Background: an optimization exercise with open tools, aiming at small area and a short achievable clock period. Do not read the settings as production practice.
Only simulation tests tie the RTL to the original design; equivalence was not proved.
The series may have gaps, and a smaller design here may also do less where the tests do not look.

==> run_1/ff_map.png <==
Other sequential cells in the stronger gray, the rest of the logic in the fainter gray.
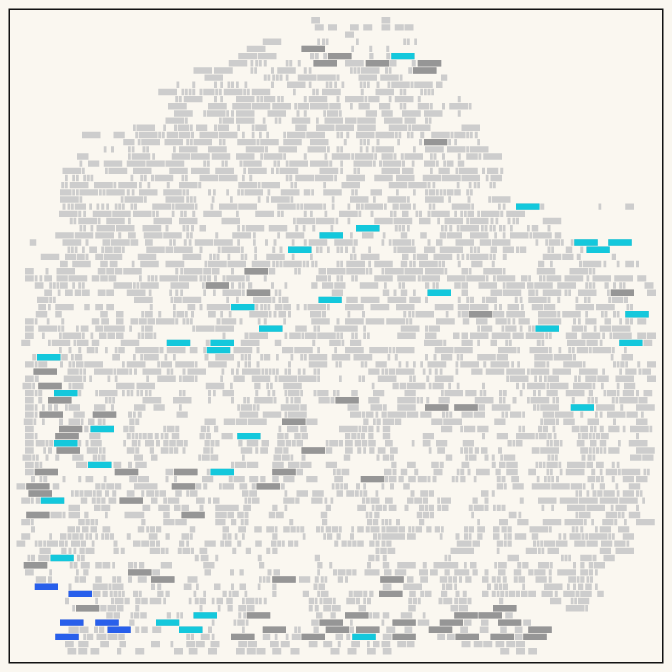
==> run_1/util_map.png <==
25 x 25 tiles, from dark purple (low) to yellow (high), 0 to 100% covered.
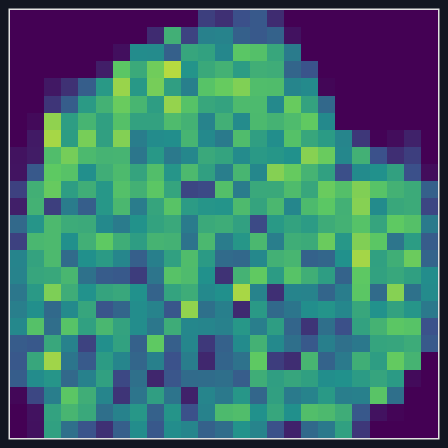
==> run_1/top_view.png <==
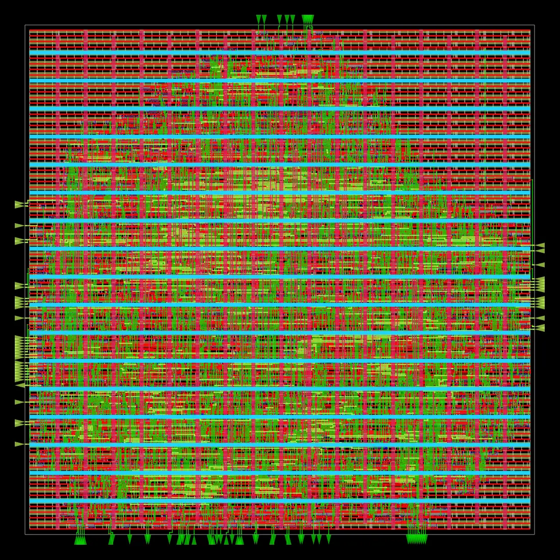
### flow/run.sh
#!/bin/bash
# synth_recipe.tcl (not shown) runs the flow's synth.tcl, then flattens the netlist and writes it again
# the make line also repeats each setting of config.mk as NAME=value (left out here)
make -C /OpenROAD-flow-scripts/flow DESIGN_CONFIG=/design/flow/config.mk WORK_HOME=/design/flow/orfs CLKGATE_MAP_FILE= SYNTH_SCRIPT=/design/flow/synth_recipe.tcl finish
### flow/config.mk
export PLATFORM = sky130hd
export DESIGN_NAME = alu_operations_five
export DESIGN_NICKNAME = alu_operations_five
export VERILOG_FILES = /design/flow/design.v
export SDC_FILE = /design/flow/constraint.sdc
export NUM_CORES = 4
export LEC_CHECK = 0
export CAP_MARGIN = 20
export CORE_MARGIN = 2
export CORE_UTILIZATION = 40
export SLEW_MARGIN = 20
### flow/constraint.sdc
create_clock -name core_clock -period 8.5 [get_ports {clk}]
set_input_delay 1.7000 -clock core_clock [delete_from_list [all_inputs] [get_ports {clk}]]
set_output_delay 1.7000 -clock core_clock [all_outputs]
set_load 0.01 [all_outputs]
### flow/design.v
`timescale 1ns / 1ps
module alu_operations_five (
    input  clk,
    input  rst_n,
    input  load,      
    input  signed [31:0]  ID_EX_A,
    input  signed [31:0]  ID_EX_B,
    input  signed [5:0]   opcode,
    output reg signed [31:0] ALU_result
);
    reg signed [31:0] rA;
    reg signed [31:0] rB;
    reg [5:0] rop;
    localparam ADD = 6'b000000;
    localparam SUB = 6'b000001;
    localparam AND = 6'b000010;
    localparam OR  = 6'b000011;
    localparam SLT = 6'b000100;
    localparam MUL = 6'b000101;
    wire valid_op = (opcode == ADD) || (opcode == SUB) || (opcode == AND) || (opcode == OR)  || (opcode == SLT) || (opcode == MUL);
    wire signed [31:0] gated_a = valid_op ? ID_EX_A : 32'sd0;
    wire signed [31:0] gated_b = valid_op ? ID_EX_B : 32'sd0;
    always @(posedge clk or negedge rst_n) 
    begin
        if (!rst_n) 
        begin
            rA  <= 32'sd0;
            rB  <= 32'sd0;
            rop <= 6'd0;
            ALU_result <= 32'sd0;
        end 
        else 
        begin
            if (load) 
            begin
                rA  <= gated_a;
                rB  <= gated_b;
                rop <= opcode;
            end
            if (load) 
            begin
                case (rop)
                    ADD: ALU_result <= rA + rB;
                    SUB: ALU_result <= rA - rB;
                    AND: ALU_result <= rA & rB;
                    OR : ALU_result <= rA | rB;
                    SLT: ALU_result <= ($signed(rA) < $signed(rB)) ? 32'sd1 : 32'sd0;
                    MUL: ALU_result <= $signed(rA) * $signed(rB);
                    default: ALU_result <= 32'sd0;
                endcase
            end
        end
    end
endmodule
==> results.txt, run 1 <==
- The dominant combinational cell family by area after synthesis is adder cells.
- Synthesis inferred a little over 100 register bits.
- The share of the synthesized area in compound gates (AO/OA/AOI/OAI) is 12.5%.
- The fraction of the mapped netlist area in adder cells is a little under half.
- For the pin with the worst max-slew slack, the measured transition is roughly 1 ns.
- Counting every instance in the synthesized netlist gives 2,808.
- In this run the cell area of the synthesized design comes to approximately 24,000 um^2.
- The layout contains a multi-input combinational cell count of 2,056.
- The number of optimization iterations in the first detailed-route pass is 6.
- The post-synthesis xor/xnor area fraction is 3.28%.
- The CTS tree is done.
- The post-cts resize count is 0.
- The flow ran to the end and the layout has no timing, DRC or antenna violations.
- The area used by multi-input combinational logic is 18,700 um^2.
- The clock edge transition at the registers on the reported setup and hold paths is 0.10 ns.
- The final number of max-transition violations is 0.
- The mux contribution to synthesized area is 0.407%.
- For this run, the number of Yosys warnings is 1.
- The number of hold buffers added after CTS was 0.
- The count of endpoints failing hold in the final timing report was 0.
- Counting instances, the worst hold path has a depth of 1.
- Setup violations remaining at the end of the flow were counted as 0.
- The start of the worst register-to-register path is rA[11]$_DFFE_PN0P_.
- Measured on the final layout, buffering overhead outside the clock network stands at 6.45%.
- The sequential fraction of the synthesis area is a little over a tenth.
- The setup check on the worst reg-to-reg path leaves a slack of a little under 0.6 ns.
- The cell type contributing the most total cell area after synthesis is fa_1.
- The largest individual stage delay along the critical path comes from the cell dfrtp_1.
- Relative to the synthesized area, the layout overhead comes to 10.6%.
- The detailed-route vias per instance is 5.68.
- Dividing the detail-routed wire length by the instance count gives around 25 um.
- The worst hold path terminates at ALU_result[10]$_DFFE_PN0P_.
- Of all nets on the critical path, the largest fanout is 10.
- The depth of the most critical reg-to-reg path is 24.
- Of the post-synthesis cell area, the dominant cell type holds around 35%.
- The number of max-cap violations is 0.
- The number of global-route vias before repair is 21.5k.
-- ff_map.png (at the start) --
- rop: blue (sequential cells 6; where bottom left)
- rA: cyan (sequential cells 32)
- not colored: 64
post-route core utilization: 44.6%
sequential cell area in the final layout: 2550 um^2
fraction of standard cell area that is sequential: 9.74%

-- util_map.png (at the start) --
- nearly empty tiles: 17%
- fullest tile: 89%
- tiles over 75% full: 5.6%
- emptiest ninth of the die: top right
area of the placeable core: 58,800 um^2
Starting Density: 40.3%

-- top_view.png (at the start) --
total detailed-routing wirelength: 90,200 um
Die Ht: 247 um
Die Footprint: 61,200 um^2
FP Rows: 89

run 1: per-layer routing:
| metal | vias up | part of all wire (%) | global-route usage, % |
|---|---|---|---|
| li1 | 8955 | - | - |
| met1 | 10493 | 40 | 39.7 |
| met2 | 1084 | 46 | 48.3 |
| met3 | 214 | 8.8 | 5.72 |
| met4 | 0 | 5.6 | 14.4 |
| met5 | - | 0 | 0 |
run 1: critical path, delay by kind of cell, from the launching register on:
family | cells | cell delay (ns)
adder cells (fa/ha/maj) | 9 | 4.19
AO/OA/AOI/OAI | 6 | 1.46
flip-flops | 1 | 0.81
buffers and inverters | 5 | 0.66
AND/OR/NAND/NOR | 3 | 0.47
XOR/XNOR | 1 | 0.16
run 1: registers in the layout, indices dropped and copies added, names as in the netlist:
| signal | cells |
|---|---|
| ALU_result | 32 |
| rA | 32 |
| rB | 32 |
| rop | 6 |
run 1: stage by stage:
stage | cells | hold WS, ns | worst slack (ns)
4_1_cts | 3651 | 0.497 | 0.745
3_5_place_dp | 3635 | 0.472 | 0.770
3_3_place_gp | 3635 | 0.471 | 0.831
2_1_floorplan | 2808 | 0.505 | 1.43
5_1_grt | 3651 | 0.509 | 0.325
6_report | 3652 | 0.498 | 0.593
==> run 2: too many edits to list; what changed since run 1 <==
flow/design.v: 54 -> 2616 lines; modules unchanged: 0
  alu_operations_five: edited, 53 -> 2580 lines
  alu_fa: new, 4 lines
  alu_ha: new, 4 lines
  alu_a21o: new, 3 lines
  alu_a221o: new, 3 lines
  alu_and2: new, 3 lines
  alu_inv: new, 3 lines
  alu_nand2: new, 3 lines
  alu_nor2: new, 3 lines
  alu_o22ai: new, 3 lines
  alu_xnor2: new, 3 lines
  alu_xor2: new, 3 lines
==> module alu_ha as of run 2 <==
module alu_ha (input a, input b, output s, output co);
    assign s = a ^ b;
    assign co = a & b;
endmodule
==> module alu_inv as of run 2 <==
module alu_inv (input a, output y);
    assign y = ~a;
endmodule
==> module alu_and2 as of run 2 <==
module alu_and2 (input a, input b, output y);
    assign y = a & b;
endmodule
==> module alu_a21o as of run 2 <==
module alu_a21o (input a, input b, input c, output y);
    assign y = (a & b) | c;
endmodule
==> module alu_fa as of run 2 <==
module alu_fa (input a, input b, input c, output s, output co);
    assign s = a ^ b ^ c;
    assign co = (a & b) | (a & c) | (b & c);
endmodule
==> module alu_nor2 as of run 2 <==
module alu_nor2 (input a, input b, output y);
    assign y = ~(a | b);
endmodule
==> module alu_nand2 as of run 2 <==
module alu_nand2 (input a, input b, output y);
    assign y = ~(a & b);
endmodule
==> module alu_o22ai as of run 2 <==
module alu_o22ai (input a, input b, input c, input d, output y);
    assign y = ~((a | b) & (c | d));
endmodule
==> module alu_xor2 as of run 2 <==
module alu_xor2 (input a, input b, output y);
    assign y = a ^ b;
endmodule
==> module alu_xnor2 as of run 2 <==
module alu_xnor2 (input a, input b, output y);
    assign y = ~(a ^ b);
endmodule
==> module alu_a221o as of run 2 <==
module alu_a221o (input a, input b, input c, input d, input e, output y);
    assign y = (a & b) | (c & d) | e;
endmodule
--- a/flow/config.mk
+++ b/flow/config.mk
@@ -9,3 +9,5 @@
 export CORE_MARGIN = 2
 export CORE_UTILIZATION = 40
+export SETUP_SLACK_MARGIN = 2.0
 export SLEW_MARGIN = 20
+export SYNTH_HIERARCHICAL = 1
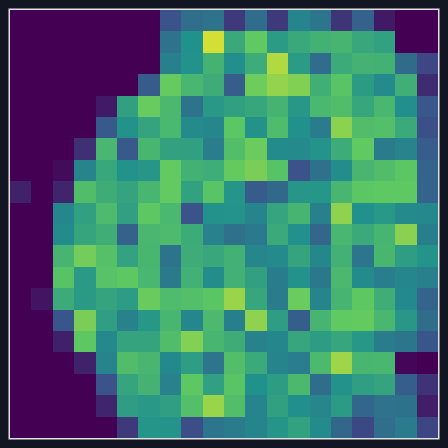
(run_2/util_map.png)
20 x 20 tiles, from dark purple (low) to yellow (high), 0 to 100% covered.
- fullest tile: 94%
- nearly empty tiles: 19%
- mean over tiles: 43%
- tiles over 75% full: 7.0%
post-route core utilization: 47.2%
area of the placeable core: 36,700 um^2
Starting Density: 40.7%

==> run 2 against run 1 <==
Effect of this change:
- still clean
- sequential share of layout area increased by 6.4 points
- global-route usage shrank 3.2 points
==> results.txt, run 2 <==
- The cell count of the worst hold path is 2.
- For this run, the detailed router's first-pass iteration total came to 6.
- Including well taps, the total number of placed cells is around 2.0k.
- Relative to the synthesized area, the layout overhead comes to 16.1%.
- The area used by multi-input combinational logic is 12,100 um^2.
- By area, the combinational part of the netlist is dominated by adder cells.
- The met2 layer wire length in the routed design is 23,400 um.
- Among cell families on the critical path, the largest total delay comes from adder cells.
- After detailed routing, the average wire length per cell comes to 25.7 um.
- The total of flip-flops plus latches after synthesis is 99.
- The total length of routed wires is 51,600 um.
- The total of hold buffers inserted after clock tree synthesis is 0.
- The final number of max-transition violations was 0.
- The clock edge transition at the registers on the reported setup and hold paths is 0.08 ns.
- The start of the worst register-to-register path is q0[1]$_DFFE_PP_.
- The post-synthesis instance total is 1,372.
- The total stage count of the critical path is 12.
- met2 is the most crowded layer.
- The flow ran to the end and the layout has no timing, DRC or antenna violations.
- The area fraction of the dominant cell type after synthesis is 28.2%.
- The final instance count without filler cells is approximately 2k.
- The mapped netlist covers 14,900 um^2.
- The count of endpoints failing hold in the final timing report was 0.
- Yosys printed 7 warnings.
- The routed metal-1 wire length is 21,400 um.
- The slowest cell on the critical path is clkdlybuf4s50_1.
- The count of multi-input gates is 1,231.
- Global routing used 42.1% of the available met2 tracks.
- The number of max-cap violations is 0.
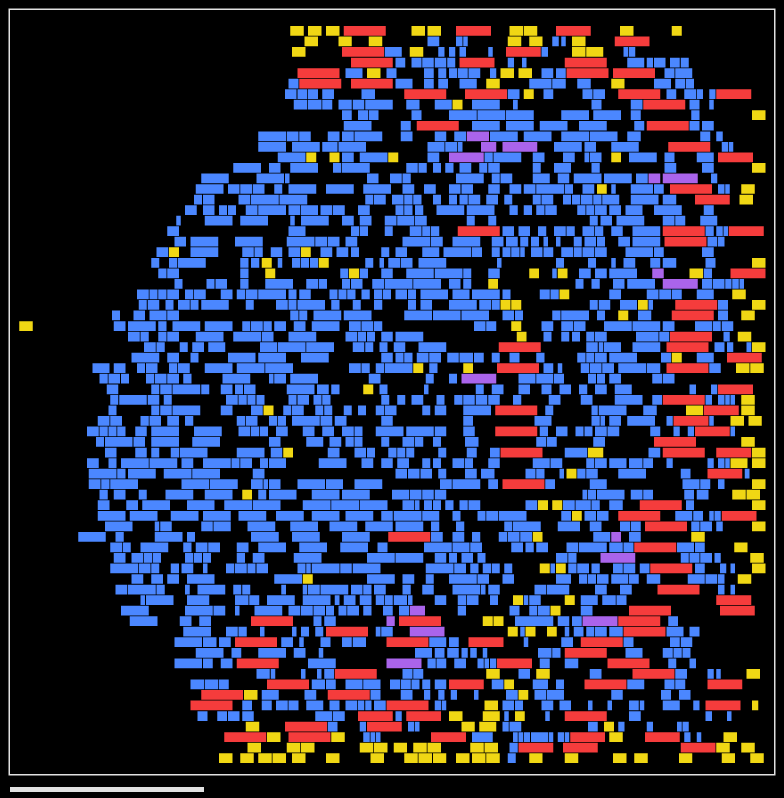
(run_2/class_map.png)
Scale bar: 50 um.
- remaining logic cells: blue (cells 1,265; share of their area 73%)
- registers: red (cells 99; share of their area 17%)
- remaining buffers and delay cells: yellow (cells 155; share of their area 8.6%)
- clock drivers and dummy loads: purple (cells 16; share of their area 1.8%)
fraction of standard cell area that is sequential: 16.2%
FP Rows: 70
final design area excluding fillers: 17,300 um^2

[run 2: changes by cell type after synthesis, sizes merged, moves of 98 or more]
cell    before  now
inv        503   34
nand2      305   52
ha         246   62
o21ai      131   33
nor2       421   19
xor2        24  352
o22ai        7  257
clkbuf     114    1
fa         410  210
[run 2: worst reg2reg max path, stage by stage, from the launching register on]
cell	delay, ns
edfxtp_1	0.39
ha_1	0.36
a21o_1	0.20
a21o_1	0.15
a21o_1	0.15
a21o_1	0.20
a21o_1	0.23
a21o_1	0.23
a21o_1	0.24
a21o_1	0.29
a21o_1	0.28
a21o_1	0.22
a21o_1	0.18
a21o_1	0.19
a21o_1	0.20
xor2_1	0.24
o2111ai_1	0.15
a41oi_1	0.22
[run 2: through the flow]
step | cell area (um^2)
floorplan | 15000
global route | 17300
global placement | 16900
CTS | 17300
detailed placement | 16900
finish | 17300
[run 2: what timing repair did]
action,in CTS,in global routing
gates resized for setup,13,15
setup endpoints to repair,37,23
hold endpoints to repair,0,0
cloned,2,0
pin swaps,1,0
## Run 3: what changed since run 2
--- a/flow/config.mk
+++ b/flow/config.mk
@@ -10,3 +10,2 @@
 export CORE_UTILIZATION = 40
-export SETUP_SLACK_MARGIN = 2.0
 export SLEW_MARGIN = 20
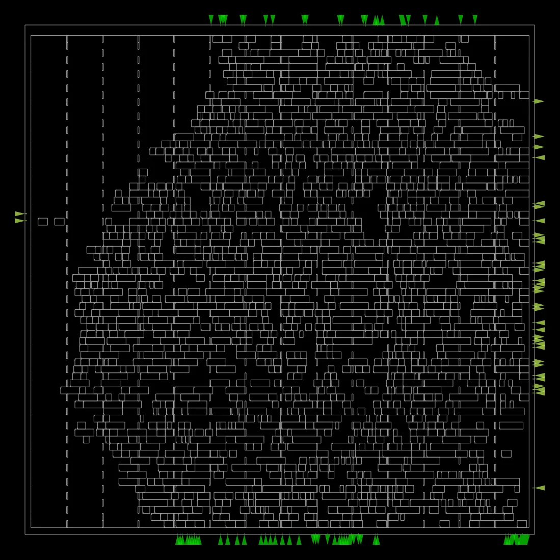
(run_3/placed.png)
flip-flop and latch count: 99
fraction of standard cell area that is sequential: 16.3%
number of filler cells placed in the layout: 3,482

==> run 3 against run 2 <==
Effect of this change:
- still clean on timing, DRC and antenna
- clock-buffer cell count stayed put
- critical path depth grew 1
- synthesized cell count unchanged
- critical endpoint is now q0[29]$_DFFE_PP_
- largest cell class unchanged
==> results.txt, run 3 <==
- The run finished with no timing, DRC or antenna violations.
- The fraction of the mapped netlist area in adder cells is around 33%.
- Setup violations remaining at the end of the flow were counted as 0.
- The chip height is 197 um.
- The kind of cell adding the most delay to the critical path is adder cells.
- The core region is 36,700 um^2.
- The clock edge transition at the registers on the reported setup and hold paths is 0.08 ns.
- In this run the worst path has a maximum fanout of 28.
- Across the run, the number of max-cap violations was 0.
- The dominant combinational cell family by area after synthesis is adder cells.
- Among all stages on the critical path, the largest delay is contributed by and2_2.
- The total stage count of the critical path is 13.
- The number of rows in the core area is 70.
- After detailed routing, the number of vias per cell comes to ~6.2.
- The share of the synthesized area in compound gates (AO/OA/AOI/OAI) is 20.1%.
- The post-cts resize count is 0.
- The number of global-route vias before repair is 12.6k.
- TritonCTS built the clock tree.
- The die covers 38,900 um^2.
- The sequential fraction of the synthesis area is 18.8%.
- The final instance count without filler cells is 2,004.
- Timing analysis after detailed placement gives a worst setup slack of roughly 1.2 ns.
- The total of warnings raised by yosys is 7.
- The final-layout worst hold slack is 0.511 ns.
- The final number of max-transition violations is 0.
- The critical path contains buffers and inverters numbering 2 combined.
- The biggest area contributor in the post-synthesis netlist is fa_1.
- After detailed routing, the average wire length per cell comes to 24.9 um.
- The worst hold endpoint is ALU_result[20]$_DFFE_PN0P_.
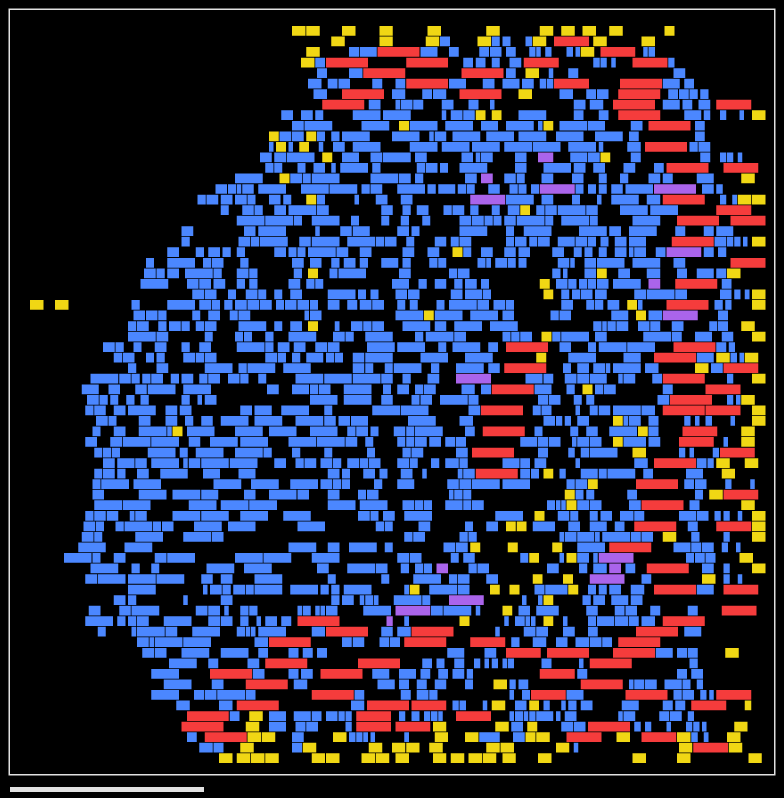
(run_3/class_map.png)
Scale bar: 50 um.
- remaining buffers and delay cells: yellow (cells 158; share of their area 8.7%)
- remaining logic cells: blue (cells 1,263; share of their area 73%)
- clock drivers and dummy loads: purple (cells 16; share of their area 1.8%)
- registers: red (cells 99; share of their area 17%)

## run 3: cell count changes in the layout (fill, tap and decap cells not counted), sizes merged
cell / change
and2: -2
buf: +3
bufinv: +1
clkdlybuf4s50: +5
clkinvlp: -1
dlymetal6s2s: -5
## run 3: final cells by class
class | count | area (um^2) | area share [%]
timing repair buffer | 158 | 1440 | 8.36
clock inverter | 7 | 81.3 | 0.472
clock buffer | 9 | 225 | 1.31
sequential | 99 | 2800 | 16.3
tap | 468 | 586 | 3.40
multi-input combinational | 1229 | 12000 | 69.4
inverter | 34 | 128 | 0.741
## run 3: per-layer routing
layer	share of wire (%)	GRT usage [%]	routed length, um
met1	44	36.2	21800
met2	46	42.4	23100
met3	7.3	4.37	3670
met4	2.7	7.60	1360
met5	0	0	0
## run 3: through the flow
stage	utilization, %	instance area, um^2
4_1_cts	46.9	17200
3_5_place_dp	46.1	16900
5_1_grt	46.9	17200
2_1_floorplan	-	14900
6_report	46.9	17200
3_3_place_gp	46.1	16900
==> run 4: too many edits to list; what changed since run 3 <==
flow/design.v: 2616 -> 2682 lines; modules unchanged: 11
  alu_operations_five: edited, 2580 -> 2640 lines
  alu_and3: new, 3 lines
  alu_nand3: new, 3 lines
==> module alu_nand3 as of run 4 <==
module alu_nand3 (input a, input b, input c, output y);
    assign y = ~(a & b & c);
endmodule
==> module alu_and3 as of run 4 <==
module alu_and3 (input a, input b, input c, output y);
    assign y = a & b & c;
endmodule
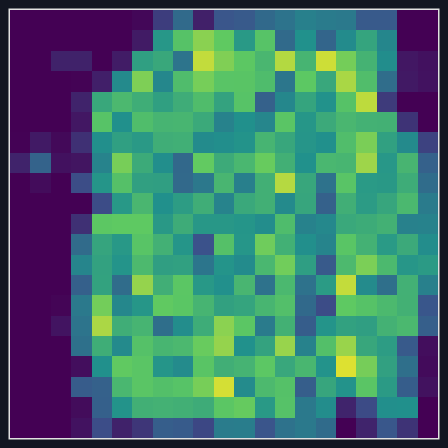
(run_4/util_map.png)
21 x 21 tiles, from dark purple (low) to yellow (high), 0 to 100% covered.
- mean over tiles: 43%
- tiles over 75% full: 8.2%
- emptiest ninth of the die: top left
- nearly empty tiles: 17%
- fullest tile: 95%

==> run 4 against run 3 <==
Effect of this change:
- global-route usage decreased by 0.92 points
- area after synthesis grew 11%
- via count is 7.0% higher
- die area up 11%
- sequential cell count rose by 56
- utilization is 0.39 points higher
- cell area increased by 12%
- synthesized cell count rose by 4.2%
- highest routed layer unchanged
==> results.txt, run 4 <==
- The run finished with no timing, DRC or antenna violations.
- The met1 track demand over resource in global routing is 33.4%.
- The clock edge transition at the registers on the reported setup and hold paths is ~0.07 ns.
- The routed metal-1 wire length is between 20,000 and 25,000 um.
- The mapped netlist covers 16,600 um^2.
- The setup slack on the worst flop-to-flop path is 3.58 ns.
- The layout has 3,719 filler cells.
- The largest total area in the synthesized netlist belongs to fa_1.
- Sequential elements use 27.0% of the synthesized area.
- After synthesis, the share of cell area in mux cells is 0%.
- The largest individual stage delay along the critical path comes from the cell clkdlybuf4s50_1.
- The number of rows in the core area is 74.
- The die is about 210 um tall.
- The met2 layer wire length in the routed design is approximately 25,000 um.
- The largest registers in the layout are ALU_result: 32 flops, q0: 32 flops, q1: 32 flops.
- The routed length on met3 is around 4800 um.
- The worst register-to-register path begins at q0[6]$_DFFE_PP_.
- The area used by multi-input combinational logic is about 12,000 um^2.
- Global routing used 40.4% of the available met2 tracks.
- The post-synthesis instance total is 1,429.
- Summing the areas of all compound-gate instances in the mapped netlist gives 18.1% of the synthesized area.
- TritonCTS built the clock tree.
- The layer carrying the most global-route usage is met2.
- The depth of the most critical reg-to-reg path is 18.
- The total of flip-flops plus latches after synthesis is 155.
- After Yosys synthesis, XOR and XNOR cells account for 19.3% of the synthesized area.
- The highest metal layer carrying signal wires in the routed design is met4.
- The routed design has 53,800 um of wire.
- Setup violations remaining at the end of the flow were counted as 0.
- The cell count of the worst hold path is 2.
- The path with the worst hold slack has its endpoint at ALU_result[23]$_DFFE_PN0P_.
- The total of warnings raised by yosys is 7.
- The transition time at the pin with the least slew margin is 1.15 ns.
- The count of endpoints failing hold in the final timing report came to 0.
- After detailed routing, the average wire length per cell comes to 25.1 um.
- The tool flagged a number of max-cap violations equal to 0.
- The final number of max-transition violations is 0.
- The die covers 43,200 um^2.
- The number of global-route vias before repair is 13.6k.
- The detailed-route vias per instance is 6.17.
- Relative to the synthesized area, the layout overhead comes to 16.4%.
- On the critical path the largest part of the delay comes from adder cells.
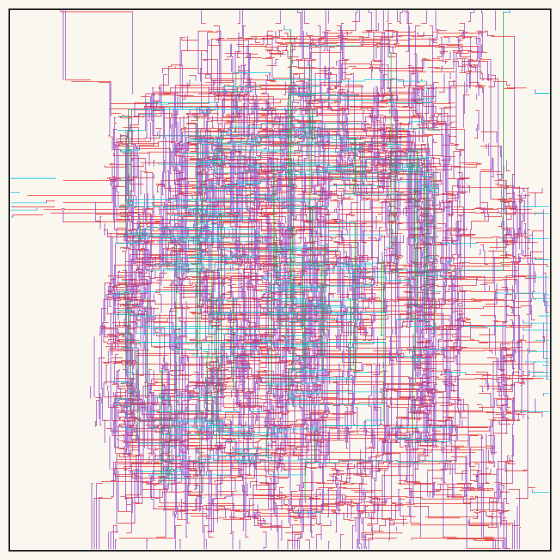
(run_4/layers.png)
- M2: purple (wire length 25.4 mm)
- M1: red (wire length 21.4 mm)
- M4: green (wire length 2,310 um)
- M3: cyan (wire length 4,770 um)

## run 4: stage by stage
stage	worst slack, ns	utilization, %	std cells	area [um^2]
detailed placement	2.49	45.8	2107	18700
CTS	2.98	47.3	2139	19400
global placement	2.53	45.8	2107	18700
floorplan	1.93	-	1430	16600
global route	2.81	47.3	2139	19400
finish	2.88	47.3	2139	19400
## run 4: cells by family (layout without fill, tap and decap cells)
logic type | after synthesis | in the layout
AND/OR/NAND/NOR | 144 | 144
XOR/XNOR | 367 | 367
buffers and inverters | 45 | 222
other | 1 | 2
adder cells (fa/ha/maj) | 272 | 272
flip-flops | 155 | 155
AO/OA/AOI/OAI | 445 | 445
## run 4: cell type report
type | count | share of cell area [%]
multi-input combinational | 1230 | 62.1
sequential | 155 | 23.2
timing repair buffer | 157 | 7.36
tap | 532 | 3.44
clock buffer | 19 | 2.29
clock inverter | 13 | 0.983
inverter | 33 | 0.640
## Run 5: what changed since run 4
--- a/flow/design.v
+++ b/flow/design.v
@@ -2431,2 +2431,16 @@
     wire g1385;
+    wire g1386;
+    wire g1387;
+    wire g1388;
+    wire g1389;
+    wire g1390;
+    wire g1391;
+    wire g1392;
+    wire g1393;
+    wire g1394;
+    wire g1395;
+    wire g1396;
+    wire g1397;
+    wire g1398;
+    wire g1399;
     alu_ha u_s1101 (.a(q0[4]), .b(q1[4]), .s(s1101), .co(c1102));
@@ -2521,108 +2535,122 @@
     alu_ha u_s1279 (.a(c1214), .b(s1215), .s(s1279), .co(c1280));
-    alu_a21o u_g1281 (.a(s1219), .b(c1218), .c(c1220), .y(g1281));
-    alu_a21o u_g1282 (.a(s1221), .b(g1281), .c(c1222), .y(g1282));
-    alu_a21o u_g1283 (.a(s1223), .b(g1282), .c(c1224), .y(g1283));
-    alu_and2 u_g1284 (.a(s1217), .b(s1219), .y(g1284));
-    alu_and2 u_g1285 (.a(g1284), .b(s1221), .y(g1285));
-    alu_and2 u_g1286 (.a(g1285), .b(s1223), .y(g1286));
-    alu_a21o u_g1287 (.a(g1286), .b(qcin), .c(g1283), .y(g1287));
-    alu_a21o u_g1288 (.a(s1217), .b(qcin), .c(c1218), .y(g1288));
-    alu_a21o u_g1289 (.a(s1219), .b(g1288), .c(c1220), .y(g1289));
-    alu_a21o u_g1290 (.a(s1221), .b(g1289), .c(c1222), .y(g1290));
-    alu_a21o u_g1291 (.a(s1227), .b(c1226), .c(c1228), .y(g1291));
-    alu_a21o u_g1292 (.a(s1229), .b(g1291), .c(c1230), .y(g1292));
-    alu_a21o u_g1293 (.a(s1231), .b(g1292), .c(c1232), .y(g1293));
-    alu_and2 u_g1294 (.a(s1225), .b(s1227), .y(g1294));
-    alu_and2 u_g1295 (.a(g1294), .b(s1229), .y(g1295));
-    alu_and2 u_g1296 (.a(g1295), .b(s1231), .y(g1296));
-    alu_a21o u_g1297 (.a(g1296), .b(g1287), .c(g1293), .y(g1297));
-    alu_a21o u_g1298 (.a(s1225), .b(g1287), .c(c1226), .y(g1298));
-    alu_a21o u_g1299 (.a(s1227), .b(g1298), .c(c1228), .y(g1299));
-    alu_a21o u_g1300 (.a(s1229), .b(g1299), .c(c1230), .y(g1300));
-    alu_a21o u_g1301 (.a(s1235), .b(c1234), .c(c1236), .y(g1301));
-    alu_a21o u_g1302 (.a(s1237), .b(g1301), .c(c1238), .y(g1302));
-    alu_a21o u_g1303 (.a(s1239), .b(g1302), .c(c1240), .y(g1303));
-    alu_and2 u_g1304 (.a(s1233), .b(s1235), .y(g1304));
-    alu_and2 u_g1305 (.a(g1304), .b(s1237), .y(g1305));
-    alu_and2 u_g1306 (.a(g1305), .b(s1239), .y(g1306));
-    alu_a21o u_g1307 (.a(g1306), .b(g1297), .c(g1303), .y(g1307));
-    alu_a21o u_g1308 (.a(s1233), .b(g1297), .c(c1234), .y(g1308));
-    alu_a21o u_g1309 (.a(s1235), .b(g1308), .c(c1236), .y(g1309));
-    alu_a21o u_g1310 (.a(s1237), .b(g1309), .c(c1238), .y(g1310));
-    alu_a21o u_g1311 (.a(s1243), .b(c1242), .c(c1244), .y(g1311));
-    alu_a21o u_g1312 (.a(s1245), .b(g1311), .c(c1246), .y(g1312));
-    alu_a21o u_g1313 (.a(s1247), .b(g1312), .c(c1248), .y(g1313));
-    alu_and2 u_g1314 (.a(s1241), .b(s1243), .y(g1314));
-    alu_and2 u_g1315 (.a(g1314), .b(s1245), .y(g1315));
-    alu_and2 u_g1316 (.a(g1315), .b(s1247), .y(g1316));
-    alu_a21o u_g1317 (.a(g1316), .b(g1307), .c(g1313), .y(g1317));
-    alu_a21o u_g1318 (.a(s1241), .b(g1307), .c(c1242), .y(g1318));
-    alu_a21o u_g1319 (.a(s1243), .b(g1318), .c(c1244), .y(g1319));
-    alu_a21o u_g1320 (.a(s1245), .b(g1319), .c(c1246), .y(g1320));
-    alu_a21o u_g1321 (.a(s1251), .b(c1250), .c(c1252), .y(g1321));
-    alu_a21o u_g1322 (.a(s1253), .b(g1321), .c(c1254), .y(g1322));
-    alu_a21o u_g1323 (.a(s1255), .b(g1322), .c(c1256), .y(g1323));
-    alu_and2 u_g1324 (.a(s1249), .b(s1251), .y(g1324));
-    alu_and2 u_g1325 (.a(g1324), .b(s1253), .y(g1325));
-    alu_and2 u_g1326 (.a(g1325), .b(s1255), .y(g1326));
-    alu_a21o u_g1327 (.a(g1326), .b(g1317), .c(g1323), .y(g1327));
-    alu_a21o u_g1328 (.a(s1249), .b(g1317), .c(c1250), .y(g1328));
-    alu_a21o u_g1329 (.a(s1251), .b(g1328), .c(c1252), .y(g1329));
-    alu_a21o u_g1330 (.a(s1253), .b(g1329), .c(c1254), .y(g1330));
-    alu_a21o u_g1331 (.a(s1259), .b(c1258), .c(c1260), .y(g1331));
-    alu_a21o u_g1332 (.a(s1261), .b(g1331), .c(c1262), .y(g1332));
-    alu_a21o u_g1333 (.a(s1263), .b(g1332), .c(c1264), .y(g1333));
-    alu_and2 u_g1334 (.a(s1257), .b(s1259), .y(g1334));
-    alu_and2 u_g1335 (.a(g1334), .b(s1261), .y(g1335));
-    alu_and2 u_g1336 (.a(g1335), .b(s1263), .y(g1336));
-    alu_a21o u_g1337 (.a(g1336), .b(g1327), .c(g1333), .y(g1337));
-    alu_a21o u_g1338 (.a(s1257), .b(g1327), .c(c1258), .y(g1338));
-    alu_a21o u_g1339 (.a(s1259), .b(g1338), .c(c1260), .y(g1339));
-    alu_a21o u_g1340 (.a(s1261), .b(g1339), .c(c1262), .y(g1340));
-    alu_a21o u_g1341 (.a(s1267), .b(c1266), .c(c1268), .y(g1341));
-    alu_a21o u_g1342 (.a(s1269), .b(g1341), .c(c1270), .y(g1342));
-    alu_a21o u_g1343 (.a(s1271), .b(g1342), .c(c1272), .y(g1343));
-    alu_and2 u_g1344 (.a(s1265), .b(s1267), .y(g1344));
-    alu_and2 u_g1345 (.a(g1344), .b(s1269), .y(g1345));
-    alu_and2 u_g1346 (.a(g1345), .b(s1271), .y(g1346));
-    alu_a21o u_g1347 (.a(g1346), .b(g1337), .c(g1343), .y(g1347));
-    alu_a21o u_g1348 (.a(s1265), .b(g1337), .c(c1266), .y(g1348));
-    alu_a21o u_g1349 (.a(s1267), .b(g1348), .c(c1268), .y(g1349));
-    alu_a21o u_g1350 (.a(s1269), .b(g1349), .c(c1270), .y(g1350));
-    alu_a21o u_g1351 (.a(s1273), .b(g1347), .c(c1274), .y(g1351));
-    alu_a21o u_g1352 (.a(s1275), .b(g1351), .c(c1276), .y(g1352));
-    alu_a21o u_g1353 (.a(s1277), .b(g1352), .c(c1278), .y(g1353));
-    alu_xor2 u_g1354 (.a(s1217), .b(qcin), .y(g1354));
-    alu_xor2 u_g1355 (.a(s1219), .b(g1288), .y(g1355));
-    alu_xor2 u_g1356 (.a(s1221), .b(g1289), .y(g1356));
-    alu_xor2 u_g1357 (.a(s1223), .b(g1290), .y(g1357));
-    alu_xor2 u_g1358 (.a(s1225), .b(g1287), .y(g1358));
-    alu_xor2 u_g1359 (.a(s1227), .b(g1298), .y(g1359));
-    alu_xor2 u_g1360 (.a(s1229), .b(g1299), .y(g1360));
-    alu_xor2 u_g1361 (.a(s1231), .b(g1300), .y(g1361));
-    alu_xor2 u_g1362 (.a(s1233), .b(g1297), .y(g1362));
-    alu_xor2 u_g1363 (.a(s1235), .b(g1308), .y(g1363));
-    alu_xor2 u_g1364 (.a(s1237), .b(g1309), .y(g1364));
-    alu_xor2 u_g1365 (.a(s1239), .b(g1310), .y(g1365));
-    alu_xor2 u_g1366 (.a(s1241), .b(g1307), .y(g1366));
-    alu_xor2 u_g1367 (.a(s1243), .b(g1318), .y(g1367));
-    alu_xor2 u_g1368 (.a(s1245), .b(g1319), .y(g1368));
-    alu_xor2 u_g1369 (.a(s1247), .b(g1320), .y(g1369));
-    alu_xor2 u_g1370 (.a(s1249), .b(g1317), .y(g1370));
-    alu_xor2 u_g1371 (.a(s1251), .b(g1328), .y(g1371));
-    alu_xor2 u_g1372 (.a(s1253), .b(g1329), .y(g1372));
-    alu_xor2 u_g1373 (.a(s1255), .b(g1330), .y(g1373));
-    alu_xor2 u_g1374 (.a(s1257), .b(g1327), .y(g1374));
-    alu_xor2 u_g1375 (.a(s1259), .b(g1338), .y(g1375));
-    alu_xor2 u_g1376 (.a(s1261), .b(g1339), .y(g1376));
-    alu_xor2 u_g1377 (.a(s1263), .b(g1340), .y(g1377));
-    alu_xor2 u_g1378 (.a(s1265), .b(g1337), .y(g1378));
-    alu_xor2 u_g1379 (.a(s1267), .b(g1348), .y(g1379));
-    alu_xor2 u_g1380 (.a(s1269), .b(g1349), .y(g1380));
-    alu_xor2 u_g1381 (.a(s1271), .b(g1350), .y(g1381));
-    alu_xor2 u_g1382 (.a(s1273), .b(g1347), .y(g1382));
-    alu_xor2 u_g1383 (.a(s1275), .b(g1351), .y(g1383));
-    alu_xor2 u_g1384 (.a(s1277), .b(g1352), .y(g1384));
-    alu_xor2 u_g1385 (.a(s1279), .b(g1353), .y(g1385));
-    wire [31:0] sum = {g1385, g1384, g1383, g1382, g1381, g1380, g1379, g1378, g1377, g1376, g1375, g1374, g1373, g1372, g1371, g1370, g1369, g1368, g1367, g1366, g1365, g1364, g1363, g1362, g1361, g1360, g1359, g1358, g1357, g1356, g1355, g1354};
+    alu_a21o u_g1281 (.a(s1217), .b(qcin), .c(c1218), .y(g1281));
+    alu_a21o u_g1282 (.a(s1219), .b(g1281), .c(c1220), .y(g1282));
+    alu_a21o u_g1283 (.a(s1221), .b(g1282), .c(c1222), .y(g1283));
+    alu_a21o u_g1284 (.a(s1223), .b(g1283), .c(c1224), .y(g1284));
+    alu_a21o u_g1285 (.a(s1227), .b(c1226), .c(c1228), .y(g1285));
+    alu_a21o u_g1286 (.a(s1229), .b(g1285), .c(c1230), .y(g1286));
+    alu_a21o u_g1287 (.a(s1231), .b(g1286), .c(c1232), .y(g1287));
+    alu_and2 u_g1288 (.a(s1225), .b(s1227), .y(g1288));
+    alu_and2 u_g1289 (.a(g1288), .b(s1229), .y(g1289));
+    alu_and2 u_g1290 (.a(g1289), .b(s1231), .y(g1290));
+    alu_a21o u_g1291 (.a(s1235), .b(c1234), .c(c1236), .y(g1291));
+    alu_a21o u_g1292 (.a(s1237), .b(g1291), .c(c1238), .y(g1292));
+    alu_a21o u_g1293 (.a(s1239), .b(g1292), .c(c1240), .y(g1293));
+    alu_and2 u_g1294 (.a(s1233), .b(s1235), .y(g1294));
+    alu_and2 u_g1295 (.a(g1294), .b(s1237), .y(g1295));
+    alu_and2 u_g1296 (.a(g1295), .b(s1239), .y(g1296));
+    alu_a21o u_g1297 (.a(s1243), .b(c1242), .c(c1244), .y(g1297));
+    alu_a21o u_g1298 (.a(s1245), .b(g1297), .c(c1246), .y(g1298));
+    alu_a21o u_g1299 (.a(s1247), .b(g1298), .c(c1248), .y(g1299));
+    alu_and2 u_g1300 (.a(s1241), .b(s1243), .y(g1300));
+    alu_and2 u_g1301 (.a(g1300), .b(s1245), .y(g1301));
+    alu_and2 u_g1302 (.a(g1301), .b(s1247), .y(g1302));
+    alu_a21o u_g1303 (.a(s1251), .b(c1250), .c(c1252), .y(g1303));
+    alu_a21o u_g1304 (.a(s1253), .b(g1303), .c(c1254), .y(g1304));
+    alu_a21o u_g1305 (.a(s1255), .b(g1304), .c(c1256), .y(g1305));
+    alu_and2 u_g1306 (.a(s1249), .b(s1251), .y(g1306));
+    alu_and2 u_g1307 (.a(g1306), .b(s1253), .y(g1307));
+    alu_and2 u_g1308 (.a(g1307), .b(s1255), .y(g1308));
+    alu_a21o u_g1309 (.a(s1259), .b(c1258), .c(c1260), .y(g1309));
+    alu_a21o u_g1310 (.a(s1261), .b(g1309), .c(c1262), .y(g1310));
+    alu_a21o u_g1311 (.a(s1263), .b(g1310), .c(c1264), .y(g1311));
+    alu_and2 u_g1312 (.a(s1257), .b(s1259), .y(g1312));
+    alu_and2 u_g1313 (.a(g1312), .b(s1261), .y(g1313));
+    alu_and2 u_g1314 (.a(g1313), .b(s1263), .y(g1314));
+    alu_a21o u_g1315 (.a(s1267), .b(c1266), .c(c1268), .y(g1315));
+    alu_a21o u_g1316 (.a(s1269), .b(g1315), .c(c1270), .y(g1316));
+    alu_a21o u_g1317 (.a(s1271), .b(g1316), .c(c1272), .y(g1317));
+    alu_and2 u_g1318 (.a(s1265), .b(s1267), .y(g1318));
+    alu_and2 u_g1319 (.a(g1318), .b(s1269), .y(g1319));
+    alu_and2 u_g1320 (.a(g1319), .b(s1271), .y(g1320));
+    alu_a21o u_g1321 (.a(s1275), .b(c1274), .c(c1276), .y(g1321));
+    alu_a21o u_g1322 (.a(s1277), .b(g1321), .c(c1278), .y(g1322));
+    alu_a21o u_g1323 (.a(s1279), .b(g1322), .c(c1280), .y(g1323));
+    alu_and2 u_g1324 (.a(s1273), .b(s1275), .y(g1324));
+    alu_and2 u_g1325 (.a(g1324), .b(s1277), .y(g1325));
+    alu_and2 u_g1326 (.a(g1325), .b(s1279), .y(g1326));
+    alu_a21o u_g1327 (.a(g1290), .b(g1284), .c(g1287), .y(g1327));
+    alu_a21o u_g1328 (.a(g1302), .b(g1293), .c(g1299), .y(g1328));
+    alu_and2 u_g1329 (.a(g1302), .b(g1296), .y(g1329));
+    alu_a21o u_g1330 (.a(g1314), .b(g1305), .c(g1311), .y(g1330));
+    alu_and2 u_g1331 (.a(g1314), .b(g1308), .y(g1331));
+    alu_a21o u_g1332 (.a(g1326), .b(g1317), .c(g1323), .y(g1332));
+    alu_and2 u_g1333 (.a(g1326), .b(g1320), .y(g1333));
+    alu_a21o u_g1334 (.a(g1296), .b(g1327), .c(g1293), .y(g1334));
+    alu_a21o u_g1335 (.a(g1329), .b(g1327), .c(g1328), .y(g1335));
+    alu_a21o u_g1336 (.a(g1320), .b(g1330), .c(g1317), .y(g1336));
+    alu_and2 u_g1337 (.a(g1320), .b(g1331), .y(g1337));
+    alu_a21o u_g1338 (.a(g1333), .b(g1330), .c(g1332), .y(g1338));
+    alu_and2 u_g1339 (.a(g1333), .b(g1331), .y(g1339));
+    alu_a21o u_g1340 (.a(g1308), .b(g1335), .c(g1305), .y(g1340));
+    alu_a21o u_g1341 (.a(g1331), .b(g1335), .c(g1330), .y(g1341));
+    alu_a21o u_g1342 (.a(g1337), .b(g1335), .c(g1336), .y(g1342));
+    alu_a21o u_g1343 (.a(g1339), .b(g1335), .c(g1338), .y(g1343));
+    alu_a21o u_g1344 (.a(s1217), .b(qcin), .c(c1218), .y(g1344));
+    alu_a21o u_g1345 (.a(s1219), .b(g1344), .c(c1220), .y(g1345));
+    alu_a21o u_g1346 (.a(s1221), .b(g1345), .c(c1222), .y(g1346));
+    alu_a21o u_g1347 (.a(s1225), .b(g1284), .c(c1226), .y(g1347));
+    alu_a21o u_g1348 (.a(s1227), .b(g1347), .c(c1228), .y(g1348));
+    alu_a21o u_g1349 (.a(s1229), .b(g1348), .c(c1230), .y(g1349));
+    alu_a21o u_g1350 (.a(s1233), .b(g1327), .c(c1234), .y(g1350));
+    alu_a21o u_g1351 (.a(s1235), .b(g1350), .c(c1236), .y(g1351));
+    alu_a21o u_g1352 (.a(s1237), .b(g1351), .c(c1238), .y(g1352));
+    alu_a21o u_g1353 (.a(s1241), .b(g1334), .c(c1242), .y(g1353));
+    alu_a21o u_g1354 (.a(s1243), .b(g1353), .c(c1244), .y(g1354));
+    alu_a21o u_g1355 (.a(s1245), .b(g1354), .c(c1246), .y(g1355));
+    alu_a21o u_g1356 (.a(s1249), .b(g1335), .c(c1250), .y(g1356));
+    alu_a21o u_g1357 (.a(s1251), .b(g1356), .c(c1252), .y(g1357));
+    alu_a21o u_g1358 (.a(s1253), .b(g1357), .c(c1254), .y(g1358));
+    alu_a21o u_g1359 (.a(s1257), .b(g1340), .c(c1258), .y(g1359));
+    alu_a21o u_g1360 (.a(s1259), .b(g1359), .c(c1260), .y(g1360));
+    alu_a21o u_g1361 (.a(s1261), .b(g1360), .c(c1262), .y(g1361));
+    alu_a21o u_g1362 (.a(s1265), .b(g1341), .c(c1266), .y(g1362));
+    alu_a21o u_g1363 (.a(s1267), .b(g1362), .c(c1268), .y(g1363));
+    alu_a21o u_g1364 (.a(s1269), .b(g1363), .c(c1270), .y(g1364));
+    alu_a21o u_g1365 (.a(s1273), .b(g1342), .c(c1274), .y(g1365));
+    alu_a21o u_g1366 (.a(s1275), .b(g1365), .c(c1276), .y(g1366));
+    alu_a21o u_g1367 (.a(s1277), .b(g1366), .c(c1278), .y(g1367));
+    alu_xor2 u_g1368 (.a(s1217), .b(qcin), .y(g1368));
+    alu_xor2 u_g1369 (.a(s1219), .b(g1344), .y(g1369));
+    alu_xor2 u_g1370 (.a(s1221), .b(g1345), .y(g1370));
+    alu_xor2 u_g1371 (.a(s1223), .b(g1346), .y(g1371));
+    alu_xor2 u_g1372 (.a(s1225), .b(g1284), .y(g1372));
+    alu_xor2 u_g1373 (.a(s1227), .b(g1347), .y(g1373));
+    alu_xor2 u_g1374 (.a(s1229), .b(g1348), .y(g1374));
+    alu_xor2 u_g1375 (.a(s1231), .b(g1349), .y(g1375));
+    alu_xor2 u_g1376 (.a(s1233), .b(g1327), .y(g1376));
+    alu_xor2 u_g1377 (.a(s1235), .b(g1350), .y(g1377));
+    alu_xor2 u_g1378 (.a(s1237), .b(g1351), .y(g1378));
+    alu_xor2 u_g1379 (.a(s1239), .b(g1352), .y(g1379));
+    alu_xor2 u_g1380 (.a(s1241), .b(g1334), .y(g1380));
+    alu_xor2 u_g1381 (.a(s1243), .b(g1353), .y(g1381));
+    alu_xor2 u_g1382 (.a(s1245), .b(g1354), .y(g1382));
+    alu_xor2 u_g1383 (.a(s1247), .b(g1355), .y(g1383));
+    alu_xor2 u_g1384 (.a(s1249), .b(g1335), .y(g1384));
+    alu_xor2 u_g1385 (.a(s1251), .b(g1356), .y(g1385));
+    alu_xor2 u_g1386 (.a(s1253), .b(g1357), .y(g1386));
+    alu_xor2 u_g1387 (.a(s1255), .b(g1358), .y(g1387));
+    alu_xor2 u_g1388 (.a(s1257), .b(g1340), .y(g1388));
+    alu_xor2 u_g1389 (.a(s1259), .b(g1359), .y(g1389));
+    alu_xor2 u_g1390 (.a(s1261), .b(g1360), .y(g1390));
+    alu_xor2 u_g1391 (.a(s1263), .b(g1361), .y(g1391));
+    alu_xor2 u_g1392 (.a(s1265), .b(g1341), .y(g1392));
+    alu_xor2 u_g1393 (.a(s1267), .b(g1362), .y(g1393));
+    alu_xor2 u_g1394 (.a(s1269), .b(g1363), .y(g1394));
+    alu_xor2 u_g1395 (.a(s1271), .b(g1364), .y(g1395));
+    alu_xor2 u_g1396 (.a(s1273), .b(g1342), .y(g1396));
+    alu_xor2 u_g1397 (.a(s1275), .b(g1365), .y(g1397));
+    alu_xor2 u_g1398 (.a(s1277), .b(g1366), .y(g1398));
+    alu_xor2 u_g1399 (.a(s1279), .b(g1367), .y(g1399));
+    wire [31:0] sum = {g1399, g1398, g1397, g1396, g1395, g1394, g1393, g1392, g1391, g1390, g1389, g1388, g1387, g1386, g1385, g1384, g1383, g1382, g1381, g1380, g1379, g1378, g1377, g1376, g1375, g1374, g1373, g1372, g1371, g1370, g1369, g1368};
     wire lt = (q0[31] == q1[31]) ? q0[31] : sum[31];
--- a/flow/config.mk
+++ b/flow/config.mk
@@ -10,2 +10,3 @@
 export CORE_UTILIZATION = 40
+export SETUP_SLACK_MARGIN = 3.2
 export SLEW_MARGIN = 20
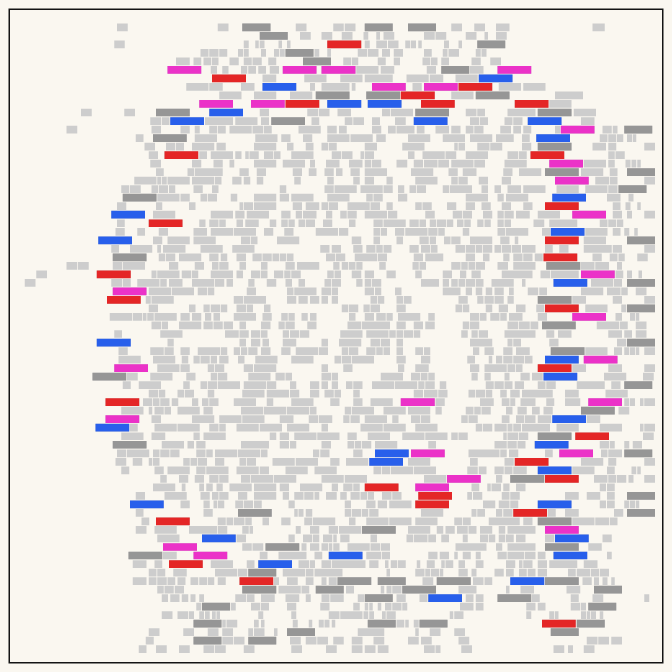
(run_5/ff_map.png)
Other sequential cells in the stronger gray, the rest of the logic in the fainter gray.
- q2: red (sequential cells 29; where all over the die)
- q3: magenta (sequential cells 27; where all over the die)
- q1: blue (sequential cells 32; where all over the die)
- not colored: 67
fraction of standard cell area that is sequential: 23.0%

==> run 5 against run 4 <==
Effect of this change:
- area after synthesis up 0.23%
- register-to-register slack gained 0.69 ns
- maximum frequency increased by 7.3%
- cell count fell by 0.19%
- hold slack is essentially flat
- critical path depth fell by 2
- first-iteration DRC count down 9.0%
- sequential share of layout area shrank 0.19 points
- sequential cell count is the same
- largest cell class unchanged
==> results.txt, run 5 <==
- The number of signal-net buffers in the layout is 146.
- The met1 track demand over resource in global routing is 34.7%.
- Summing all multi-input logic gate instances after layout gives 12,300 um^2.
- Synthesis produced a netlist whose cell count is 1,433.
- In the final layout, multi-input gates take up 62.9% of the cell area.
- The count of non-CTS inverters in the layout is 34.
- The highest layer touched by signal routing is met4.
- For this design, the CTS-stage hold fixing added 0 buffers.
- The count of multi-input gates is roughly 1.2k.
- Global routing used 41.7% of the available met2 tracks.
- There are approximately 160 flip-flops and latches.
- The final-layout non-clock buffer area share is 7.03%.
- Counting the fill cells in the layout gives 3,709.
- The post-cts resize count is 29.
- Summing all flip-flop and latch instances after layout gives 4480 um^2.
- The worst path setup slack after routing is 3.26 ns.
- The largest registers in the layout are ALU_result: 32 flops, q0: 32 flops, q1: 32 flops.
- The total of warnings raised by yosys is 7.
- In this run, placement finished with an instance count of 2,097.
- The cell type contributing the most total cell area after synthesis is fa_1.
- Setup violations remaining at the end of the flow were counted as 0.
- The slowest cell on the critical path is xnor2_1.
- The detailed router put a total of 22,500 um of wire on met1.
- The top cell class by occupied area is multi-input combinational cells.
- The instance area after placement is 18,700 um^2.
- Timing analysis after detailed placement gives a worst setup slack of 2.00 ns.
- At the pin with the least slew margin, the transition time is 1.17 ns.
- The final number of max-transition violations came to 0.
- The layout overhead on the synthesized area is 17.0%.
- In this run the worst path has a maximum fanout of 9.
- For this run, the register share of the synthesized area comes to between 20% and 30%.
- Measured on the final layout, the clock distribution area share stands at 3.04%.
- The final instance area is ~20,000 um^2.
- The die covers about 43,000 um^2.
- The run finished with no timing, DRC or antenna violations.
- The total length of routed wires is 53,100 um.
- The final-layout worst hold slack is a little over 0.5 ns.
- The count of endpoints failing hold in the final timing report is 0.
- The cell family contributing the most delay on the critical path is adder cells.
- The initial utilization of the core area, before any placement, comes to 40.7%.
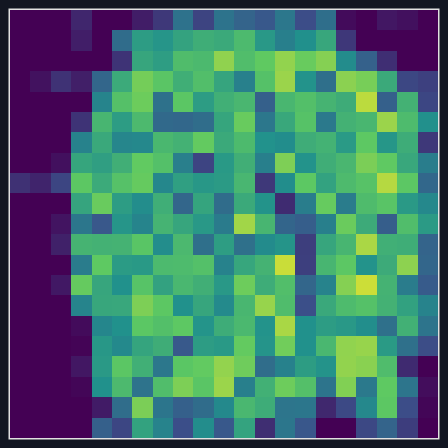
(run_5/util_map.png)
21 x 21 tiles, from dark purple (low) to yellow (high), 0 to 100% covered.
- fullest tile: 92%
- emptiest ninth of the die: top left
- nearly empty tiles: 18%
- mean over tiles: 44%
- tiles over 75% full: 11%

run 5: final timing paths:
| kind | slack, ns | end | cells past startpoint | start |
|---|---|---|---|---|
| max | 3.26 | q1[31]$_DFFE_PP_ | 9 | ID_EX_B[24] |
| min | 0.51 | ALU_result[15]$_DFFE_PN0P_ | 2 | ALU_result[15]$_DFFE_PN0P_ |
| max reg2reg | 4.27 | ALU_result[0]$_DFFE_PN0P_ | 15 | q0[13]$_DFFE_PP_ |
| min reg2reg | 0.51 | ALU_result[15]$_DFFE_PN0P_ | 2 | ALU_result[15]$_DFFE_PN0P_ |
| max in group asynchronous | 6.54 | ALU_result[23]$_DFFE_PN0P_ | 1 | rst_n |
| min in group asynchronous | 1.37 | ALU_result[3]$_DFFE_PN0P_ | 1 | rst_n |
run 5: cell families (layout without fill, tap and decap cells):
group / Yosys count / after routing / synth area share (%)
other: 1 / 2 / 0.0225
AOI/OAI and AO/OA: 446 / 446 / 18.1
buffers and inverters: 46 / 212 / 1.31
and+or+nand+nor: 146 / 146 / 4.50
DFF: 155 / 155 / 26.9
xor gates and xnor gates: 367 / 370 / 19.3
adders and majority gates: 272 / 272 / 29.9
## Run 6: what changed since run 5
--- a/flow/config.mk
+++ b/flow/config.mk
@@ -10,3 +10,3 @@
 export CORE_UTILIZATION = 40
-export SETUP_SLACK_MARGIN = 3.2
+export SETUP_SLACK_MARGIN = 3.7
 export SLEW_MARGIN = 20
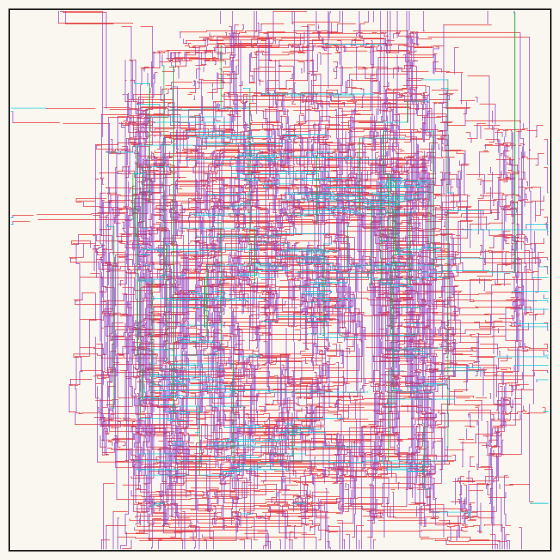
(run_6/layers.png)
- M4: green (wire length 1,690 um)
- M3: cyan (wire length 3,530 um)
- M1: red (wire length 22.7 mm)
- M2: purple (wire length 26.1 mm)
vias after detailed routing: 13.3k
Tot GR Track Use: 25.3%
routed length per placed instance: 24.8 um
total detailed-routing wirelength: 54,000 um

==> run 6 against run 5 <==
Effect of this change:
- hold slack barely moved
- area after synthesis did not move
- critical path depth did not move
- utilization rose by 2.5 points
- cell area rose by 5.2%
- sequential cell count did not move
- largest cell class unchanged
- highest routed layer unchanged
==> results.txt, run 6 <==
- The detailed-route vias per instance is 6.09.
- The number of global-route vias before repair is 13.5k.
- The total of hold buffers inserted after clock tree synthesis is 0.
- Yosys printed 7 warnings.
- The largest registers in the layout are ALU_result: 32 flops, q0: 32 flops, q1: 32 flops.
- The total of flip-flops plus latches after synthesis is ~160.
- The routed length on met3 is 3530 um.
- The run finished with no timing, DRC or antenna violations.
- The slowest cell on the critical path is fa_1.
- Global routing consumed, on the met3 layer, under 10% of the routing resources.
- The proportion of cell area occupied by registers is between 20% and 30%.
- The beginning of the worst hold path is ALU_result[15]$_DFFE_PN0P_.
- The startpoint identified for the worst register-to-register timing path is q0[6]$_DFFE_PP_.
- The share of the Yosys chip area taken by registers is 26.9%.
- The routed metal-1 wire length is 22,700 um.
- The multi-input combinational cells in the finished layout cover a total of between 10,000 and 15,000 um^2.
- The post-synthesis instance total is between 1k and 1.5k.
- For met1 alone, demand over resource in global routing was 34.1%.
- TritonCTS built the clock tree.
- The critical path ends at q1[31]$_DFFE_PP_.
- The layout has 182 buffers outside the clock class.
- The layer carrying the most global-route usage is met2.
- The number of placed instances with taps included is 2,094.
- The area of the core is 41,000 um^2.
- The fraction of final cell area spent on clock buffers and inverters in this run is ~3%.
- The final number of max-transition violations is 0.
- The worst path setup slack after routing is around 3.7 ns.
- The number of cells on the worst reg-to-reg path is 14.
- For met2 alone, demand over resource in global routing was 41.2%.
- The highest routed metal layer is met4.
- The path with the worst hold slack has its endpoint at ALU_result[15]$_DFFE_PN0P_.
- In this design, the largest share of critical-path delay is due to adder cells.
- Counting the clock-network buffers in the layout gives 23.
- Timing analysis after detailed placement gives a worst setup slack of ~2.3 ns.
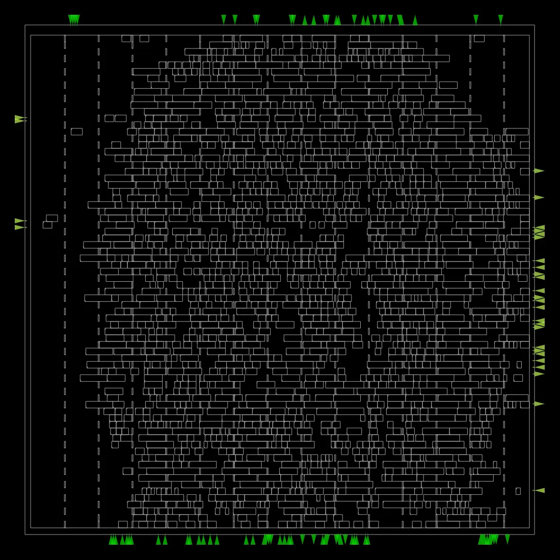
(run_6/placed.png)
FP Rows: 74
number of filler cells placed in the layout: 3,612

[run 6: per-module statistics from Yosys (local to each module, per instance), a selection]
module               cells  cell area [um^2]
alu_a21o                 1              7.51
alu_a221o                1              10.0
alu_and2                 1              6.26
alu_and3                 1              6.26
alu_fa                   1              20.0
alu_inv                  1              3.75
alu_nand2                1              3.75
alu_nand3                1              5.00
alu_nor2                 1              3.75
alu_o22ai                1              6.26
alu_operations_five    285              5150
alu_xnor2                1              8.76
alu_xor2                 1              8.76
[run 6: cells by family after synthesis]
kind of cell	count (synthesis)	synth area share [%]
other cells	1	0.0225
xor+xnor	367	19.3
buf+inv	46	1.31
compound gates	446	18.1
flops	155	26.9
fa+ha+maj	272	29.9
simple gates	146	4.50
## Run 7: what changed since run 6
--- a/flow/config.mk
+++ b/flow/config.mk
@@ -9,3 +9,3 @@
 export CORE_MARGIN = 2
-export CORE_UTILIZATION = 40
+export CORE_UTILIZATION = 55
 export SETUP_SLACK_MARGIN = 3.7
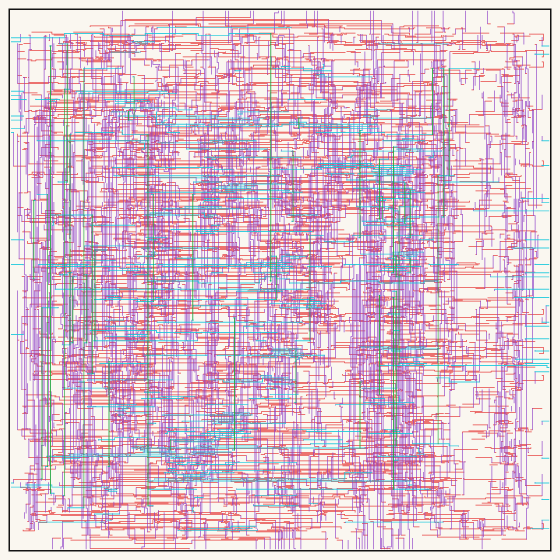
(run_7/layers.png)
- M2: purple (wire length 24.3 mm)
- M1: red (wire length 22.3 mm)
- M3: cyan (wire length 4,620 um)
- M4: green (wire length 1,860 um)
routed length per placed instance: 26.2 um
Tot GR Track Use: 34.6%
total detailed-routing wirelength: 53,100 um

==> run 7 against run 6 <==
Effect of this change:
- area after synthesis stayed put
- still clean on timing, DRC and antenna
- non-clock buffer count is 9 lower
- synthesized cell count stayed put
- utilization is 18 points higher
- critical path depth stayed put
==> results.txt, run 7 <==
- The global routing usage on met2 is 52.8%.
- After technology mapping, the gate count stands at ~1.4k.
- In this run, synthesis produced a sequential element count of 155.
- The area of the core is 29,700 um^2.
- The beginning of the worst hold path is ALU_result[15]$_DFFE_PN0P_.
- At the placement stage, the worst setup path has a slack of 2.34 ns.
- After synthesis, the largest family of logic cells by area is adder cells.
- For this run, the number of Yosys warnings is 7.
- Final hold analysis gives a worst-case slack of 0.509 ns.
- Setup violations remaining at the end of the flow were counted as 0.
- After synthesis, flip-flops and latches occupy 26.9% of the total area.
- The initial utilization of the core area, before any placement, comes to between 50% and 60%.
- The die is 178 um tall.
- The worst register-to-register path begins at q0[9]$_DFFE_PP_.
- The worst hold endpoint is ALU_result[15]$_DFFE_PN0P_.
- In this run the worst setup path begins at ID_EX_B[22].
- Once routing completed, OpenROAD measured the worst setup slack at between 3 and 4 ns.
- The number of hold buffers added after CTS was 0.
- The floorplan step defined a die boundary enclosing 31,700 um^2.
- In the detailed route, the total length drawn on met3 is 4620 um.
- The met2 layer wire length in the routed design is 24,300 um.
- After Yosys synthesis, and, or, nand and nor cells account for 4.50% of the synthesized area.
- The run finished with no timing, DRC or antenna violations.
- The post-synthesis cell area is about 17,000 um^2.
- The clock edge transition at the registers on the reported setup and hold paths is 0.07 ns.
- Signal routing reaches up to met4.
- After detailed placement, the total cell area comes to 18,600 um^2.
- The fraction of the mapped netlist area in adder cells is 29.9%.
- Cells fill 67.9% of the core in the end.
- The transition time at the pin with the least slew margin is 1.03 ns.
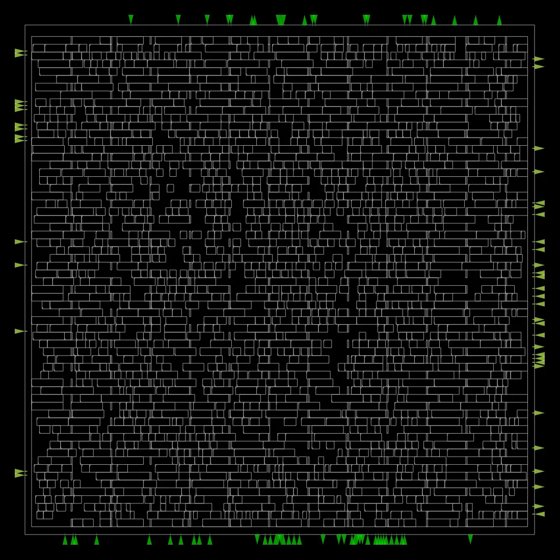
(run_7/placed.png)
flip-flop and latch count: 155
FP Rows: 63
number of tap instances: 390
Cell Count, Final, Fillers Out: 2,024

==> run 7: cell types whose count changed in the layout (fill, tap and decap cells not counted), moves of 3 or more <==
cell             previous run  this run
xor2_1                    339       344
buf_4                      67        60
clkdlybuf4s15_2             5         9
clkdlybuf4s18_2             3         0
xor2_2                     10         6
o22ai_2                    15         6
o22ai_1                   241       251
clkbuf_16                  21        18
==> run 7: final cells by class <==
type                    instances  share of cell area [%]
inverters                      34                   0.633
multi-input cells            1240                    63.5
clock buffers                  18                    2.18
well taps                     390                    2.42
flip-flops and latches        155                    22.2
repair buffers                173                    8.34
clock inverters                14                   0.713
==> run 7: modules after synthesis (local to each module, per instance), a selection <==
module     copies in the design  area [um^2]
alu_a221o                    32         10.0
alu_and2                     21         6.26
alu_ha                       62         12.5
alu_inv                       1         3.75
alu_xor2                    352         8.76
alu_fa                      210         20.0
## Run 8: what changed since run 7
--- a/flow/config.mk
+++ b/flow/config.mk
@@ -9,4 +9,4 @@
 export CORE_MARGIN = 2
-export CORE_UTILIZATION = 55
-export SETUP_SLACK_MARGIN = 3.7
+export CORE_UTILIZATION = 40
+export SETUP_SLACK_MARGIN = 4.1
 export SLEW_MARGIN = 20
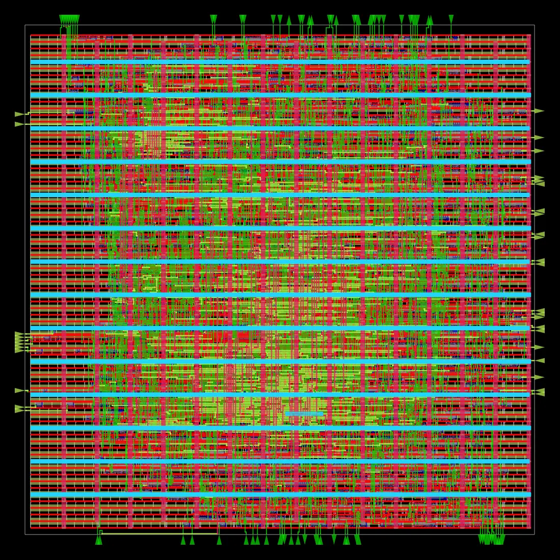
(run_8/top_view.png)
number of primary I/O pins: 105
total detailed-routing wirelength: 64,400 um
Die Ht: 208 um

==> run 8 against run 7 <==
Effect of this change:
- still clean
- critical path depth grew 1
- die area up 37%
- clock-buffer cell count unchanged
- hold slack lost 0.0046 ns
- critical path type unchanged
- critical endpoint is now q3[27]$_DFFE_PP_
- highest routed layer is now met5
==> results.txt, run 8 <==
- Global routing consumed, over all layers together, 30.1% of the routing resources.
- The total of flip-flops plus latches after synthesis is 155.
- Along the worst path, the maximum fanout reaches 7.
- The post-synthesis cell area is 16,700 um^2.
- The final setup violation count is 0.
- The synthesized design devotes to its leading area cell type between 20% and 30% of total area.
- The routed metal-1 wire length is roughly 25,000 um.
- The CTS tree is done.
- The worst path setup slack after routing is ~4 ns.
- The dominant combinational cell family by area after synthesis is adder cells.
- Across all register-to-register paths, the minimum setup slack is about 4.3 ns.
- The fraction of the mapped netlist area in adder cells is 29.9%.
- The depth of the most critical reg-to-reg path is 15.
- For the pin with the worst max-slew slack, the measured transition is 0.983 ns.
- In the synthesized netlist, mux cells make up 0% of the area.
- The routed layout has 14.4k vias.
- Summing the areas of all compound-gate instances in the mapped netlist gives between 15 and 20% of the synthesized area.
- The global routing usage on met2 is 45.5%.
- The beginning of the worst hold path is ALU_result[22]$_DFFE_PN0P_.
- The run finished with no timing, DRC or antenna violations.
- The pre-CTS worst setup slack is about 2.2 ns.
- After detailed routing, the average wire length per cell comes to approximately 28 um.
- The share of the core filled with cells in the final layout is roughly 55%.
- For met1 alone, demand over resource in global routing was 39.9%.
- After technology mapping, the gate count stands at 1,433.
- The share of synthesized cell area in and, or, nand and nor gates is under 10%.
- The worst hold endpoint is ALU_result[22]$_DFFE_PN0P_.
- The first detailed-routing pass took 6 iterations.
- The clock edge transition at the registers on the reported setup and hold paths is approximately 0.07 ns.
- The final instance area is 22,600 um^2.
- The placed instances occupy a cell area of 19,000 um^2.
- The post-cts resize count is 361.
- The count of endpoints failing hold in the final timing report is 0.
- The sequential fraction of the synthesis area is between 20% and 30%.
- The post-synthesis xor/xnor area fraction is 19.3%.
- The startpoint identified for the worst register-to-register timing path is q0[12]$_DFFE_PP_.
- The routed design uses 28,600 um of met2 wire.
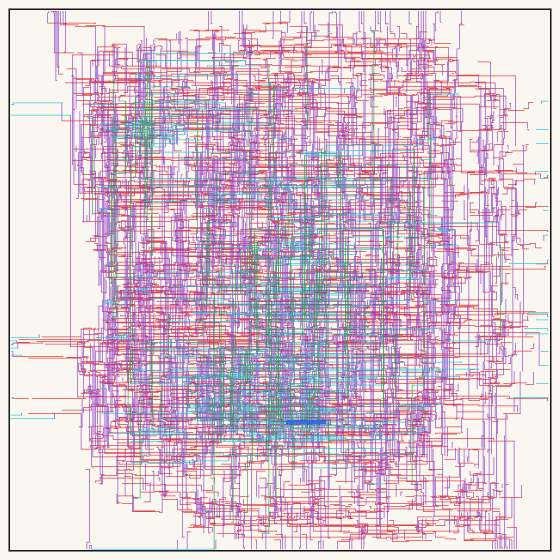
(run_8/layers.png)
- M2: purple (wire length 28.6 mm)
- M5: blue (wire length 13.8 um)
- M4: green (wire length 3,480 um)
- M1: red (wire length 25.4 mm)
- M3: cyan (wire length 6,900 um)

==> run 8: cell counts after synthesis <==
No cell type changed its count.
==> run 8: area by class of cell <==
class,count,area [um^2]
fillers,3504,18400
multi-input cells,1254,13700
flip-flops and latches,155,4480
repair buffers,264,2950
well taps,532,666
clock buffers,18,429
clock inverters,13,225
inverters,34,131
==> run 8: Yosys stat by module (local to each module, per instance) <==
module / cells inside / times used / flip-flops and latches
alu_operations_five: 285 / 1 / 155
alu_fa: 1 / 210 / 0
alu_ha: 1 / 62 / 0
alu_a221o: 1 / 32 / 0
alu_xnor2: 1 / 15 / 0
alu_xor2: 1 / 352 / 0
alu_a21o: 1 / 119 / 0
alu_and2: 1 / 21 / 0
alu_and3: 1 / 16 / 0
alu_o22ai: 1 / 256 / 0
alu_nand3: 1 / 32 / 0
alu_inv: 1 / 1 / 0
alu_nand2: 1 / 16 / 0
alu_nor2: 1 / 16 / 0
## Run 9: large edit since run 8, in outline
flow/design.v: 2710 -> 2740 lines; modules unchanged: 13
  alu_operations_five: edited, 2668 -> 2698 lines
==> flow/flow/run.sh (new file) <==
#!/bin/bash
set -euo pipefail
bash standard.sh BUFFER_PORTS_ARGS="-buffer_cell sky130_fd_sc_hd__buf_1" finish > standard.log 2>&1
==> flow/standard.sh (new file) <==
#!/bin/bash
# synth_recipe.tcl (not shown) runs the flow's synth.tcl, then flattens the netlist and writes it again
# the make line also repeats each setting of config.mk as NAME=value (left out here)
make -C /OpenROAD-flow-scripts/flow DESIGN_CONFIG=/design/flow/config.mk WORK_HOME=/design/flow/orfs CLKGATE_MAP_FILE= SYNTH_SCRIPT=/design/flow/synth_recipe.tcl "${@:-finish}"
--- a/flow/config.mk
+++ b/flow/config.mk
@@ -9,4 +9,5 @@
 export CORE_MARGIN = 2
 export CORE_UTILIZATION = 40
+export CTS_BUF_LIST = sky130_fd_sc_hd__clkbuf_4 sky130_fd_sc_hd__clkbuf_8
 export SETUP_SLACK_MARGIN = 4.1
 export SLEW_MARGIN = 20
removed: flow/run.sh
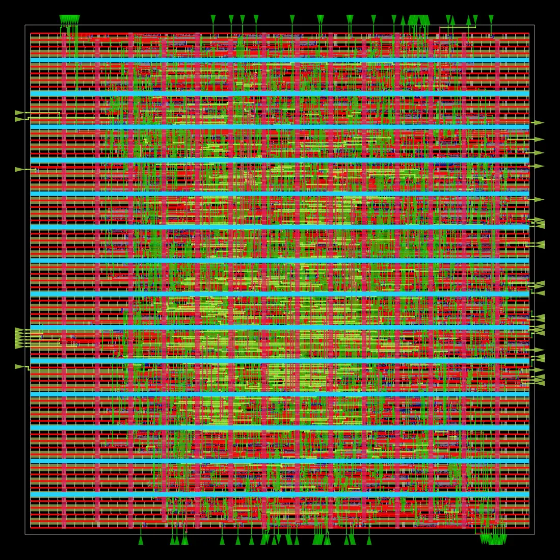
(run_9/top_view.png)
final design area excluding fillers: 19,200 um^2
FP Rows: 74
Cell Count, Final, Fillers Out: 2,144
Die Footprint: 43,000 um^2
Die Ht: 207 um

==> run 9 against run 8 <==
Effect of this change:
- clock-buffer cell count rose by 4
- register-to-register slack improved by 0.14 ns
- sequential share of layout area rose by 2.1 points
- hold slack improved by 0.0057 ns
- critical path depth fell by 1
- cell area fell by 15%
- critical endpoint is now q1[9]$_DFFE_PP_
- highest routed layer is now met4
==> results.txt, run 9 <==
- The flow ran to the end and the layout has no timing, DRC or antenna violations.
- The core region is 40,800 um^2.
- The final setup violation count is 0.
- The worst path setup slack after routing is 4.10 ns.
- Summing all placed instances gives a cell area of 18,200 um^2.
- The overall fraction of global-route tracks in use is ~26%.
- The area used by multi-input combinational logic is 13,100 um^2.
- The routed metal-1 wire length is roughly 23,000 um.
- Fill cells in the final layout number 3,715.
- The fraction of the mapped netlist area in adder cells is 30.5%.
- The CTS tree is done.
- The layout overhead on the synthesized area is 16.2%.
- The worst hold endpoint is ALU_result[16]$_DFFE_PN0P_.
- The met3 routing resource usage after global routing is 6.14%.
- The final-layout worst hold slack is slightly above 0.5 ns.
- The first detailed-routing pass ran for 9 iterations.
- The final number of max-transition violations was 0.
- The worst hold path passes through 2 cells.
- After Yosys synthesis, XOR and XNOR cells account for around a fifth of the synthesized area.
- In this run the critical register-to-register path is launched from q0[27]$_DFFE_PP_.
- During synthesis, Yosys emitted a total of 7 warnings.
- Of all nets on the critical path, the largest fanout is 13.
- Detailed routing placed a total of 25,100 um of wire on met2.
- The top-level port count is 105.
- The share of the core filled with cells in the final layout is approximately 47%.
- The number of global-route vias before repair is 13.6k.
- Wires add up to about 56,000 um.
- The dominant combinational cell family by area after synthesis is adder cells.
- Counting tap cells, the placed design contains a total of about 2.1k instances.
- In the final layout, the registers with the most flip-flops are ALU_result: 32 flops, q0: 32 flops, q1: 32 flops.
- Summed over all nets, wire length on met3 after detailed routing comes to about 5200 um.
- For the pin with the worst max-slew slack, the measured transition is 1.03 ns.
- After clock tree synthesis, the flow added hold-fix buffers numbering 0.
- Across the run, the number of max-cap violations was 0.
- The cell area that synthesis handed to floorplanning was 16,500 um^2.
- Clock-pin slew was measured on the worst setup and hold paths at about 0.09 ns.
- After synthesis, the largest area contributor takes up approximately 25% of total cell area.
- The highest metal layer carrying signal wires in the routed design is met4.
- The setup slack on the worst flop-to-flop path is between 4 and 5 ns.
- The beginning of the worst hold path is ALU_result[16]$_DFFE_PN0P_.
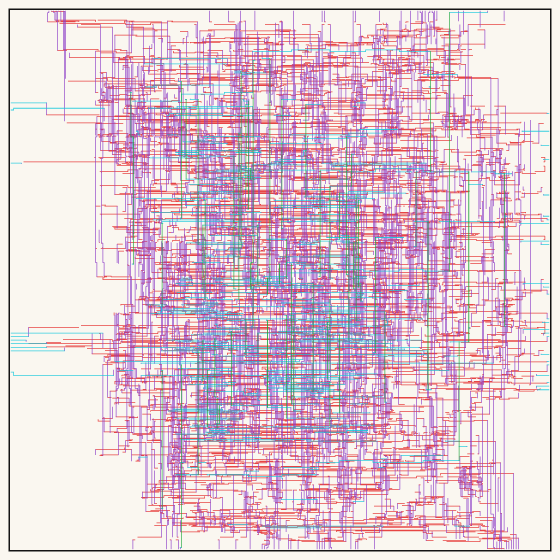
(run_9/layers.png)
- M3: cyan (wire length 5,180 um)
- M1: red (wire length 23.0 mm)
- M4: green (wire length 2,280 um)
- M2: purple (wire length 25.1 mm)

-- run 9: critical path, cell delays in order --
cell     delay (ns)
buf_2          0.35
xor2_4         0.29
nand2_2        0.32
o22ai_2        0.19
xor2_1         0.21
fa_2           0.48
fa_2           0.54
fa_1           0.41
a21o_1         0.17
-- run 9: area by class of cell --
class	instances	area share [%]
Clock inverter	10	0.325
Inverter	34	0.684
Sequential cell	146	21.9
Tap cell	532	3.46
Antenna cell	2	0.0260
Multi-Input combinational cell	1258	68.0
Timing Repair inverter	1	0.0391
Timing Repair Buffer	139	4.13
Clock buffer	22	1.45
-- run 9: how the worst max path moves through the flow --
stage / from / end / cells past startpoint
6_report: ID_EX_B[5] / q1[9]$_DFFE_PP_ / 9
5_1_grt: ID_EX_B[5] / q0[20]$_DFFE_PP_ / 9
4_1_cts: ID_EX_B[0] / q3[24]$_DFFE_PP_ / 7
3_5_place_dp: opcode[2] / q1[9]$_DFFE_PP_ / 9
3_3_place_gp: opcode[2] / q1[9]$_DFFE_PP_ / 9
2_1_floorplan: ID_EX_B[2] / q1[24]$_DFFE_PP_ / 8
## Run 10: what changed since run 9
--- a/flow/config.mk
+++ b/flow/config.mk
@@ -11,3 +11,3 @@
 export CTS_BUF_LIST = sky130_fd_sc_hd__clkbuf_4 sky130_fd_sc_hd__clkbuf_8
-export SETUP_SLACK_MARGIN = 4.1
+export SETUP_SLACK_MARGIN = 4.25
 export SLEW_MARGIN = 20
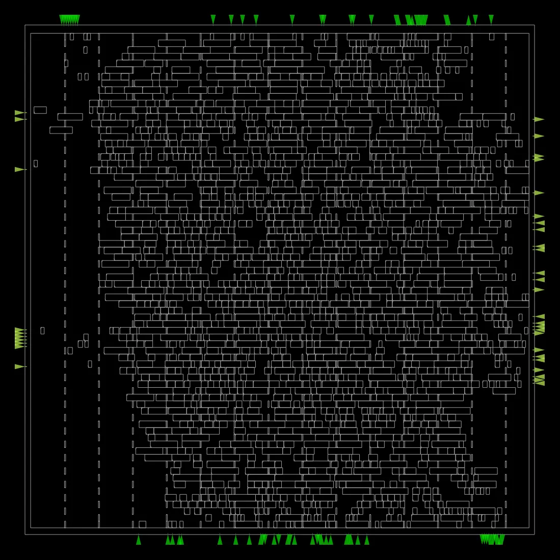
(run_10/placed.png)
flip-flop and latch count: 146
Cell Count, Final, Fillers Out: 2,183

==> run 10 against run 9 <==
Effect of this change:
- synthesized cell count unchanged
- maximum frequency up 1.5%
- setup slack better by 0.064 ns
- die area unchanged
- utilization up 2.2 points
- cell area up 4.7%
- critical path depth unchanged
==> results.txt, run 10 <==
- The flow ran to the end and the layout has no timing, DRC or antenna violations.
- The highest routed metal layer is met4.
- The die is 207 um tall.
- Together, buffers and inverters on the worst path number 2.
- The largest driver fanout on the critical path is 13.
- At the pin with the least slew margin, the transition time is 1.01 ns.
- The start of the worst register-to-register path is q0[27]$_DFFE_PP_.
- The final number of max-transition violations is 0.
- The clock edge transition at the registers on the reported setup and hold paths is 0.09 ns.
- The synthesized netlist devotes 30.5% of its cell area to adder and majority cells.
- The setup slack on the worst flop-to-flop path is about 4.5 ns.
- The critical path starts at ID_EX_B[6].
- Setup slack on the critical path of the routed design comes to 4.17 ns.
- The final setup violation count is 0.
- The die covers 43,000 um^2.
- The worst hold path was traced through 2 stages.
- At the placement stage, the worst setup path has a slack of 2.59 ns.
- The path with the worst hold slack has its endpoint at ALU_result[22]$_DFFE_PN0P_.
- Summing the sequential cell areas from Yosys gives 25.5% of the chip area.
- The critical path goes through clkbuf_4, xnor2_4, buf_4, o22ai_1, xor2_1, fa_1, fa_1, fa_1, a221o_1.
- Post-CTS repair changed the size of ~110 cells.
- The area used by multi-input combinational logic is 13,400 um^2.
- The number of max-cap violations is 0.
- The number of rows in the core area is 74.
- The final instance area is 20,100 um^2.
- The post-synthesis xor/xnor area fraction is 19.4%.
- In the final routing, the length of wire on met1 measures 24,100 um.
- The synthesized design spends more area on one cell type than any other, namely fa_1.
- The worst setup path endpoint is q0[20]$_DFFE_PP_.
- The met2 layer wire length in the routed design is 27,100 um.
- The routed layout has roughly 14k vias.
- The post-synthesis cell area is 16,500 um^2.
- The slowest cell on the critical path is fa_1.
- The top-level port count is 105.
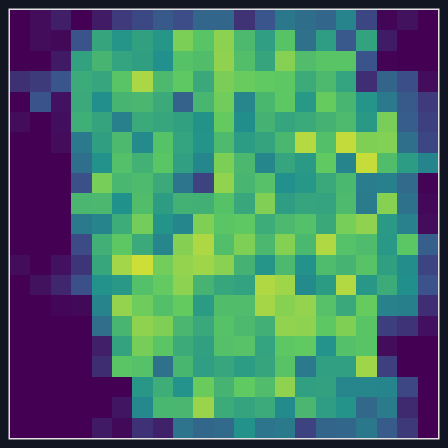
(run_10/util_map.png)
21 x 21 tiles, from dark purple (low) to yellow (high), 0 to 100% covered.
- nearly empty tiles: 16%
- mean over tiles: 45%
- fullest tile: 92%
- tiles over 75% full: 14%
- emptiest ninth of the die: bottom left
post-route core utilization: 49.3%
Starting Density: 40.5%
area of the placeable core: 40,800 um^2

## run 10: changes by cell type in the layout (fill, tap and decap cells not counted), sizes merged, moves of 4 or more
| cell | delta |
|---|---|
| and3 | +4 |
| buf | +18 |
| bufinv | +5 |
| clkinv | -5 |
| clkinvlp | +4 |
| nand3 | +7 |
## run 10: per-module statistics from Yosys (local to each module, per instance), excerpt
module,flops+latches,cell area [um^2],copies in the design,cells inside
alu_xor2,0,8.76,352,1
alu_and2,0,6.26,28,1
alu_ha,0,12.5,67,1
alu_operations_five,146,4880,1,276
alu_and3,0,6.26,16,1
alu_a221o,0,10.0,32,1
alu_a21o,0,7.51,124,1
alu_xnor2,0,8.76,15,1
alu_inv,0,3.75,1,1
alu_nand2,0,3.75,16,1
alu_nand3,0,5.00,32,1
## run 10: layer usage
metal	global-route usage [%]	up-vias
met1	37.0	7023
li1	-	5788
met4	14.0	0
met2	42.3	987
met5	1.00	-
met3	8.43	283
## run 10: layout make-up
type	instances	area share (%)
clock inverters	14	1.06
repair inverters	1	0.0373
flip-flops and latches	146	20.9
multi-input cells	1272	66.7
well taps	532	3.31
repair buffers	166	6.09
clock buffers	18	1.20
inverters	34	0.653
==> run 11: too many edits to list; what changed since run 10 <==
flow/design.v: 2740 -> 2772 lines; modules unchanged: 13
  alu_operations_five: edited, 2698 -> 2730 lines
==> flow/run.sh (new file) <==
#!/bin/bash
# synth_recipe.tcl (not shown) runs the flow's synth.tcl, then flattens the netlist and writes it again
# the make line also repeats each setting of config.mk as NAME=value (left out here)
make -C /OpenROAD-flow-scripts/flow DESIGN_CONFIG=/design/flow/config.mk WORK_HOME=/design/flow/orfs CLKGATE_MAP_FILE= SYNTH_SCRIPT=/design/flow/synth_recipe.tcl finish
--- a/flow/config.mk
+++ b/flow/config.mk
@@ -9,6 +9,5 @@
 export CORE_MARGIN = 2
 export CORE_UTILIZATION = 40
-export CTS_BUF_LIST = sky130_fd_sc_hd__clkbuf_4 sky130_fd_sc_hd__clkbuf_8
-export SETUP_SLACK_MARGIN = 4.25
+export SETUP_SLACK_MARGIN = 3.7
 export SLEW_MARGIN = 20
 export SYNTH_HIERARCHICAL = 1
removed: flow/flow/run.sh
removed: flow/standard.sh
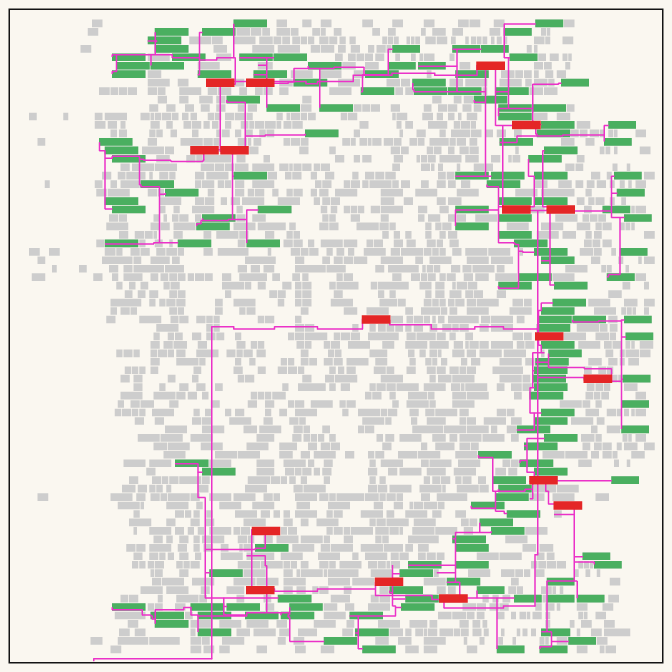
(run_11/clock_wires.png)
- flip-flops: green (count 155)
- clock-net drivers: red (count 17)
- clock wires: magenta (length 2,380 um)
- routed clock nets: 18

==> run 11 against run 10 <==
Effect of this change:
- hold slack lost 0.0023 ns
- via count shrank 3.8%
- cell area grew 2.9%
- global-route usage shrank 2.2 points
- wire length shrank 7.0%
- sequential cell count grew 9
- first-iteration DRC count shrank 14%
- cell count grew 1.9%
- critical endpoint is now q0[31]$_DFFE_PP_
- clock-buffer cell count grew 6
- critical path type unchanged
==> results.txt, run 11 <==
- The run finished with no timing, DRC or antenna violations.
- In this run the vertical extent of the chip is 210 um.
- The sequential cells in the finished layout cover a total of 4490 um^2.
- The post-synthesis cell area is around 17,000 um^2.
- The count of endpoints failing hold in the final timing report is 0.
- Summed over all instances, the cell type with the most area after synthesis is fa_1.
- The largest registers in the layout are ALU_result: 32 flops, q0: 32 flops, q1: 32 flops.
- Ranked by total area, the top cell class in this layout is multi-input combinational cells.
- The total of hold buffers inserted after clock tree synthesis is 0.
- The number of antenna diodes in the final layout is 1.
- The count of buffering cells on the critical path with inverters included is 1.
- Once layout is done, the placed cells without fillers occupy 20,700 um^2.
- The met2 layer wire length in the routed design is approximately 26,000 um.
- In this run the most used layer during global routing was met2.
- The floorplan has 75 rows.
- The share of synthesized cell area in and, or, nand and nor gates is 5.02%.
- Setup slack on the critical path of the routed design comes to about 3.8 ns.
- OpenSTA, run right after detailed placement, puts the worst setup slack at 2.09 ns.
- Among the stages of the critical path, the cell type that occurs most often is fa_1.
- The finished layout holds around 2.2k standard cells, fillers aside.
- The final-layout non-clock buffer area share is 8.99%.
- The clock edge transition at the registers on the reported setup and hold paths is ~0.070 ns.
- The area fraction of the dominant cell type after synthesis is roughly 25%.
- The dominant combinational cell family by area after synthesis is adder cells.
- The met3 routing resource usage after global routing is 6.69%.
- The mux contribution to synthesized area is 0%.
- The final layout contains a sequential cell count of around 160.
- The largest driver fanout on the critical path is 7.
- The filler cell count in the final layout is around 3.7k.
- The detailed router put a total of 24,800 um of wire on met1.
- The number of max-cap violations is 0.
- For this run, the detailed router's first-pass iteration total came to 7.
- Clock tree buffers and inverters occupy 2.92% of the routed design's cell area.
- The layout has 24 clock buffers.
- The number of global-route vias before repair came to 13.5k.
- Synthesis produced 1,470 cells.
- Leaving out the clock tree, the finished layout contains a buffer count of 193.
- The detailed-route vias per instance is 6.09.
- The final setup violation count is 0.
- For this run, the total global-route usage over all layers was measured as 25.9%.
- The detailed-route via count is 13.5k.
- The final number of max-transition violations was 0.
- Broken down by cell family, the worst path's largest delay share belongs to adder cells.
- In the final layout, multi-input gates take up 62.5% of the cell area.
- The CTS tree is done.
- The post-synthesis xor/xnor area fraction is 19.8%.
- The count of multi-input gates is 1,269.
- The die covers 44,000 um^2.
- Summed over all layers, the routed wires come to around 58,000 um.
- For this configuration, the core starts out at a cell density of 40.4%.
- The maximum single-stage delay on the critical path is 0.58 ns.
- For met2 alone, demand over resource in global routing was around two fifths.
- For this run, the number of Yosys warnings is 7.
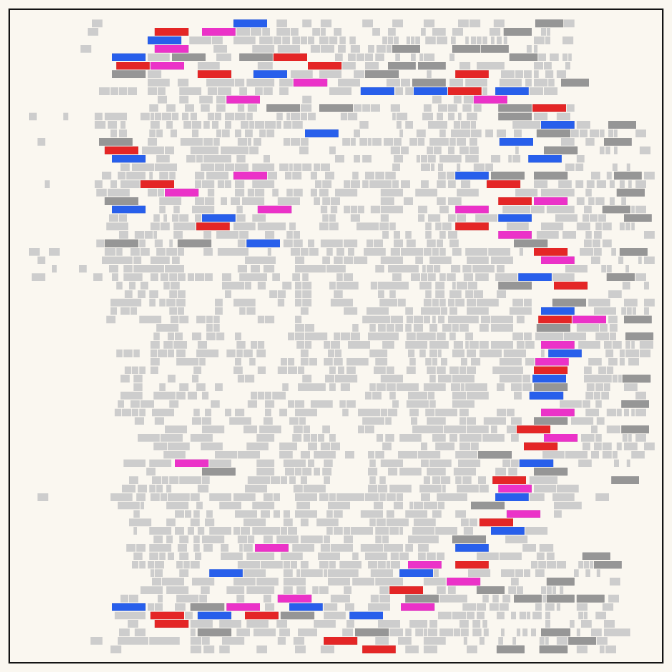
(run_11/ff_map.png)
Other sequential cells in the stronger gray, the rest of the logic in the fainter gray.
- q1: blue (sequential cells 32; where all over the die)
- q3: magenta (sequential cells 27)
- q2: red (sequential cells 29)
- not colored: 67

[run 11: modules after synthesis (local to each module, per instance), a selection]
module	cell area, um^2	times used	cells inside
alu_operations_five	5150	1	285
alu_xor2	8.76	360	1
alu_xnor2	8.76	22	1
alu_inv	3.75	2	1
alu_fa	20.0	210	1
alu_o22ai	6.26	256	1
alu_ha	12.5	62	1
alu_and2	6.26	24	1
alu_and3	6.26	24	1
alu_nor2	3.75	16	1
alu_nand3	5.00	32	1
[run 11: final timing paths]
path / from / end / cells after the start
min in group asynchronous: rst_n / ALU_result[28]$_DFFE_PN0P_ / 1
min: ALU_result[22]$_DFFE_PN0P_ / ALU_result[22]$_DFFE_PN0P_ / 2
max: ID_EX_A[14] / q0[31]$_DFFE_PP_ / 9
max in group asynchronous: rst_n / qkz$_DFFE_PN0P_ / 1
max reg2reg: q0[10]$_DFFE_PP_ / ALU_result[0]$_DFFE_PN0P_ / 13
min reg2reg: ALU_result[22]$_DFFE_PN0P_ / ALU_result[22]$_DFFE_PN0P_ / 2
## Run 12: what changed since run 11
==> flow/flow/run.sh (new file) <==
#!/bin/bash
set -euo pipefail
bash standard.sh BUFFER_PORTS_ARGS="-buffer_cell sky130_fd_sc_hd__buf_1" finish > standard.log 2>&1
==> flow/standard.sh (new file) <==
#!/bin/bash
# synth_recipe.tcl (not shown) runs the flow's synth.tcl, then flattens the netlist and writes it again
# the make line also repeats each setting of config.mk as NAME=value (left out here)
make -C /OpenROAD-flow-scripts/flow DESIGN_CONFIG=/design/flow/config.mk WORK_HOME=/design/flow/orfs CLKGATE_MAP_FILE= SYNTH_SCRIPT=/design/flow/synth_recipe.tcl "${@:-finish}"
removed: flow/run.sh
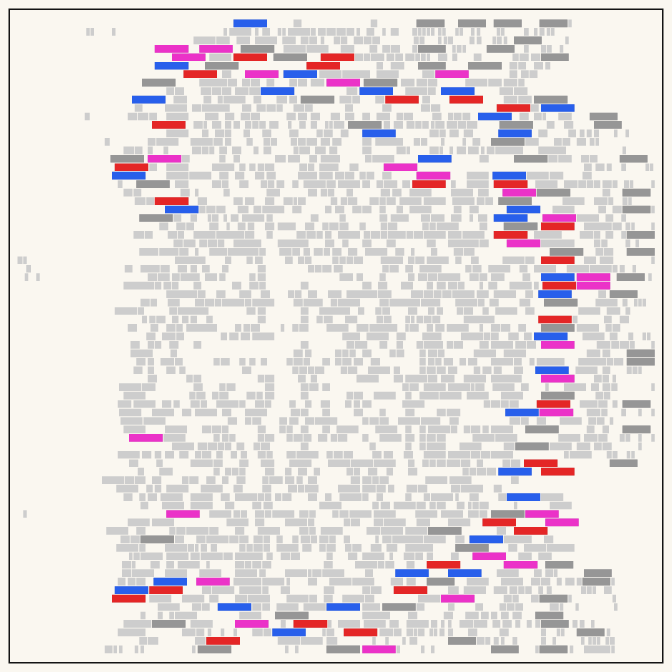
(run_12/ff_map.png)
Other sequential cells in the stronger gray, the rest of the logic in the fainter gray.
- q3: magenta (sequential cells 27)
- q1: blue (sequential cells 32)
- q2: red (sequential cells 29)

==> run 12 against run 11 <==
Effect of this change:
- via count shrank 1.3%
- non-clock buffer count is 8 lower
- clock skew fell by 0.0025 ns
- critical path type unchanged
==> results.txt, run 12 <==
- The area occupied by registers is 4480 um^2.
- The clock edge transition at the registers on the reported setup and hold paths is about 0.070 ns.
- The number of max-cap violations is 0.
- The total stage count of the critical path is 11.
- The core region is 41,900 um^2.
- The number of global-route vias before repair is 13.5k.
- Leaving out the clock tree, the finished layout contains an inverter count of 35.
- The layout overhead on the synthesized area is 17.5%.
- For this configuration, the core starts out at a cell density of 40.4%.
- The largest registers in the layout are ALU_result: 32 flops, q0: 32 flops, q1: 32 flops.
- The final setup violation count is 0.
- The count of buffering cells on the critical path with inverters included is 3.
- For this run, global-route usage on met1 was measured as about two fifths.
- The first TritonRoute pass finished after 5 iterations.
- The total of warnings raised by yosys is 7.
- The pre-CTS worst setup slack is 2.07 ns.
- During tapcell insertion the tool placed about 540 well taps.
- The worst register-to-register path begins at q0[12]$_DFFE_PP_.
- By instance count, the cell type seen most on the critical path is fa_1.
- The post-synthesis instance total is 1,470.
- The filler cell count in the final layout is 3,823.
- The met3 routing resource usage after global routing is 4.35%.
- Once placement finished, the instance area stood at 18,400 um^2.
- The area fraction of the dominant cell type after synthesis is 24.8%.
- The routed length on met3 is ~4400 um.
- The detailed-route vias per instance is ~6.0.
- Including well taps, the total number of placed cells is 2,138.
- In the detailed route, the total length drawn on met2 is 25,300 um.
- The beginning of the worst hold path is ALU_result[15]$_DFFE_PN0P_.
- The biggest slice of the area belongs to multi-input combinational cells.
- Counting the clock-network buffers in the layout gives 17.
- The detailed router placed between 10k and 15k vias in this run.
- The plain and repair buffers instantiated in the layout total approximately 190.
- The worst path setup slack after routing is 3.77 ns.
- After synthesis, flip-flops and latches occupy 26.5% of the total area.
- The final number of max-transition violations is 0.
- In the finished design the tool counted flip-flops and latches totalling 155.
- Traced cell by cell, the critical path runs through buf_1, buf_4, xnor2_4, buf_6, o22ai_1, xor2_1, fa_1, fa_1, fa_1, fa_1, a221o_1.
- The depth of the most critical reg-to-reg path is 13.
- TritonCTS built the clock tree.
- The flow ran to the end and the layout has no timing, DRC or antenna violations.
- Summing all multi-input logic gate instances after layout gives about 13,000 um^2.
- The largest individual stage delay along the critical path comes from the cell fa_1.
- Broken down by cell family, the worst path's largest delay share belongs to adder cells.
- Dividing the detail-routed wire length by the instance count gives 25.2 um.
- The highest routed metal layer is met4.
- The worst hold path was traced through 2 stages.
- The total of hold buffers inserted after clock tree synthesis is 0.
- The count of multi-input gates is 1,271.
- For this design the top-level I/O count stands at 105.
- The relative area of clock buffers and inverters in the final design is around 3%.
- For the pin with the worst max-slew slack, the measured transition is 1.05 ns.
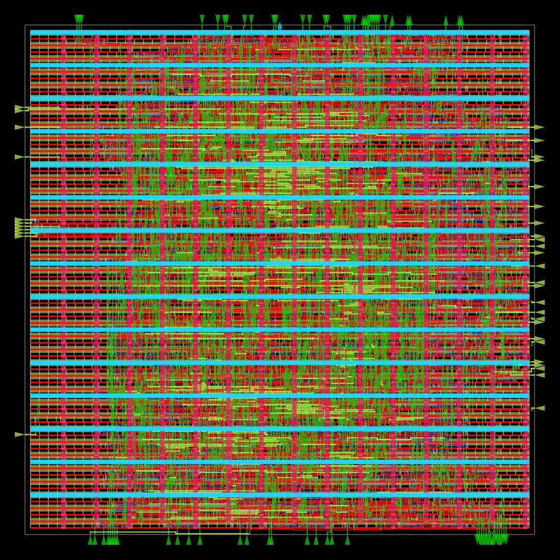
(run_12/top_view.png)
Cell Count, Final, Fillers Out: 2,217
Die Ht: 210 um

run 12: cell counts after synthesis:
No cell type changed its count.
run 12: worst paths after layout:
kind | endpoint | slack [ns]
worst max-delay path | q0[31]$_DFFE_PP_ | 3.77
worst min-delay path | ALU_result[15]$_DFFE_PN0P_ | 0.51
worst max register to register | ALU_result[0]$_DFFE_PN0P_ | 4.31
worst min register to register | ALU_result[15]$_DFFE_PN0P_ | 0.51
max in group asynchronous | ALU_result[12]$_DFFE_PN0P_ | 6.56
min in group asynchronous | ALU_result[30]$_DFFE_PN0P_ | 1.36
run 12: kinds of logic after synthesis:
logic type                 after synthesis  synth area share, %
buffers and inverters                   47                 1.31
other                                    1               0.0222
DFF                                    155                 26.5
adders and majority gates              272                 29.4
xor gates and xnor gates               382                 19.8
and+or+nand+nor                        165                 5.02
AOI/OAI and AO/OA                      448                 18.0
run 12: worst min-delay path, stage by stage, from the launching register on:
cell,delay (ns)
dfrtp_1,0.37
inv_1,0.05
o21ai_1,0.05
run 12: repair_timing:
action,CTS,global route
endpoints found under the setup margin,69,4
setup buffers,11,32
pin swaps,11,8
gates cloned,0,4
resized for setup,68,45
## Run 13: large edit since run 12, in outline
flow/design.v: 2772 -> 2752 lines; modules unchanged: 13
  alu_operations_five: edited, 2730 -> 2710 lines
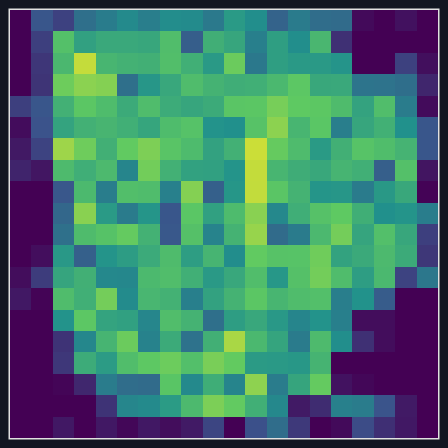
(run_13/util_map.png)
20 x 20 tiles, from dark purple (low) to yellow (high), 0 to 100% covered.
- emptiest ninth of the die: bottom right
- mean over tiles: 45%
- nearly empty tiles: 14%
- fullest tile: 92%
- tiles over 75% full: 8.7%
post-route core utilization: 48.7%
area of the placeable core: 39,600 um^2
Starting Density: 40.4%

==> run 13 against run 12 <==
Effect of this change:
- cell count shrank 1.3%
- maximum frequency is 0.58% lower
- clock-buffer cell count is 2 higher
- register-to-register slack better by 0.47 ns
- first-iteration DRC count rose by 4.8%
- area after synthesis shrank 5.4%
- critical path type unchanged
- largest cell class unchanged
==> results.txt, run 13 <==
- Dividing the detail-routed via count by the number of cells gives approximately 6.2.
- The area enclosed by the die boundary is 41,600 um^2.
- The top-level port count is between 100 and 150.
- The start point of the critical path is opcode[2].
- The wire length per cell is between 20 and 30 um.
- The share of synthesized cell area in and, or, nand and nor gates is 5.31%.
- The number of placed instances with taps included is 2,077.
- In the final layout, flip-flops and latches take up ~18% of the cell area.
- The share of the synthesized area in compound gates (AO/OA/AOI/OAI) is around a fifth.
- The worst hold path begins at ALU_result[17]$_DFFE_PN0P_.
- In this run the number of cells on the critical path is 9.
- The Yosys step of the flow raised 7 warnings.
- After synthesis, the largest area contributor takes up 26.3% of total cell area.
- The clock edge transition at the registers on the reported setup and hold paths is 0.06 ns.
- The final-layout non-clock buffer area share is 6.30%.
- The run finished with no timing, DRC or antenna violations.
- The kind of cell adding the most delay to the critical path is adder cells.
- The area occupied by registers is 3520 um^2.
- TritonCTS built the clock tree.
- The detailed-route via count is 13.6k.
- The number of antenna diodes in the final layout is 1.
- The number of multi-input combinational cells in the layout is around 1.3k.
- The largest registers in the layout are ALU_result: 32 flops, q0: 32 flops, q1: 32 flops.
- Synthesis inferred 123 register bits.
- The area used by multi-input combinational logic is 13,200 um^2.
- The final number of max-transition violations was 0.
- The chip height is 204 um.
- The worst hold endpoint is ALU_result[17]$_DFFE_PN0P_.
- Hold repair after CTS inserted 0 buffers.
- The final setup violation count is 0.
- The worst hold path was traced through 2 stages.
- The count of non-CTS inverters in the layout is 35.
- The post-cts resize count is 112.
- In this design, the critical path's most frequently occurring cell is fa_1.
- Walking the worst path, the cells encountered are buf_8, clkbuf_16, and3_2, xor2_1, fa_1, fa_1, fa_1, fa_1, a21o_1.
- The share of cell area taken by multi-input logic gates is 68.3%.
- The tapcell count is 525.
- The largest individual stage delay along the critical path comes from the cell fa_1.
- Of the total synthesized cell area, the portion taken by full adders, half adders and majority gates is a little under a third.
- The number of cells on the worst reg-to-reg path is 11.
- Row generation in the floorplan step produced 73 rows.
- The routed design has 57,000 um of wire.
- In the synthesized netlist, mux cells make up 0% of the area.
- The mapped netlist covers 16,000 um^2.
- The number of optimization iterations in the first detailed-route pass is 8.
- The synthesized netlist devotes 20.9% of its cell area to XOR and XNOR gates.
- Counting the fill cells in the layout gives 3,662.
- The start of the worst register-to-register path is q0[28]$_DFFE_PP_.
- fa_1 takes more of the synthesized area than any other cell.
- Max-cap violations in this run came to 0.
- In the final design, more cell area goes to multi-input combinational cells than to any other class.
- The count of endpoints failing hold in the final timing report is 0.
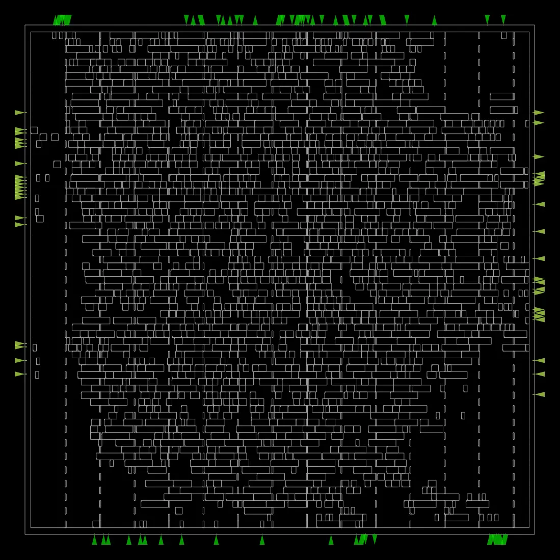
(run_13/placed.png)
flip-flop and latch count: 123
Cell Count, Final, Fillers Out: 2,188

[run 13: through the flow]
step                      hold WS [ns]  setup slack (ns)  area [um^2]  utilization, %
final                            0.506              3.74        19300            48.7
after global routing             0.532              3.69        19300            48.7
after CTS                        0.512              3.69        18800            47.4
after detailed placement         0.501              2.18        17500            44.0
after global placement           0.496              2.30        17500            44.0
after floorplan                  0.532              3.62        16300               -
[run 13: layer usage]
metal / global-route usage (%) / routed length (um) / vias up
li1: - / - / 5793
met3: 6.09 / 5250 / 192
met2: 43.0 / 25700 / 817
met4: 10.5 / 2490 / 2
met1: 37.3 / 23500 / 6843
met5: 0 / 11 / -
[run 13: cell families (layout without fill, tap and decap cells)]
family / after synthesis / after routing
AO/OA/AOI/OAI: 448 / 448
XOR/XNOR: 382 / 382
adder cells (fa/ha/maj): 276 / 276
AND/OR/NAND/NOR: 165 / 176
flip-flops: 123 / 123
buffers and inverters: 47 / 255
other: 1 / 3
[run 13: worst register-to-register path: cells and delay by family, from the launching register on]
family / cells / cell delay [ns]
adders and majority gates: 3 / 1.36
AOI/OAI and AO/OA: 7 / 1.30
xor gates and xnor gates: 1 / 0.59
DFF: 1 / 0.39
## Run 14: what changed since run 13
--- a/flow/config.mk
+++ b/flow/config.mk
@@ -10,3 +10,3 @@
 export CORE_UTILIZATION = 40
-export SETUP_SLACK_MARGIN = 3.7
+export SETUP_SLACK_MARGIN = 4.0
 export SLEW_MARGIN = 20
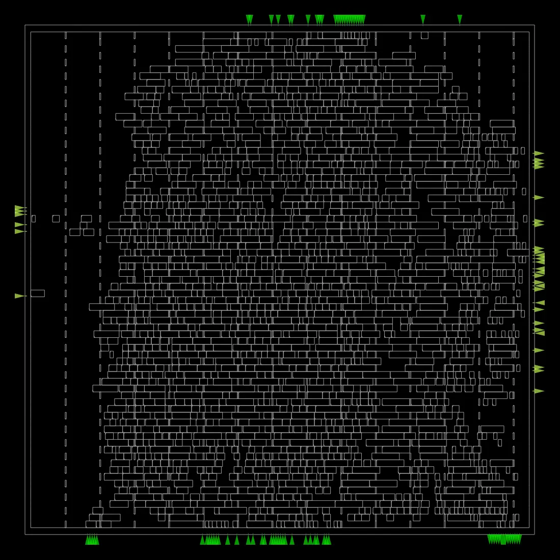
(run_14/placed.png)
FP Rows: 73
Cell Count, Final, Fillers Out: 2,318
post-route core utilization: 55.6%
number of filler cells placed in the layout: 3,165

==> run 14 against run 13 <==
Effect of this change:
- cell count rose by 5.9%
- clock-buffer cell count fell by 1
- critical path type unchanged
- setup slack improved by 0.026 ns
- first-iteration DRC count rose by 40%
- hold slack got worse by 0.00073 ns
- die area did not move
- non-clock buffer count rose by 114
- utilization rose by 6.9 points
==> results.txt, run 14 <==
- The run finished with no timing, DRC or antenna violations.
- The share of synthesized cell area in and, or, nand and nor gates is 5.31%.
- The number of global-route vias before repair is 14.7k.
- Of the total standard cell area in the layout, the sequential portion is 16.0%.
- The transition time at the pin with the least slew margin is 1.05 ns.
- The CTS tree is done.
- Buffers added to address setup during post-CTS repair amount to about 110.
- The count of endpoints failing hold in the final timing report is 0.
- In the final layout, the multi-input gates occupy about 14,000 um^2.
- Across the placement rows, the number of tap cells is around 530.
- The repair_antennas step left the layout with diodes totalling 1.
- Tracing the worst setup path back leads to its startpoint at opcode[0].
- The total of hold buffers inserted after clock tree synthesis is 0.
- The count of multi-input gates is 1,300.
- The post-synthesis instance total is 1,442.
- The post-synthesis xor/xnor area fraction is 20.9%.
- The count of non-CTS inverters in the layout is 35.
- The Yosys step of the flow raised 7 warnings.
- The starting utilization of the core area is around 40%.
- The number of optimization iterations in the first detailed-route pass is 8.
- The depth of the most critical reg-to-reg path is 11.
- The layout has 18 clock buffers.
- After synthesis, the largest area contributor takes up a little over a quarter of total cell area.
- The area enclosed by the die boundary is about 42,000 um^2.
- The floorplan step defined a core boundary enclosing approximately 40,000 um^2.
- The detailed-route vias per instance is 6.50.
- Dividing the detail-routed wire length by the instance count gives 28.7 um.
- In this run the critical register-to-register path is captured at ALU_result[0]$_DFFE_PN0P_.
- The largest driver fanout on the critical path is 8.
- The total length of routed wires is 66,500 um.
- The top-level port count is 105.
- By area, the class that comes first in the final layout consists of multi-input combinational cells.
- The area growth from synthesis to layout is 37.7%.
- The worst hold path begins at ALU_result[17]$_DFFE_PN0P_.
- The setup slack on the worst flop-to-flop path is 5.16 ns.
- After synthesis, the share of cell area in mux cells is 0%.
- The number of placed instances with taps included is ~2.1k.
- The count of flip-flops and latches is ~120.
- The chip height is 204 um.
- The number of signal-net buffers in the layout is slightly above 300.
- The fraction of the mapped netlist area in adder cells is 31.4%.
- The clock edge transition at the registers on the reported setup and hold paths is 0.06 ns.
- The fraction of final cell area spent on clock buffers and inverters in this run is under 10%.
- Non-clock buffering takes up 12.1% of total cell area after layout.
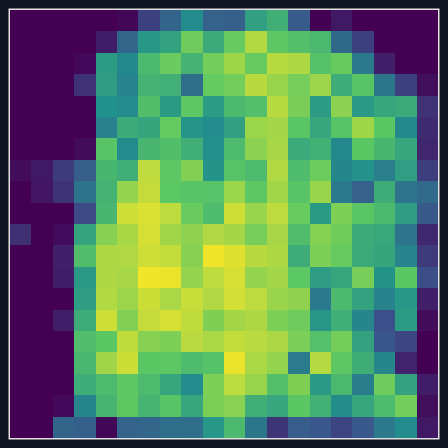
(run_14/util_map.png)
20 x 20 tiles, from dark purple (low) to yellow (high), 0 to 100% covered.
- emptiest ninth of the die: top left
- tiles over 75% full: 30%
- mean over tiles: 51%
- densest ninth of the die: middle

[run 14: cell types whose count changed in the layout (fill, tap and decap cells not counted), moves of 44 or more]
cell,before,now
o22ai_2,4,54
xor2_1,358,314
o22ai_1,253,196
fa_2,0,48
fa_1,210,162
buf_4,75,146
[run 14: routing by layer]
metal | up-vias | part of all wire (%) | GRT usage, %
met5 | - | 0 | 0
met4 | 0 | 7.6 | 16.3
met3 | 375 | 13 | 10.9
met2 | 1231 | 42 | 45.3
met1 | 7404 | 37 | 39.9
li1 | 6066 | - | -
[run 14: worst max-delay path, stage by stage]
cell	delay, ns
clkbuf_16	0.16
buf_16	0.15
buf_12	0.13
nand3_4	0.21
buf_6	0.21
o22ai_2	0.13
xor2_1	0.12
fa_2	0.38
fa_2	0.63
fa_1	0.45
fa_2	0.35
a221o_1	0.27
[run 14: through the flow]
| stage | area (um^2) | hold slack, ns |
|---|---|---|
| floorplan | 16600 | 0.532 |
| global placement | 17700 | 0.498 |
| detailed placement | 17700 | 0.503 |
| CTS | 20600 | 0.514 |
| global route | 22000 | 0.523 |
| finish | 22000 | 0.505 |
## Run 15: what changed since run 14
--- a/flow/config.mk
+++ b/flow/config.mk
@@ -10,3 +10,4 @@
 export CORE_UTILIZATION = 40
-export SETUP_SLACK_MARGIN = 4.0
+export CTS_BUF_LIST = sky130_fd_sc_hd__clkbuf_4 sky130_fd_sc_hd__clkbuf_8
+export SETUP_SLACK_MARGIN = 3.7
 export SLEW_MARGIN = 20
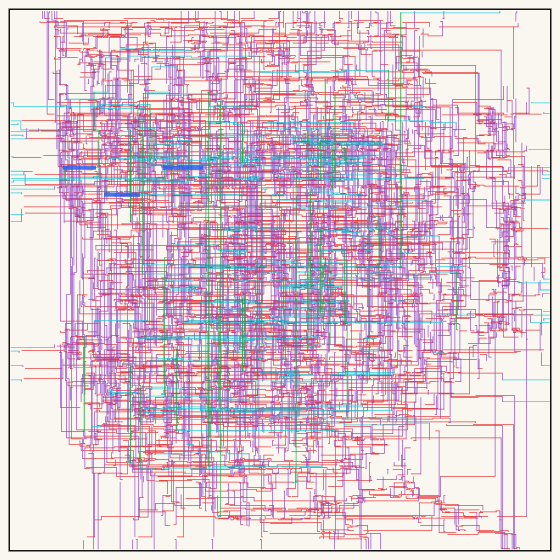
(run_15/layers.png)
- M5: blue (wire length 36.8 um)
- M4: green (wire length 2,350 um)
- M1: red (wire length 23.3 mm)
- M2: purple (wire length 25.6 mm)
- M3: cyan (wire length 5,010 um)
vias after detailed routing: 13.5k
Tot GR Track Use: 27.2%
total detailed-routing wirelength: 56,400 um
routed length per placed instance: 26.0 um

==> run 15 against run 14 <==
Effect of this change:
- area after synthesis is the same
- die area is the same
- sequential cell count is the same
- synthesized cell count is the same
- cell count shrank 6.5%
- first-iteration DRC count shrank 39%
- register-to-register slack lost 0.39 ns
==> results.txt, run 15 <==
- The floorplan has 73 rows.
- The start of the worst register-to-register path is q0[28]$_DFFE_PP_.
- After technology mapping, the gate count stands at between 1k and 1.5k.
- The capture instance of the worst register-to-register path is ALU_result[0]$_DFFE_PN0P_.
- Excluding fillers, the count of instances in the completed layout stands at 2,167.
- The maximum single-stage delay on the critical path is 0.54 ns.
- The count of endpoints failing hold in the final timing report came to 0.
- The routed design uses between 5000 and 6000 um of met3 wire.
- Global routing used between 40% and 50% of the available met2 tracks.
- The largest registers in the layout are ALU_result: 32 flops, q0: 32 flops, q1: 32 flops.
- The worst hold endpoint is ALU_result[17]$_DFFE_PN0P_.
- For this run, global-route usage on met3 was measured as under 10%.
- The flow ran to the end and the layout has no timing, DRC or antenna violations.
- The total of flip-flops plus latches after synthesis is approximately 120.
- The number of placed instances with taps included is 2,077.
- The final instance area is between 15,000 and 20,000 um^2.
- Clock-pin slew was measured on the worst setup and hold paths at around 0.080 ns.
- The slowest stage of the critical path belongs to the cell fa_1.
- The met1 track demand over resource in global routing is 36.9%.
- The CTS tree is done.
- The share of synthesized area in the top cell type comes to 26.3%.
- The top-level port count is 105.
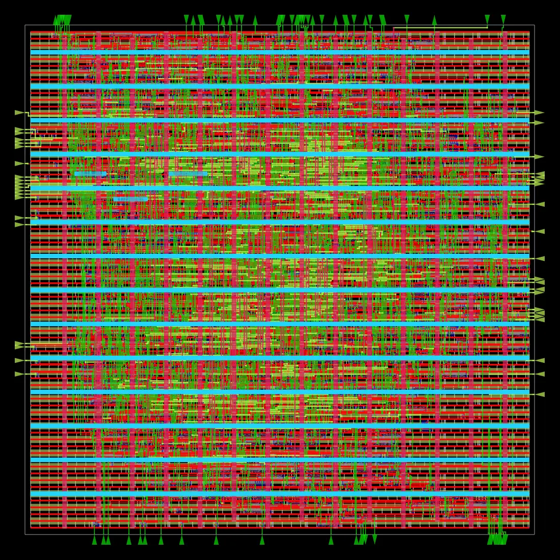
(run_15/top_view.png)
Die Ht: 204 um
Die Span X: 204 um
post-route core utilization: 47.8%

-- run 15: timing repair --
action | CTS | global route
buffers inserted | 16 | 28
resized for setup | 92 | 41
pin swaps | 22 | 4
setup endpoints to repair | 74 | 41
cloned | 9 | 5
-- run 15: layout make-up --
| class | instances | area (um^2) |
|---|---|---|
| Clock inverter | 14 | 146 |
| Clock buffer | 18 | 248 |
| Tap cell | 525 | 657 |
| Multi-Input combinational cell | 1284 | 13200 |
| Fill cell | 3701 | 20700 |
| Timing Repair Buffer | 168 | 1050 |
| Sequential cell | 123 | 3520 |
| Inverter | 35 | 139 |
-- run 15: worst register-to-register path, delay by kind of cell (launching register included) --
| kind | cells | cell delay (ns) |
|---|---|---|
| xor+xnor | 1 | 0.58 |
| compound gates | 7 | 1.32 |
| fa+ha+maj | 3 | 1.36 |
| flops | 1 | 0.40 |
-- run 15: logic make-up after synthesis --
family / count (synthesis) / share of synthesized area (%)
buffers and inverters: 47 / 1.38
adder cells (fa/ha/maj): 276 / 31.4
AO/OA/AOI/OAI: 448 / 19.0
XOR/XNOR: 382 / 20.9
flip-flops: 123 / 22.0
AND/OR/NAND/NOR: 165 / 5.31
other: 1 / 0.0234
## Run 16: what changed since run 15
--- a/flow/config.mk
+++ b/flow/config.mk
@@ -11,3 +11,3 @@
 export CTS_BUF_LIST = sky130_fd_sc_hd__clkbuf_4 sky130_fd_sc_hd__clkbuf_8
-export SETUP_SLACK_MARGIN = 3.7
+export SETUP_SLACK_MARGIN = 3.4
 export SLEW_MARGIN = 20
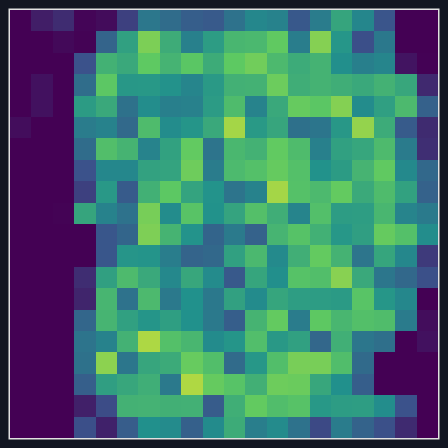
(run_16/util_map.png)
20 x 20 tiles, from dark purple (low) to yellow (high), 0 to 100% covered.
- tiles over 75% full: 8.3%
- fullest tile: 88%
- mean over tiles: 42%
- nearly empty tiles: 18%

==> run 16 against run 15 <==
Effect of this change:
- wire length shrank 2.5%
- critical path depth is the same
- synthesized cell count is the same
- still clean on timing, DRC and antenna
- first-iteration DRC count shrank 1.3%
- setup slack lost 0.29 ns
- sequential cell count is the same
- die area is the same
- maximum frequency shrank 5.7%
- clock-buffer cell count shrank 1
==> results.txt, run 16 <==
- Of the total synthesized cell area, the portion taken by full adders, half adders and majority gates is 31.4%.
- 1,273 cells are multi-input combinational gates.
- The largest registers in the layout are ALU_result: 32 flops, q0: 32 flops, q1: 32 flops.
- The clock edge transition at the registers on the reported setup and hold paths is 0.09 ns.
- The design has 123 sequential cells.
- The total of flip-flops plus latches after synthesis is 123.
- The top-level port count is ~110.
- The starting utilization of the core area is 40.4%.
- The number of hold buffers added after CTS was 0.
- The mux contribution to synthesized area is 0%.
- The transition time at the pin with the least slew margin is 0.980 ns.
- The start of the worst register-to-register path is q0[25]$_DFFE_PP_.
- Dividing the detail-routed wire length by the instance count gives 25.8 um.
- The beginning of the worst hold path is ALU_result[22]$_DFFE_PN0P_.
- The share of the synthesized area in compound gates (AO/OA/AOI/OAI) is 19.0%.
- The area fraction of the dominant cell type after synthesis is a little over a quarter.
- Counting the clock-network buffers in the layout gives 17.
- The worst hold path passes through 2 cells.
- The number of global-route vias before repair is 13.5k.
- The area occupied by registers is ~3500 um^2.
- Max-cap violations in this run came to 0.
- The share of synthesized cell area in and, or, nand and nor gates is 5.31%.
- The depth of the most critical reg-to-reg path is 11.
- Once the clock tree was built, the setup fixing pass inserted 9 buffers.
- The clock network takes up 2.14% of total cell area after layout.
- The final number of max-transition violations is 0.
- The biggest slice of the area belongs to multi-input combinational cells.
- In this run the worst setup path terminates at q0[25]$_DFFE_PP_.
- Of the synthesized area, sequential elements account for 22.0%.
- The chip height is 204 um.
- Once the clock tree was built, the resizer swapped 65 gates to a different size.
- The largest driver fanout on the critical path is 17.
- TritonCTS built the clock tree.
- The run finished with no timing, DRC or antenna violations.
- Summing all multi-input logic gate instances after layout gives 12,800 um^2.
- The number of placed instances with taps included is 2,087.
- The worst hold endpoint is ALU_result[22]$_DFFE_PN0P_.
- The post-synthesis cell area is 16,000 um^2.
- Non-clock buffers in the final layout number 143.
- The filler cell count in the final layout is 3,765.
- Sequential cells make up 19.3% of the cell area.
- The number of diodes added for antenna fixing is 0.
- The core region is 39,600 um^2.
- The post-synthesis instance total is 1,442.
- In the routed layout, each cell is associated on average with a via count of 6.19.
- The count of endpoints failing hold in the final timing report is 0.
- Across the placement rows, the number of tap cells is around 530.
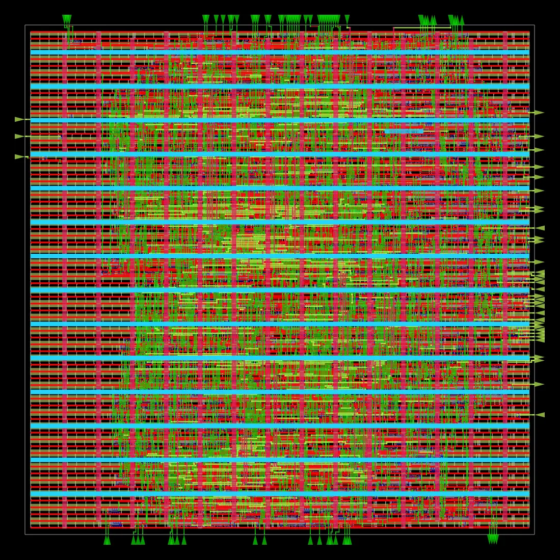
(run_16/top_view.png)
post-route core utilization: 46.1%
Die Footprint: 41,600 um^2
total detailed-routing wirelength: 55,000 um
final design area excluding fillers: 18,300 um^2
Cell Count, Final, Fillers Out: 2,131

[run 16: critical path, cell delays in order]
cell and delay [ns]:
buf_1 0.19, inv_1 0.66, nand2_2 0.54, o22ai_1 0.29, xor2_1 0.18, ha_1 0.27
fa_1 0.39, fa_1 0.42, fa_1 0.39, a221o_1 0.27
[run 16: per-layer routing]
layer | vias up | share of wire [%] | global-route usage [%]
met1 | 6731 | 42 | 37.1
met2 | 698 | 46 | 42.3
met4 | 2 | 3.1 | 9.32
met5 | - | 0.024 | 0
li1 | 5648 | - | -
met3 | 121 | 8.9 | 5.77
[run 16: kinds of logic after synthesis]
logic type                 count (synthesis)
adders and majority gates                276
other                                      1
DFF                                      123
buffers and inverters                     47
xor gates and xnor gates                 382
AOI/OAI and AO/OA                        448
and+or+nand+nor                          165
[run 16: per-stage QoR]
step | hold slack (ns) | worst slack (ns)
final | 0.512 | 3.43
after floorplan | 0.532 | 3.34
after global placement | 0.498 | 2.07
after detailed placement | 0.501 | 2.05
after CTS | 0.516 | 3.40
after global routing | 0.538 | 3.37
--- run 17: outline of the changes from run 16 ---
flow/design.v: 2752 -> 2804 lines; modules unchanged: 13
  alu_operations_five: edited, 2710 -> 2762 lines
--- a/flow/config.mk
+++ b/flow/config.mk
@@ -9,6 +9,5 @@
 export CORE_MARGIN = 2
 export CORE_UTILIZATION = 40
-export CTS_BUF_LIST = sky130_fd_sc_hd__clkbuf_4 sky130_fd_sc_hd__clkbuf_8
-export SETUP_SLACK_MARGIN = 3.4
+export SETUP_SLACK_MARGIN = 3.8
 export SLEW_MARGIN = 20
 export SYNTH_HIERARCHICAL = 1
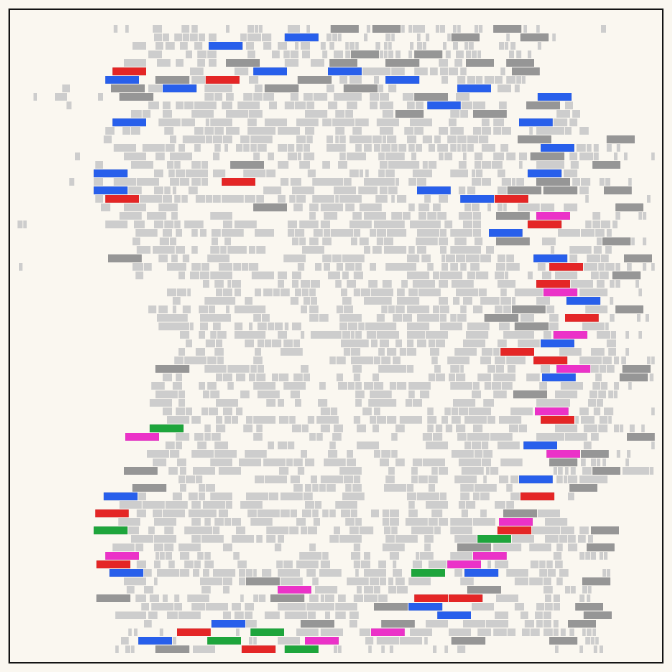
(run_17/ff_map.png)
Other sequential cells in the stronger gray, the rest of the logic in the fainter gray.
- q4: green (sequential cells 7)
- q2: red (sequential cells 20; where all over the die)
- q1: blue (sequential cells 32; where all over the die)
- q3: magenta (sequential cells 14)
- not colored: 73
sequential cell area in the final layout: 4210 um^2
fraction of standard cell area that is sequential: 21.7%
post-route core utilization: 47.2%

==> run 17 against run 16 <==
Effect of this change:
- critical path type unchanged
- hold slack got worse by 0.0037 ns
- via count increased by 1.9%
==> results.txt, run 17 <==
- TritonCTS built the clock tree.
- The total length of routed wires is 56,700 um.
- The number of global-route vias before repair is around 14k.
- The flow ran to the end and the layout has no timing, DRC or antenna violations.
- After technology mapping, the gate count stands at 1,473.
- The critical path runs through a total of 10 cells.
- In this run the register-to-register setup slack is around 4.5 ns.
- In this run, post-CTS hold repair placed 0 buffers.
- The largest registers in the layout are ALU_result: 32 flops, q0: 32 flops, q1: 32 flops.
- The met1 track demand over resource in global routing is 35.0%.
- At the pin with the least slew margin, the transition time is approximately 1.0 ns.
- Global routing used 26.0% of the available tracks.
- The largest driver fanout on the critical path is 18.
- The start of the worst register-to-register path is q0[26]$_DFFE_PP_.
- The count of buffering cells on the critical path with inverters included is 3.
- The cell type contributing the most total cell area after synthesis is fa_1.
- The final number of max-transition violations is 0.
- The top-level port count is between 100 and 150.
- After clock tree synthesis, the clock-pin slew on the worst setup and hold paths is 0.07 ns.
- The area of the core is about 41,000 um^2.
- The most critical setup path has its startpoint at opcode[0].
- The die covers between 40,000 and 50,000 um^2.
- The layout overhead on the synthesized area is 15.9%.
- For this block, the via count after detailed routing is 13.5k.
- After layout, the worst setup slack is 3.83 ns.
- The pre-CTS worst setup slack is about 2.5 ns.
- The share of synthesized area in the top cell type comes to 25.1%.
- The final-layout worst hold slack is a little over 0.5 ns.
- The count of endpoints failing hold in the final timing report is 0.
- Broken down by cell family, the worst path's largest delay share belongs to adder cells.
- The starting utilization of the core area is 40.8%.
- Traced cell by cell, the critical path runs through buf_2, buf_16, nand3_4, buf_4, o22ai_1, xor2_1, fa_1, fa_1, fa_1, a221o_1.
- The floorplan has 74 rows.
- In the global route stage, met3 resource usage came out at 6.63%.
- The most numerous cell type found on the critical path is fa_1.
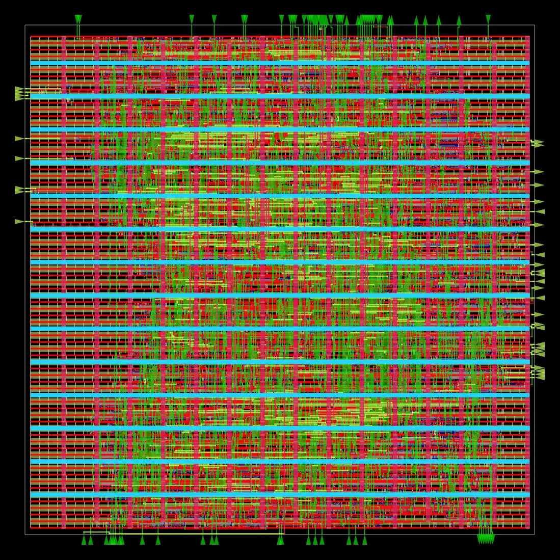
(run_17/top_view.png)
Cell Count, Final, Fillers Out: 2,178
final design area excluding fillers: 19,400 um^2
Die Span X: 209 um

[run 17: routing by layer]
| layer | wire (um) | part of all wire (%) |
|---|---|---|
| met2 | 26200 | 46 |
| met1 | 23800 | 42 |
| met3 | 5070 | 8.9 |
| met4 | 1650 | 2.9 |
| met5 | 0 | 0 |
[run 17: kinds of logic after synthesis]
kind of cell | after synthesis | share of synthesized area [%]
AOI/OAI and AO/OA | 451 | 18.3
xor gates and xnor gates | 382 | 20.0
buffers and inverters | 47 | 1.32
adders and majority gates | 277 | 30.1
DFF | 146 | 25.1
other | 1 | 0.0224
and+or+nand+nor | 169 | 5.22
[run 17: layout make-up]
class                   count  area (um^2)
flip-flops and latches    146         4210
clock inverters            12          109
diodes                      2         5.00
repair buffers            150          891
inverters                  35          139
fillers                  3852        21700
well taps                 532          666
multi-input cells        1281        13000
clock buffers              20          447
[run 17: repair_timing]
| action | in CTS | in global routing |
|---|---|---|
| endpoints found under the hold margin | 0 | 0 |
| gates cloned | 0 | 3 |
| endpoints found under the setup margin | 98 | 40 |
| setup buffers | 11 | 4 |
| resized for setup | 97 | 26 |
| pin swaps | 11 | 1 |

-- what the ideal ports hide --
No port has a modelled driver above. Below, the same layouts with a new extraction and two added sets of constraints. Step 1 assumes that a clkbuf_16 drives the clock port and a buf_2 every other input. Step 2 adds t to the input delays and takes it off the output delays; t is the mean of the earliest and latest rising clock arrival at the registers after step 1. Input paths then give back, and output paths get back, about the clock's delay inside the block. Slacks: ideal ports / drivers / drivers and shift; pairs: ideal ports / drivers.
| run | t (ns) | setup WS [ns] | hold slack, ns |
|---|---|---|---|
| run 1 | 0.454 | 0.593 / 0.593 / 0.593 | 0.498 / 0.498 / 0.498 |
| run 2 | 0.421 | 2.090 / 2.089 / 1.667 | 0.512 / 0.512 / 0.512 |
| run 3 | 0.408 | 1.493 / 1.504 / 1.096 | 0.511 / 0.511 / 0.511 |
| run 4 | 0.505 | 2.884 / 2.914 / 2.409 | 0.507 / 0.507 / 0.507 |
| run 5 | 0.522 | 3.265 / 3.269 / 2.747 | 0.507 / 0.507 / 0.507 |
| run 6 | 0.523 | 3.718 / 3.725 / 3.202 | 0.507 / 0.507 / 0.507 |
| run 7 | 0.510 | 3.688 / 3.719 / 3.210 | 0.509 / 0.509 / 0.509 |
| run 8 | 0.515 | 4.001 / 3.784 / 3.269 | 0.505 / 0.505 / 0.505 |
| run 9 | 0.558 | 4.104 / 4.117 / 3.559 | 0.510 / 0.510 / 0.510 |
| run 10 | 0.568 | 4.168 / 4.056 / 3.489 | 0.509 / 0.509 / 0.509 |
| run 11 | 0.507 | 3.767 / 3.631 / 3.124 | 0.507 / 0.507 / 0.507 |
| run 12 | 0.506 | 3.770 / 3.792 / 3.285 | 0.505 / 0.505 / 0.505 |
| run 13 | 0.516 | 3.743 / 3.653 / 3.137 | 0.506 / 0.506 / 0.506 |
| run 14 | 0.482 | 3.769 / 3.615 / 3.133 | 0.505 / 0.505 / 0.505 |
| run 15 | 0.560 | 3.719 / 3.696 / 3.136 | 0.509 / 0.509 / 0.509 |
| run 16 | 0.534 | 3.429 / 3.424 / 2.890 | 0.512 / 0.512 / 0.512 |
| run 17 | 0.513 | 3.831 / 3.864 / 3.351 | 0.508 / 0.508 / 0.508 |
After both steps every run listed still meets setup and hold. For run 8, which loses most, drivers alone change the setup slack by -0.217 ns; drivers and shift together by -0.732 ns.
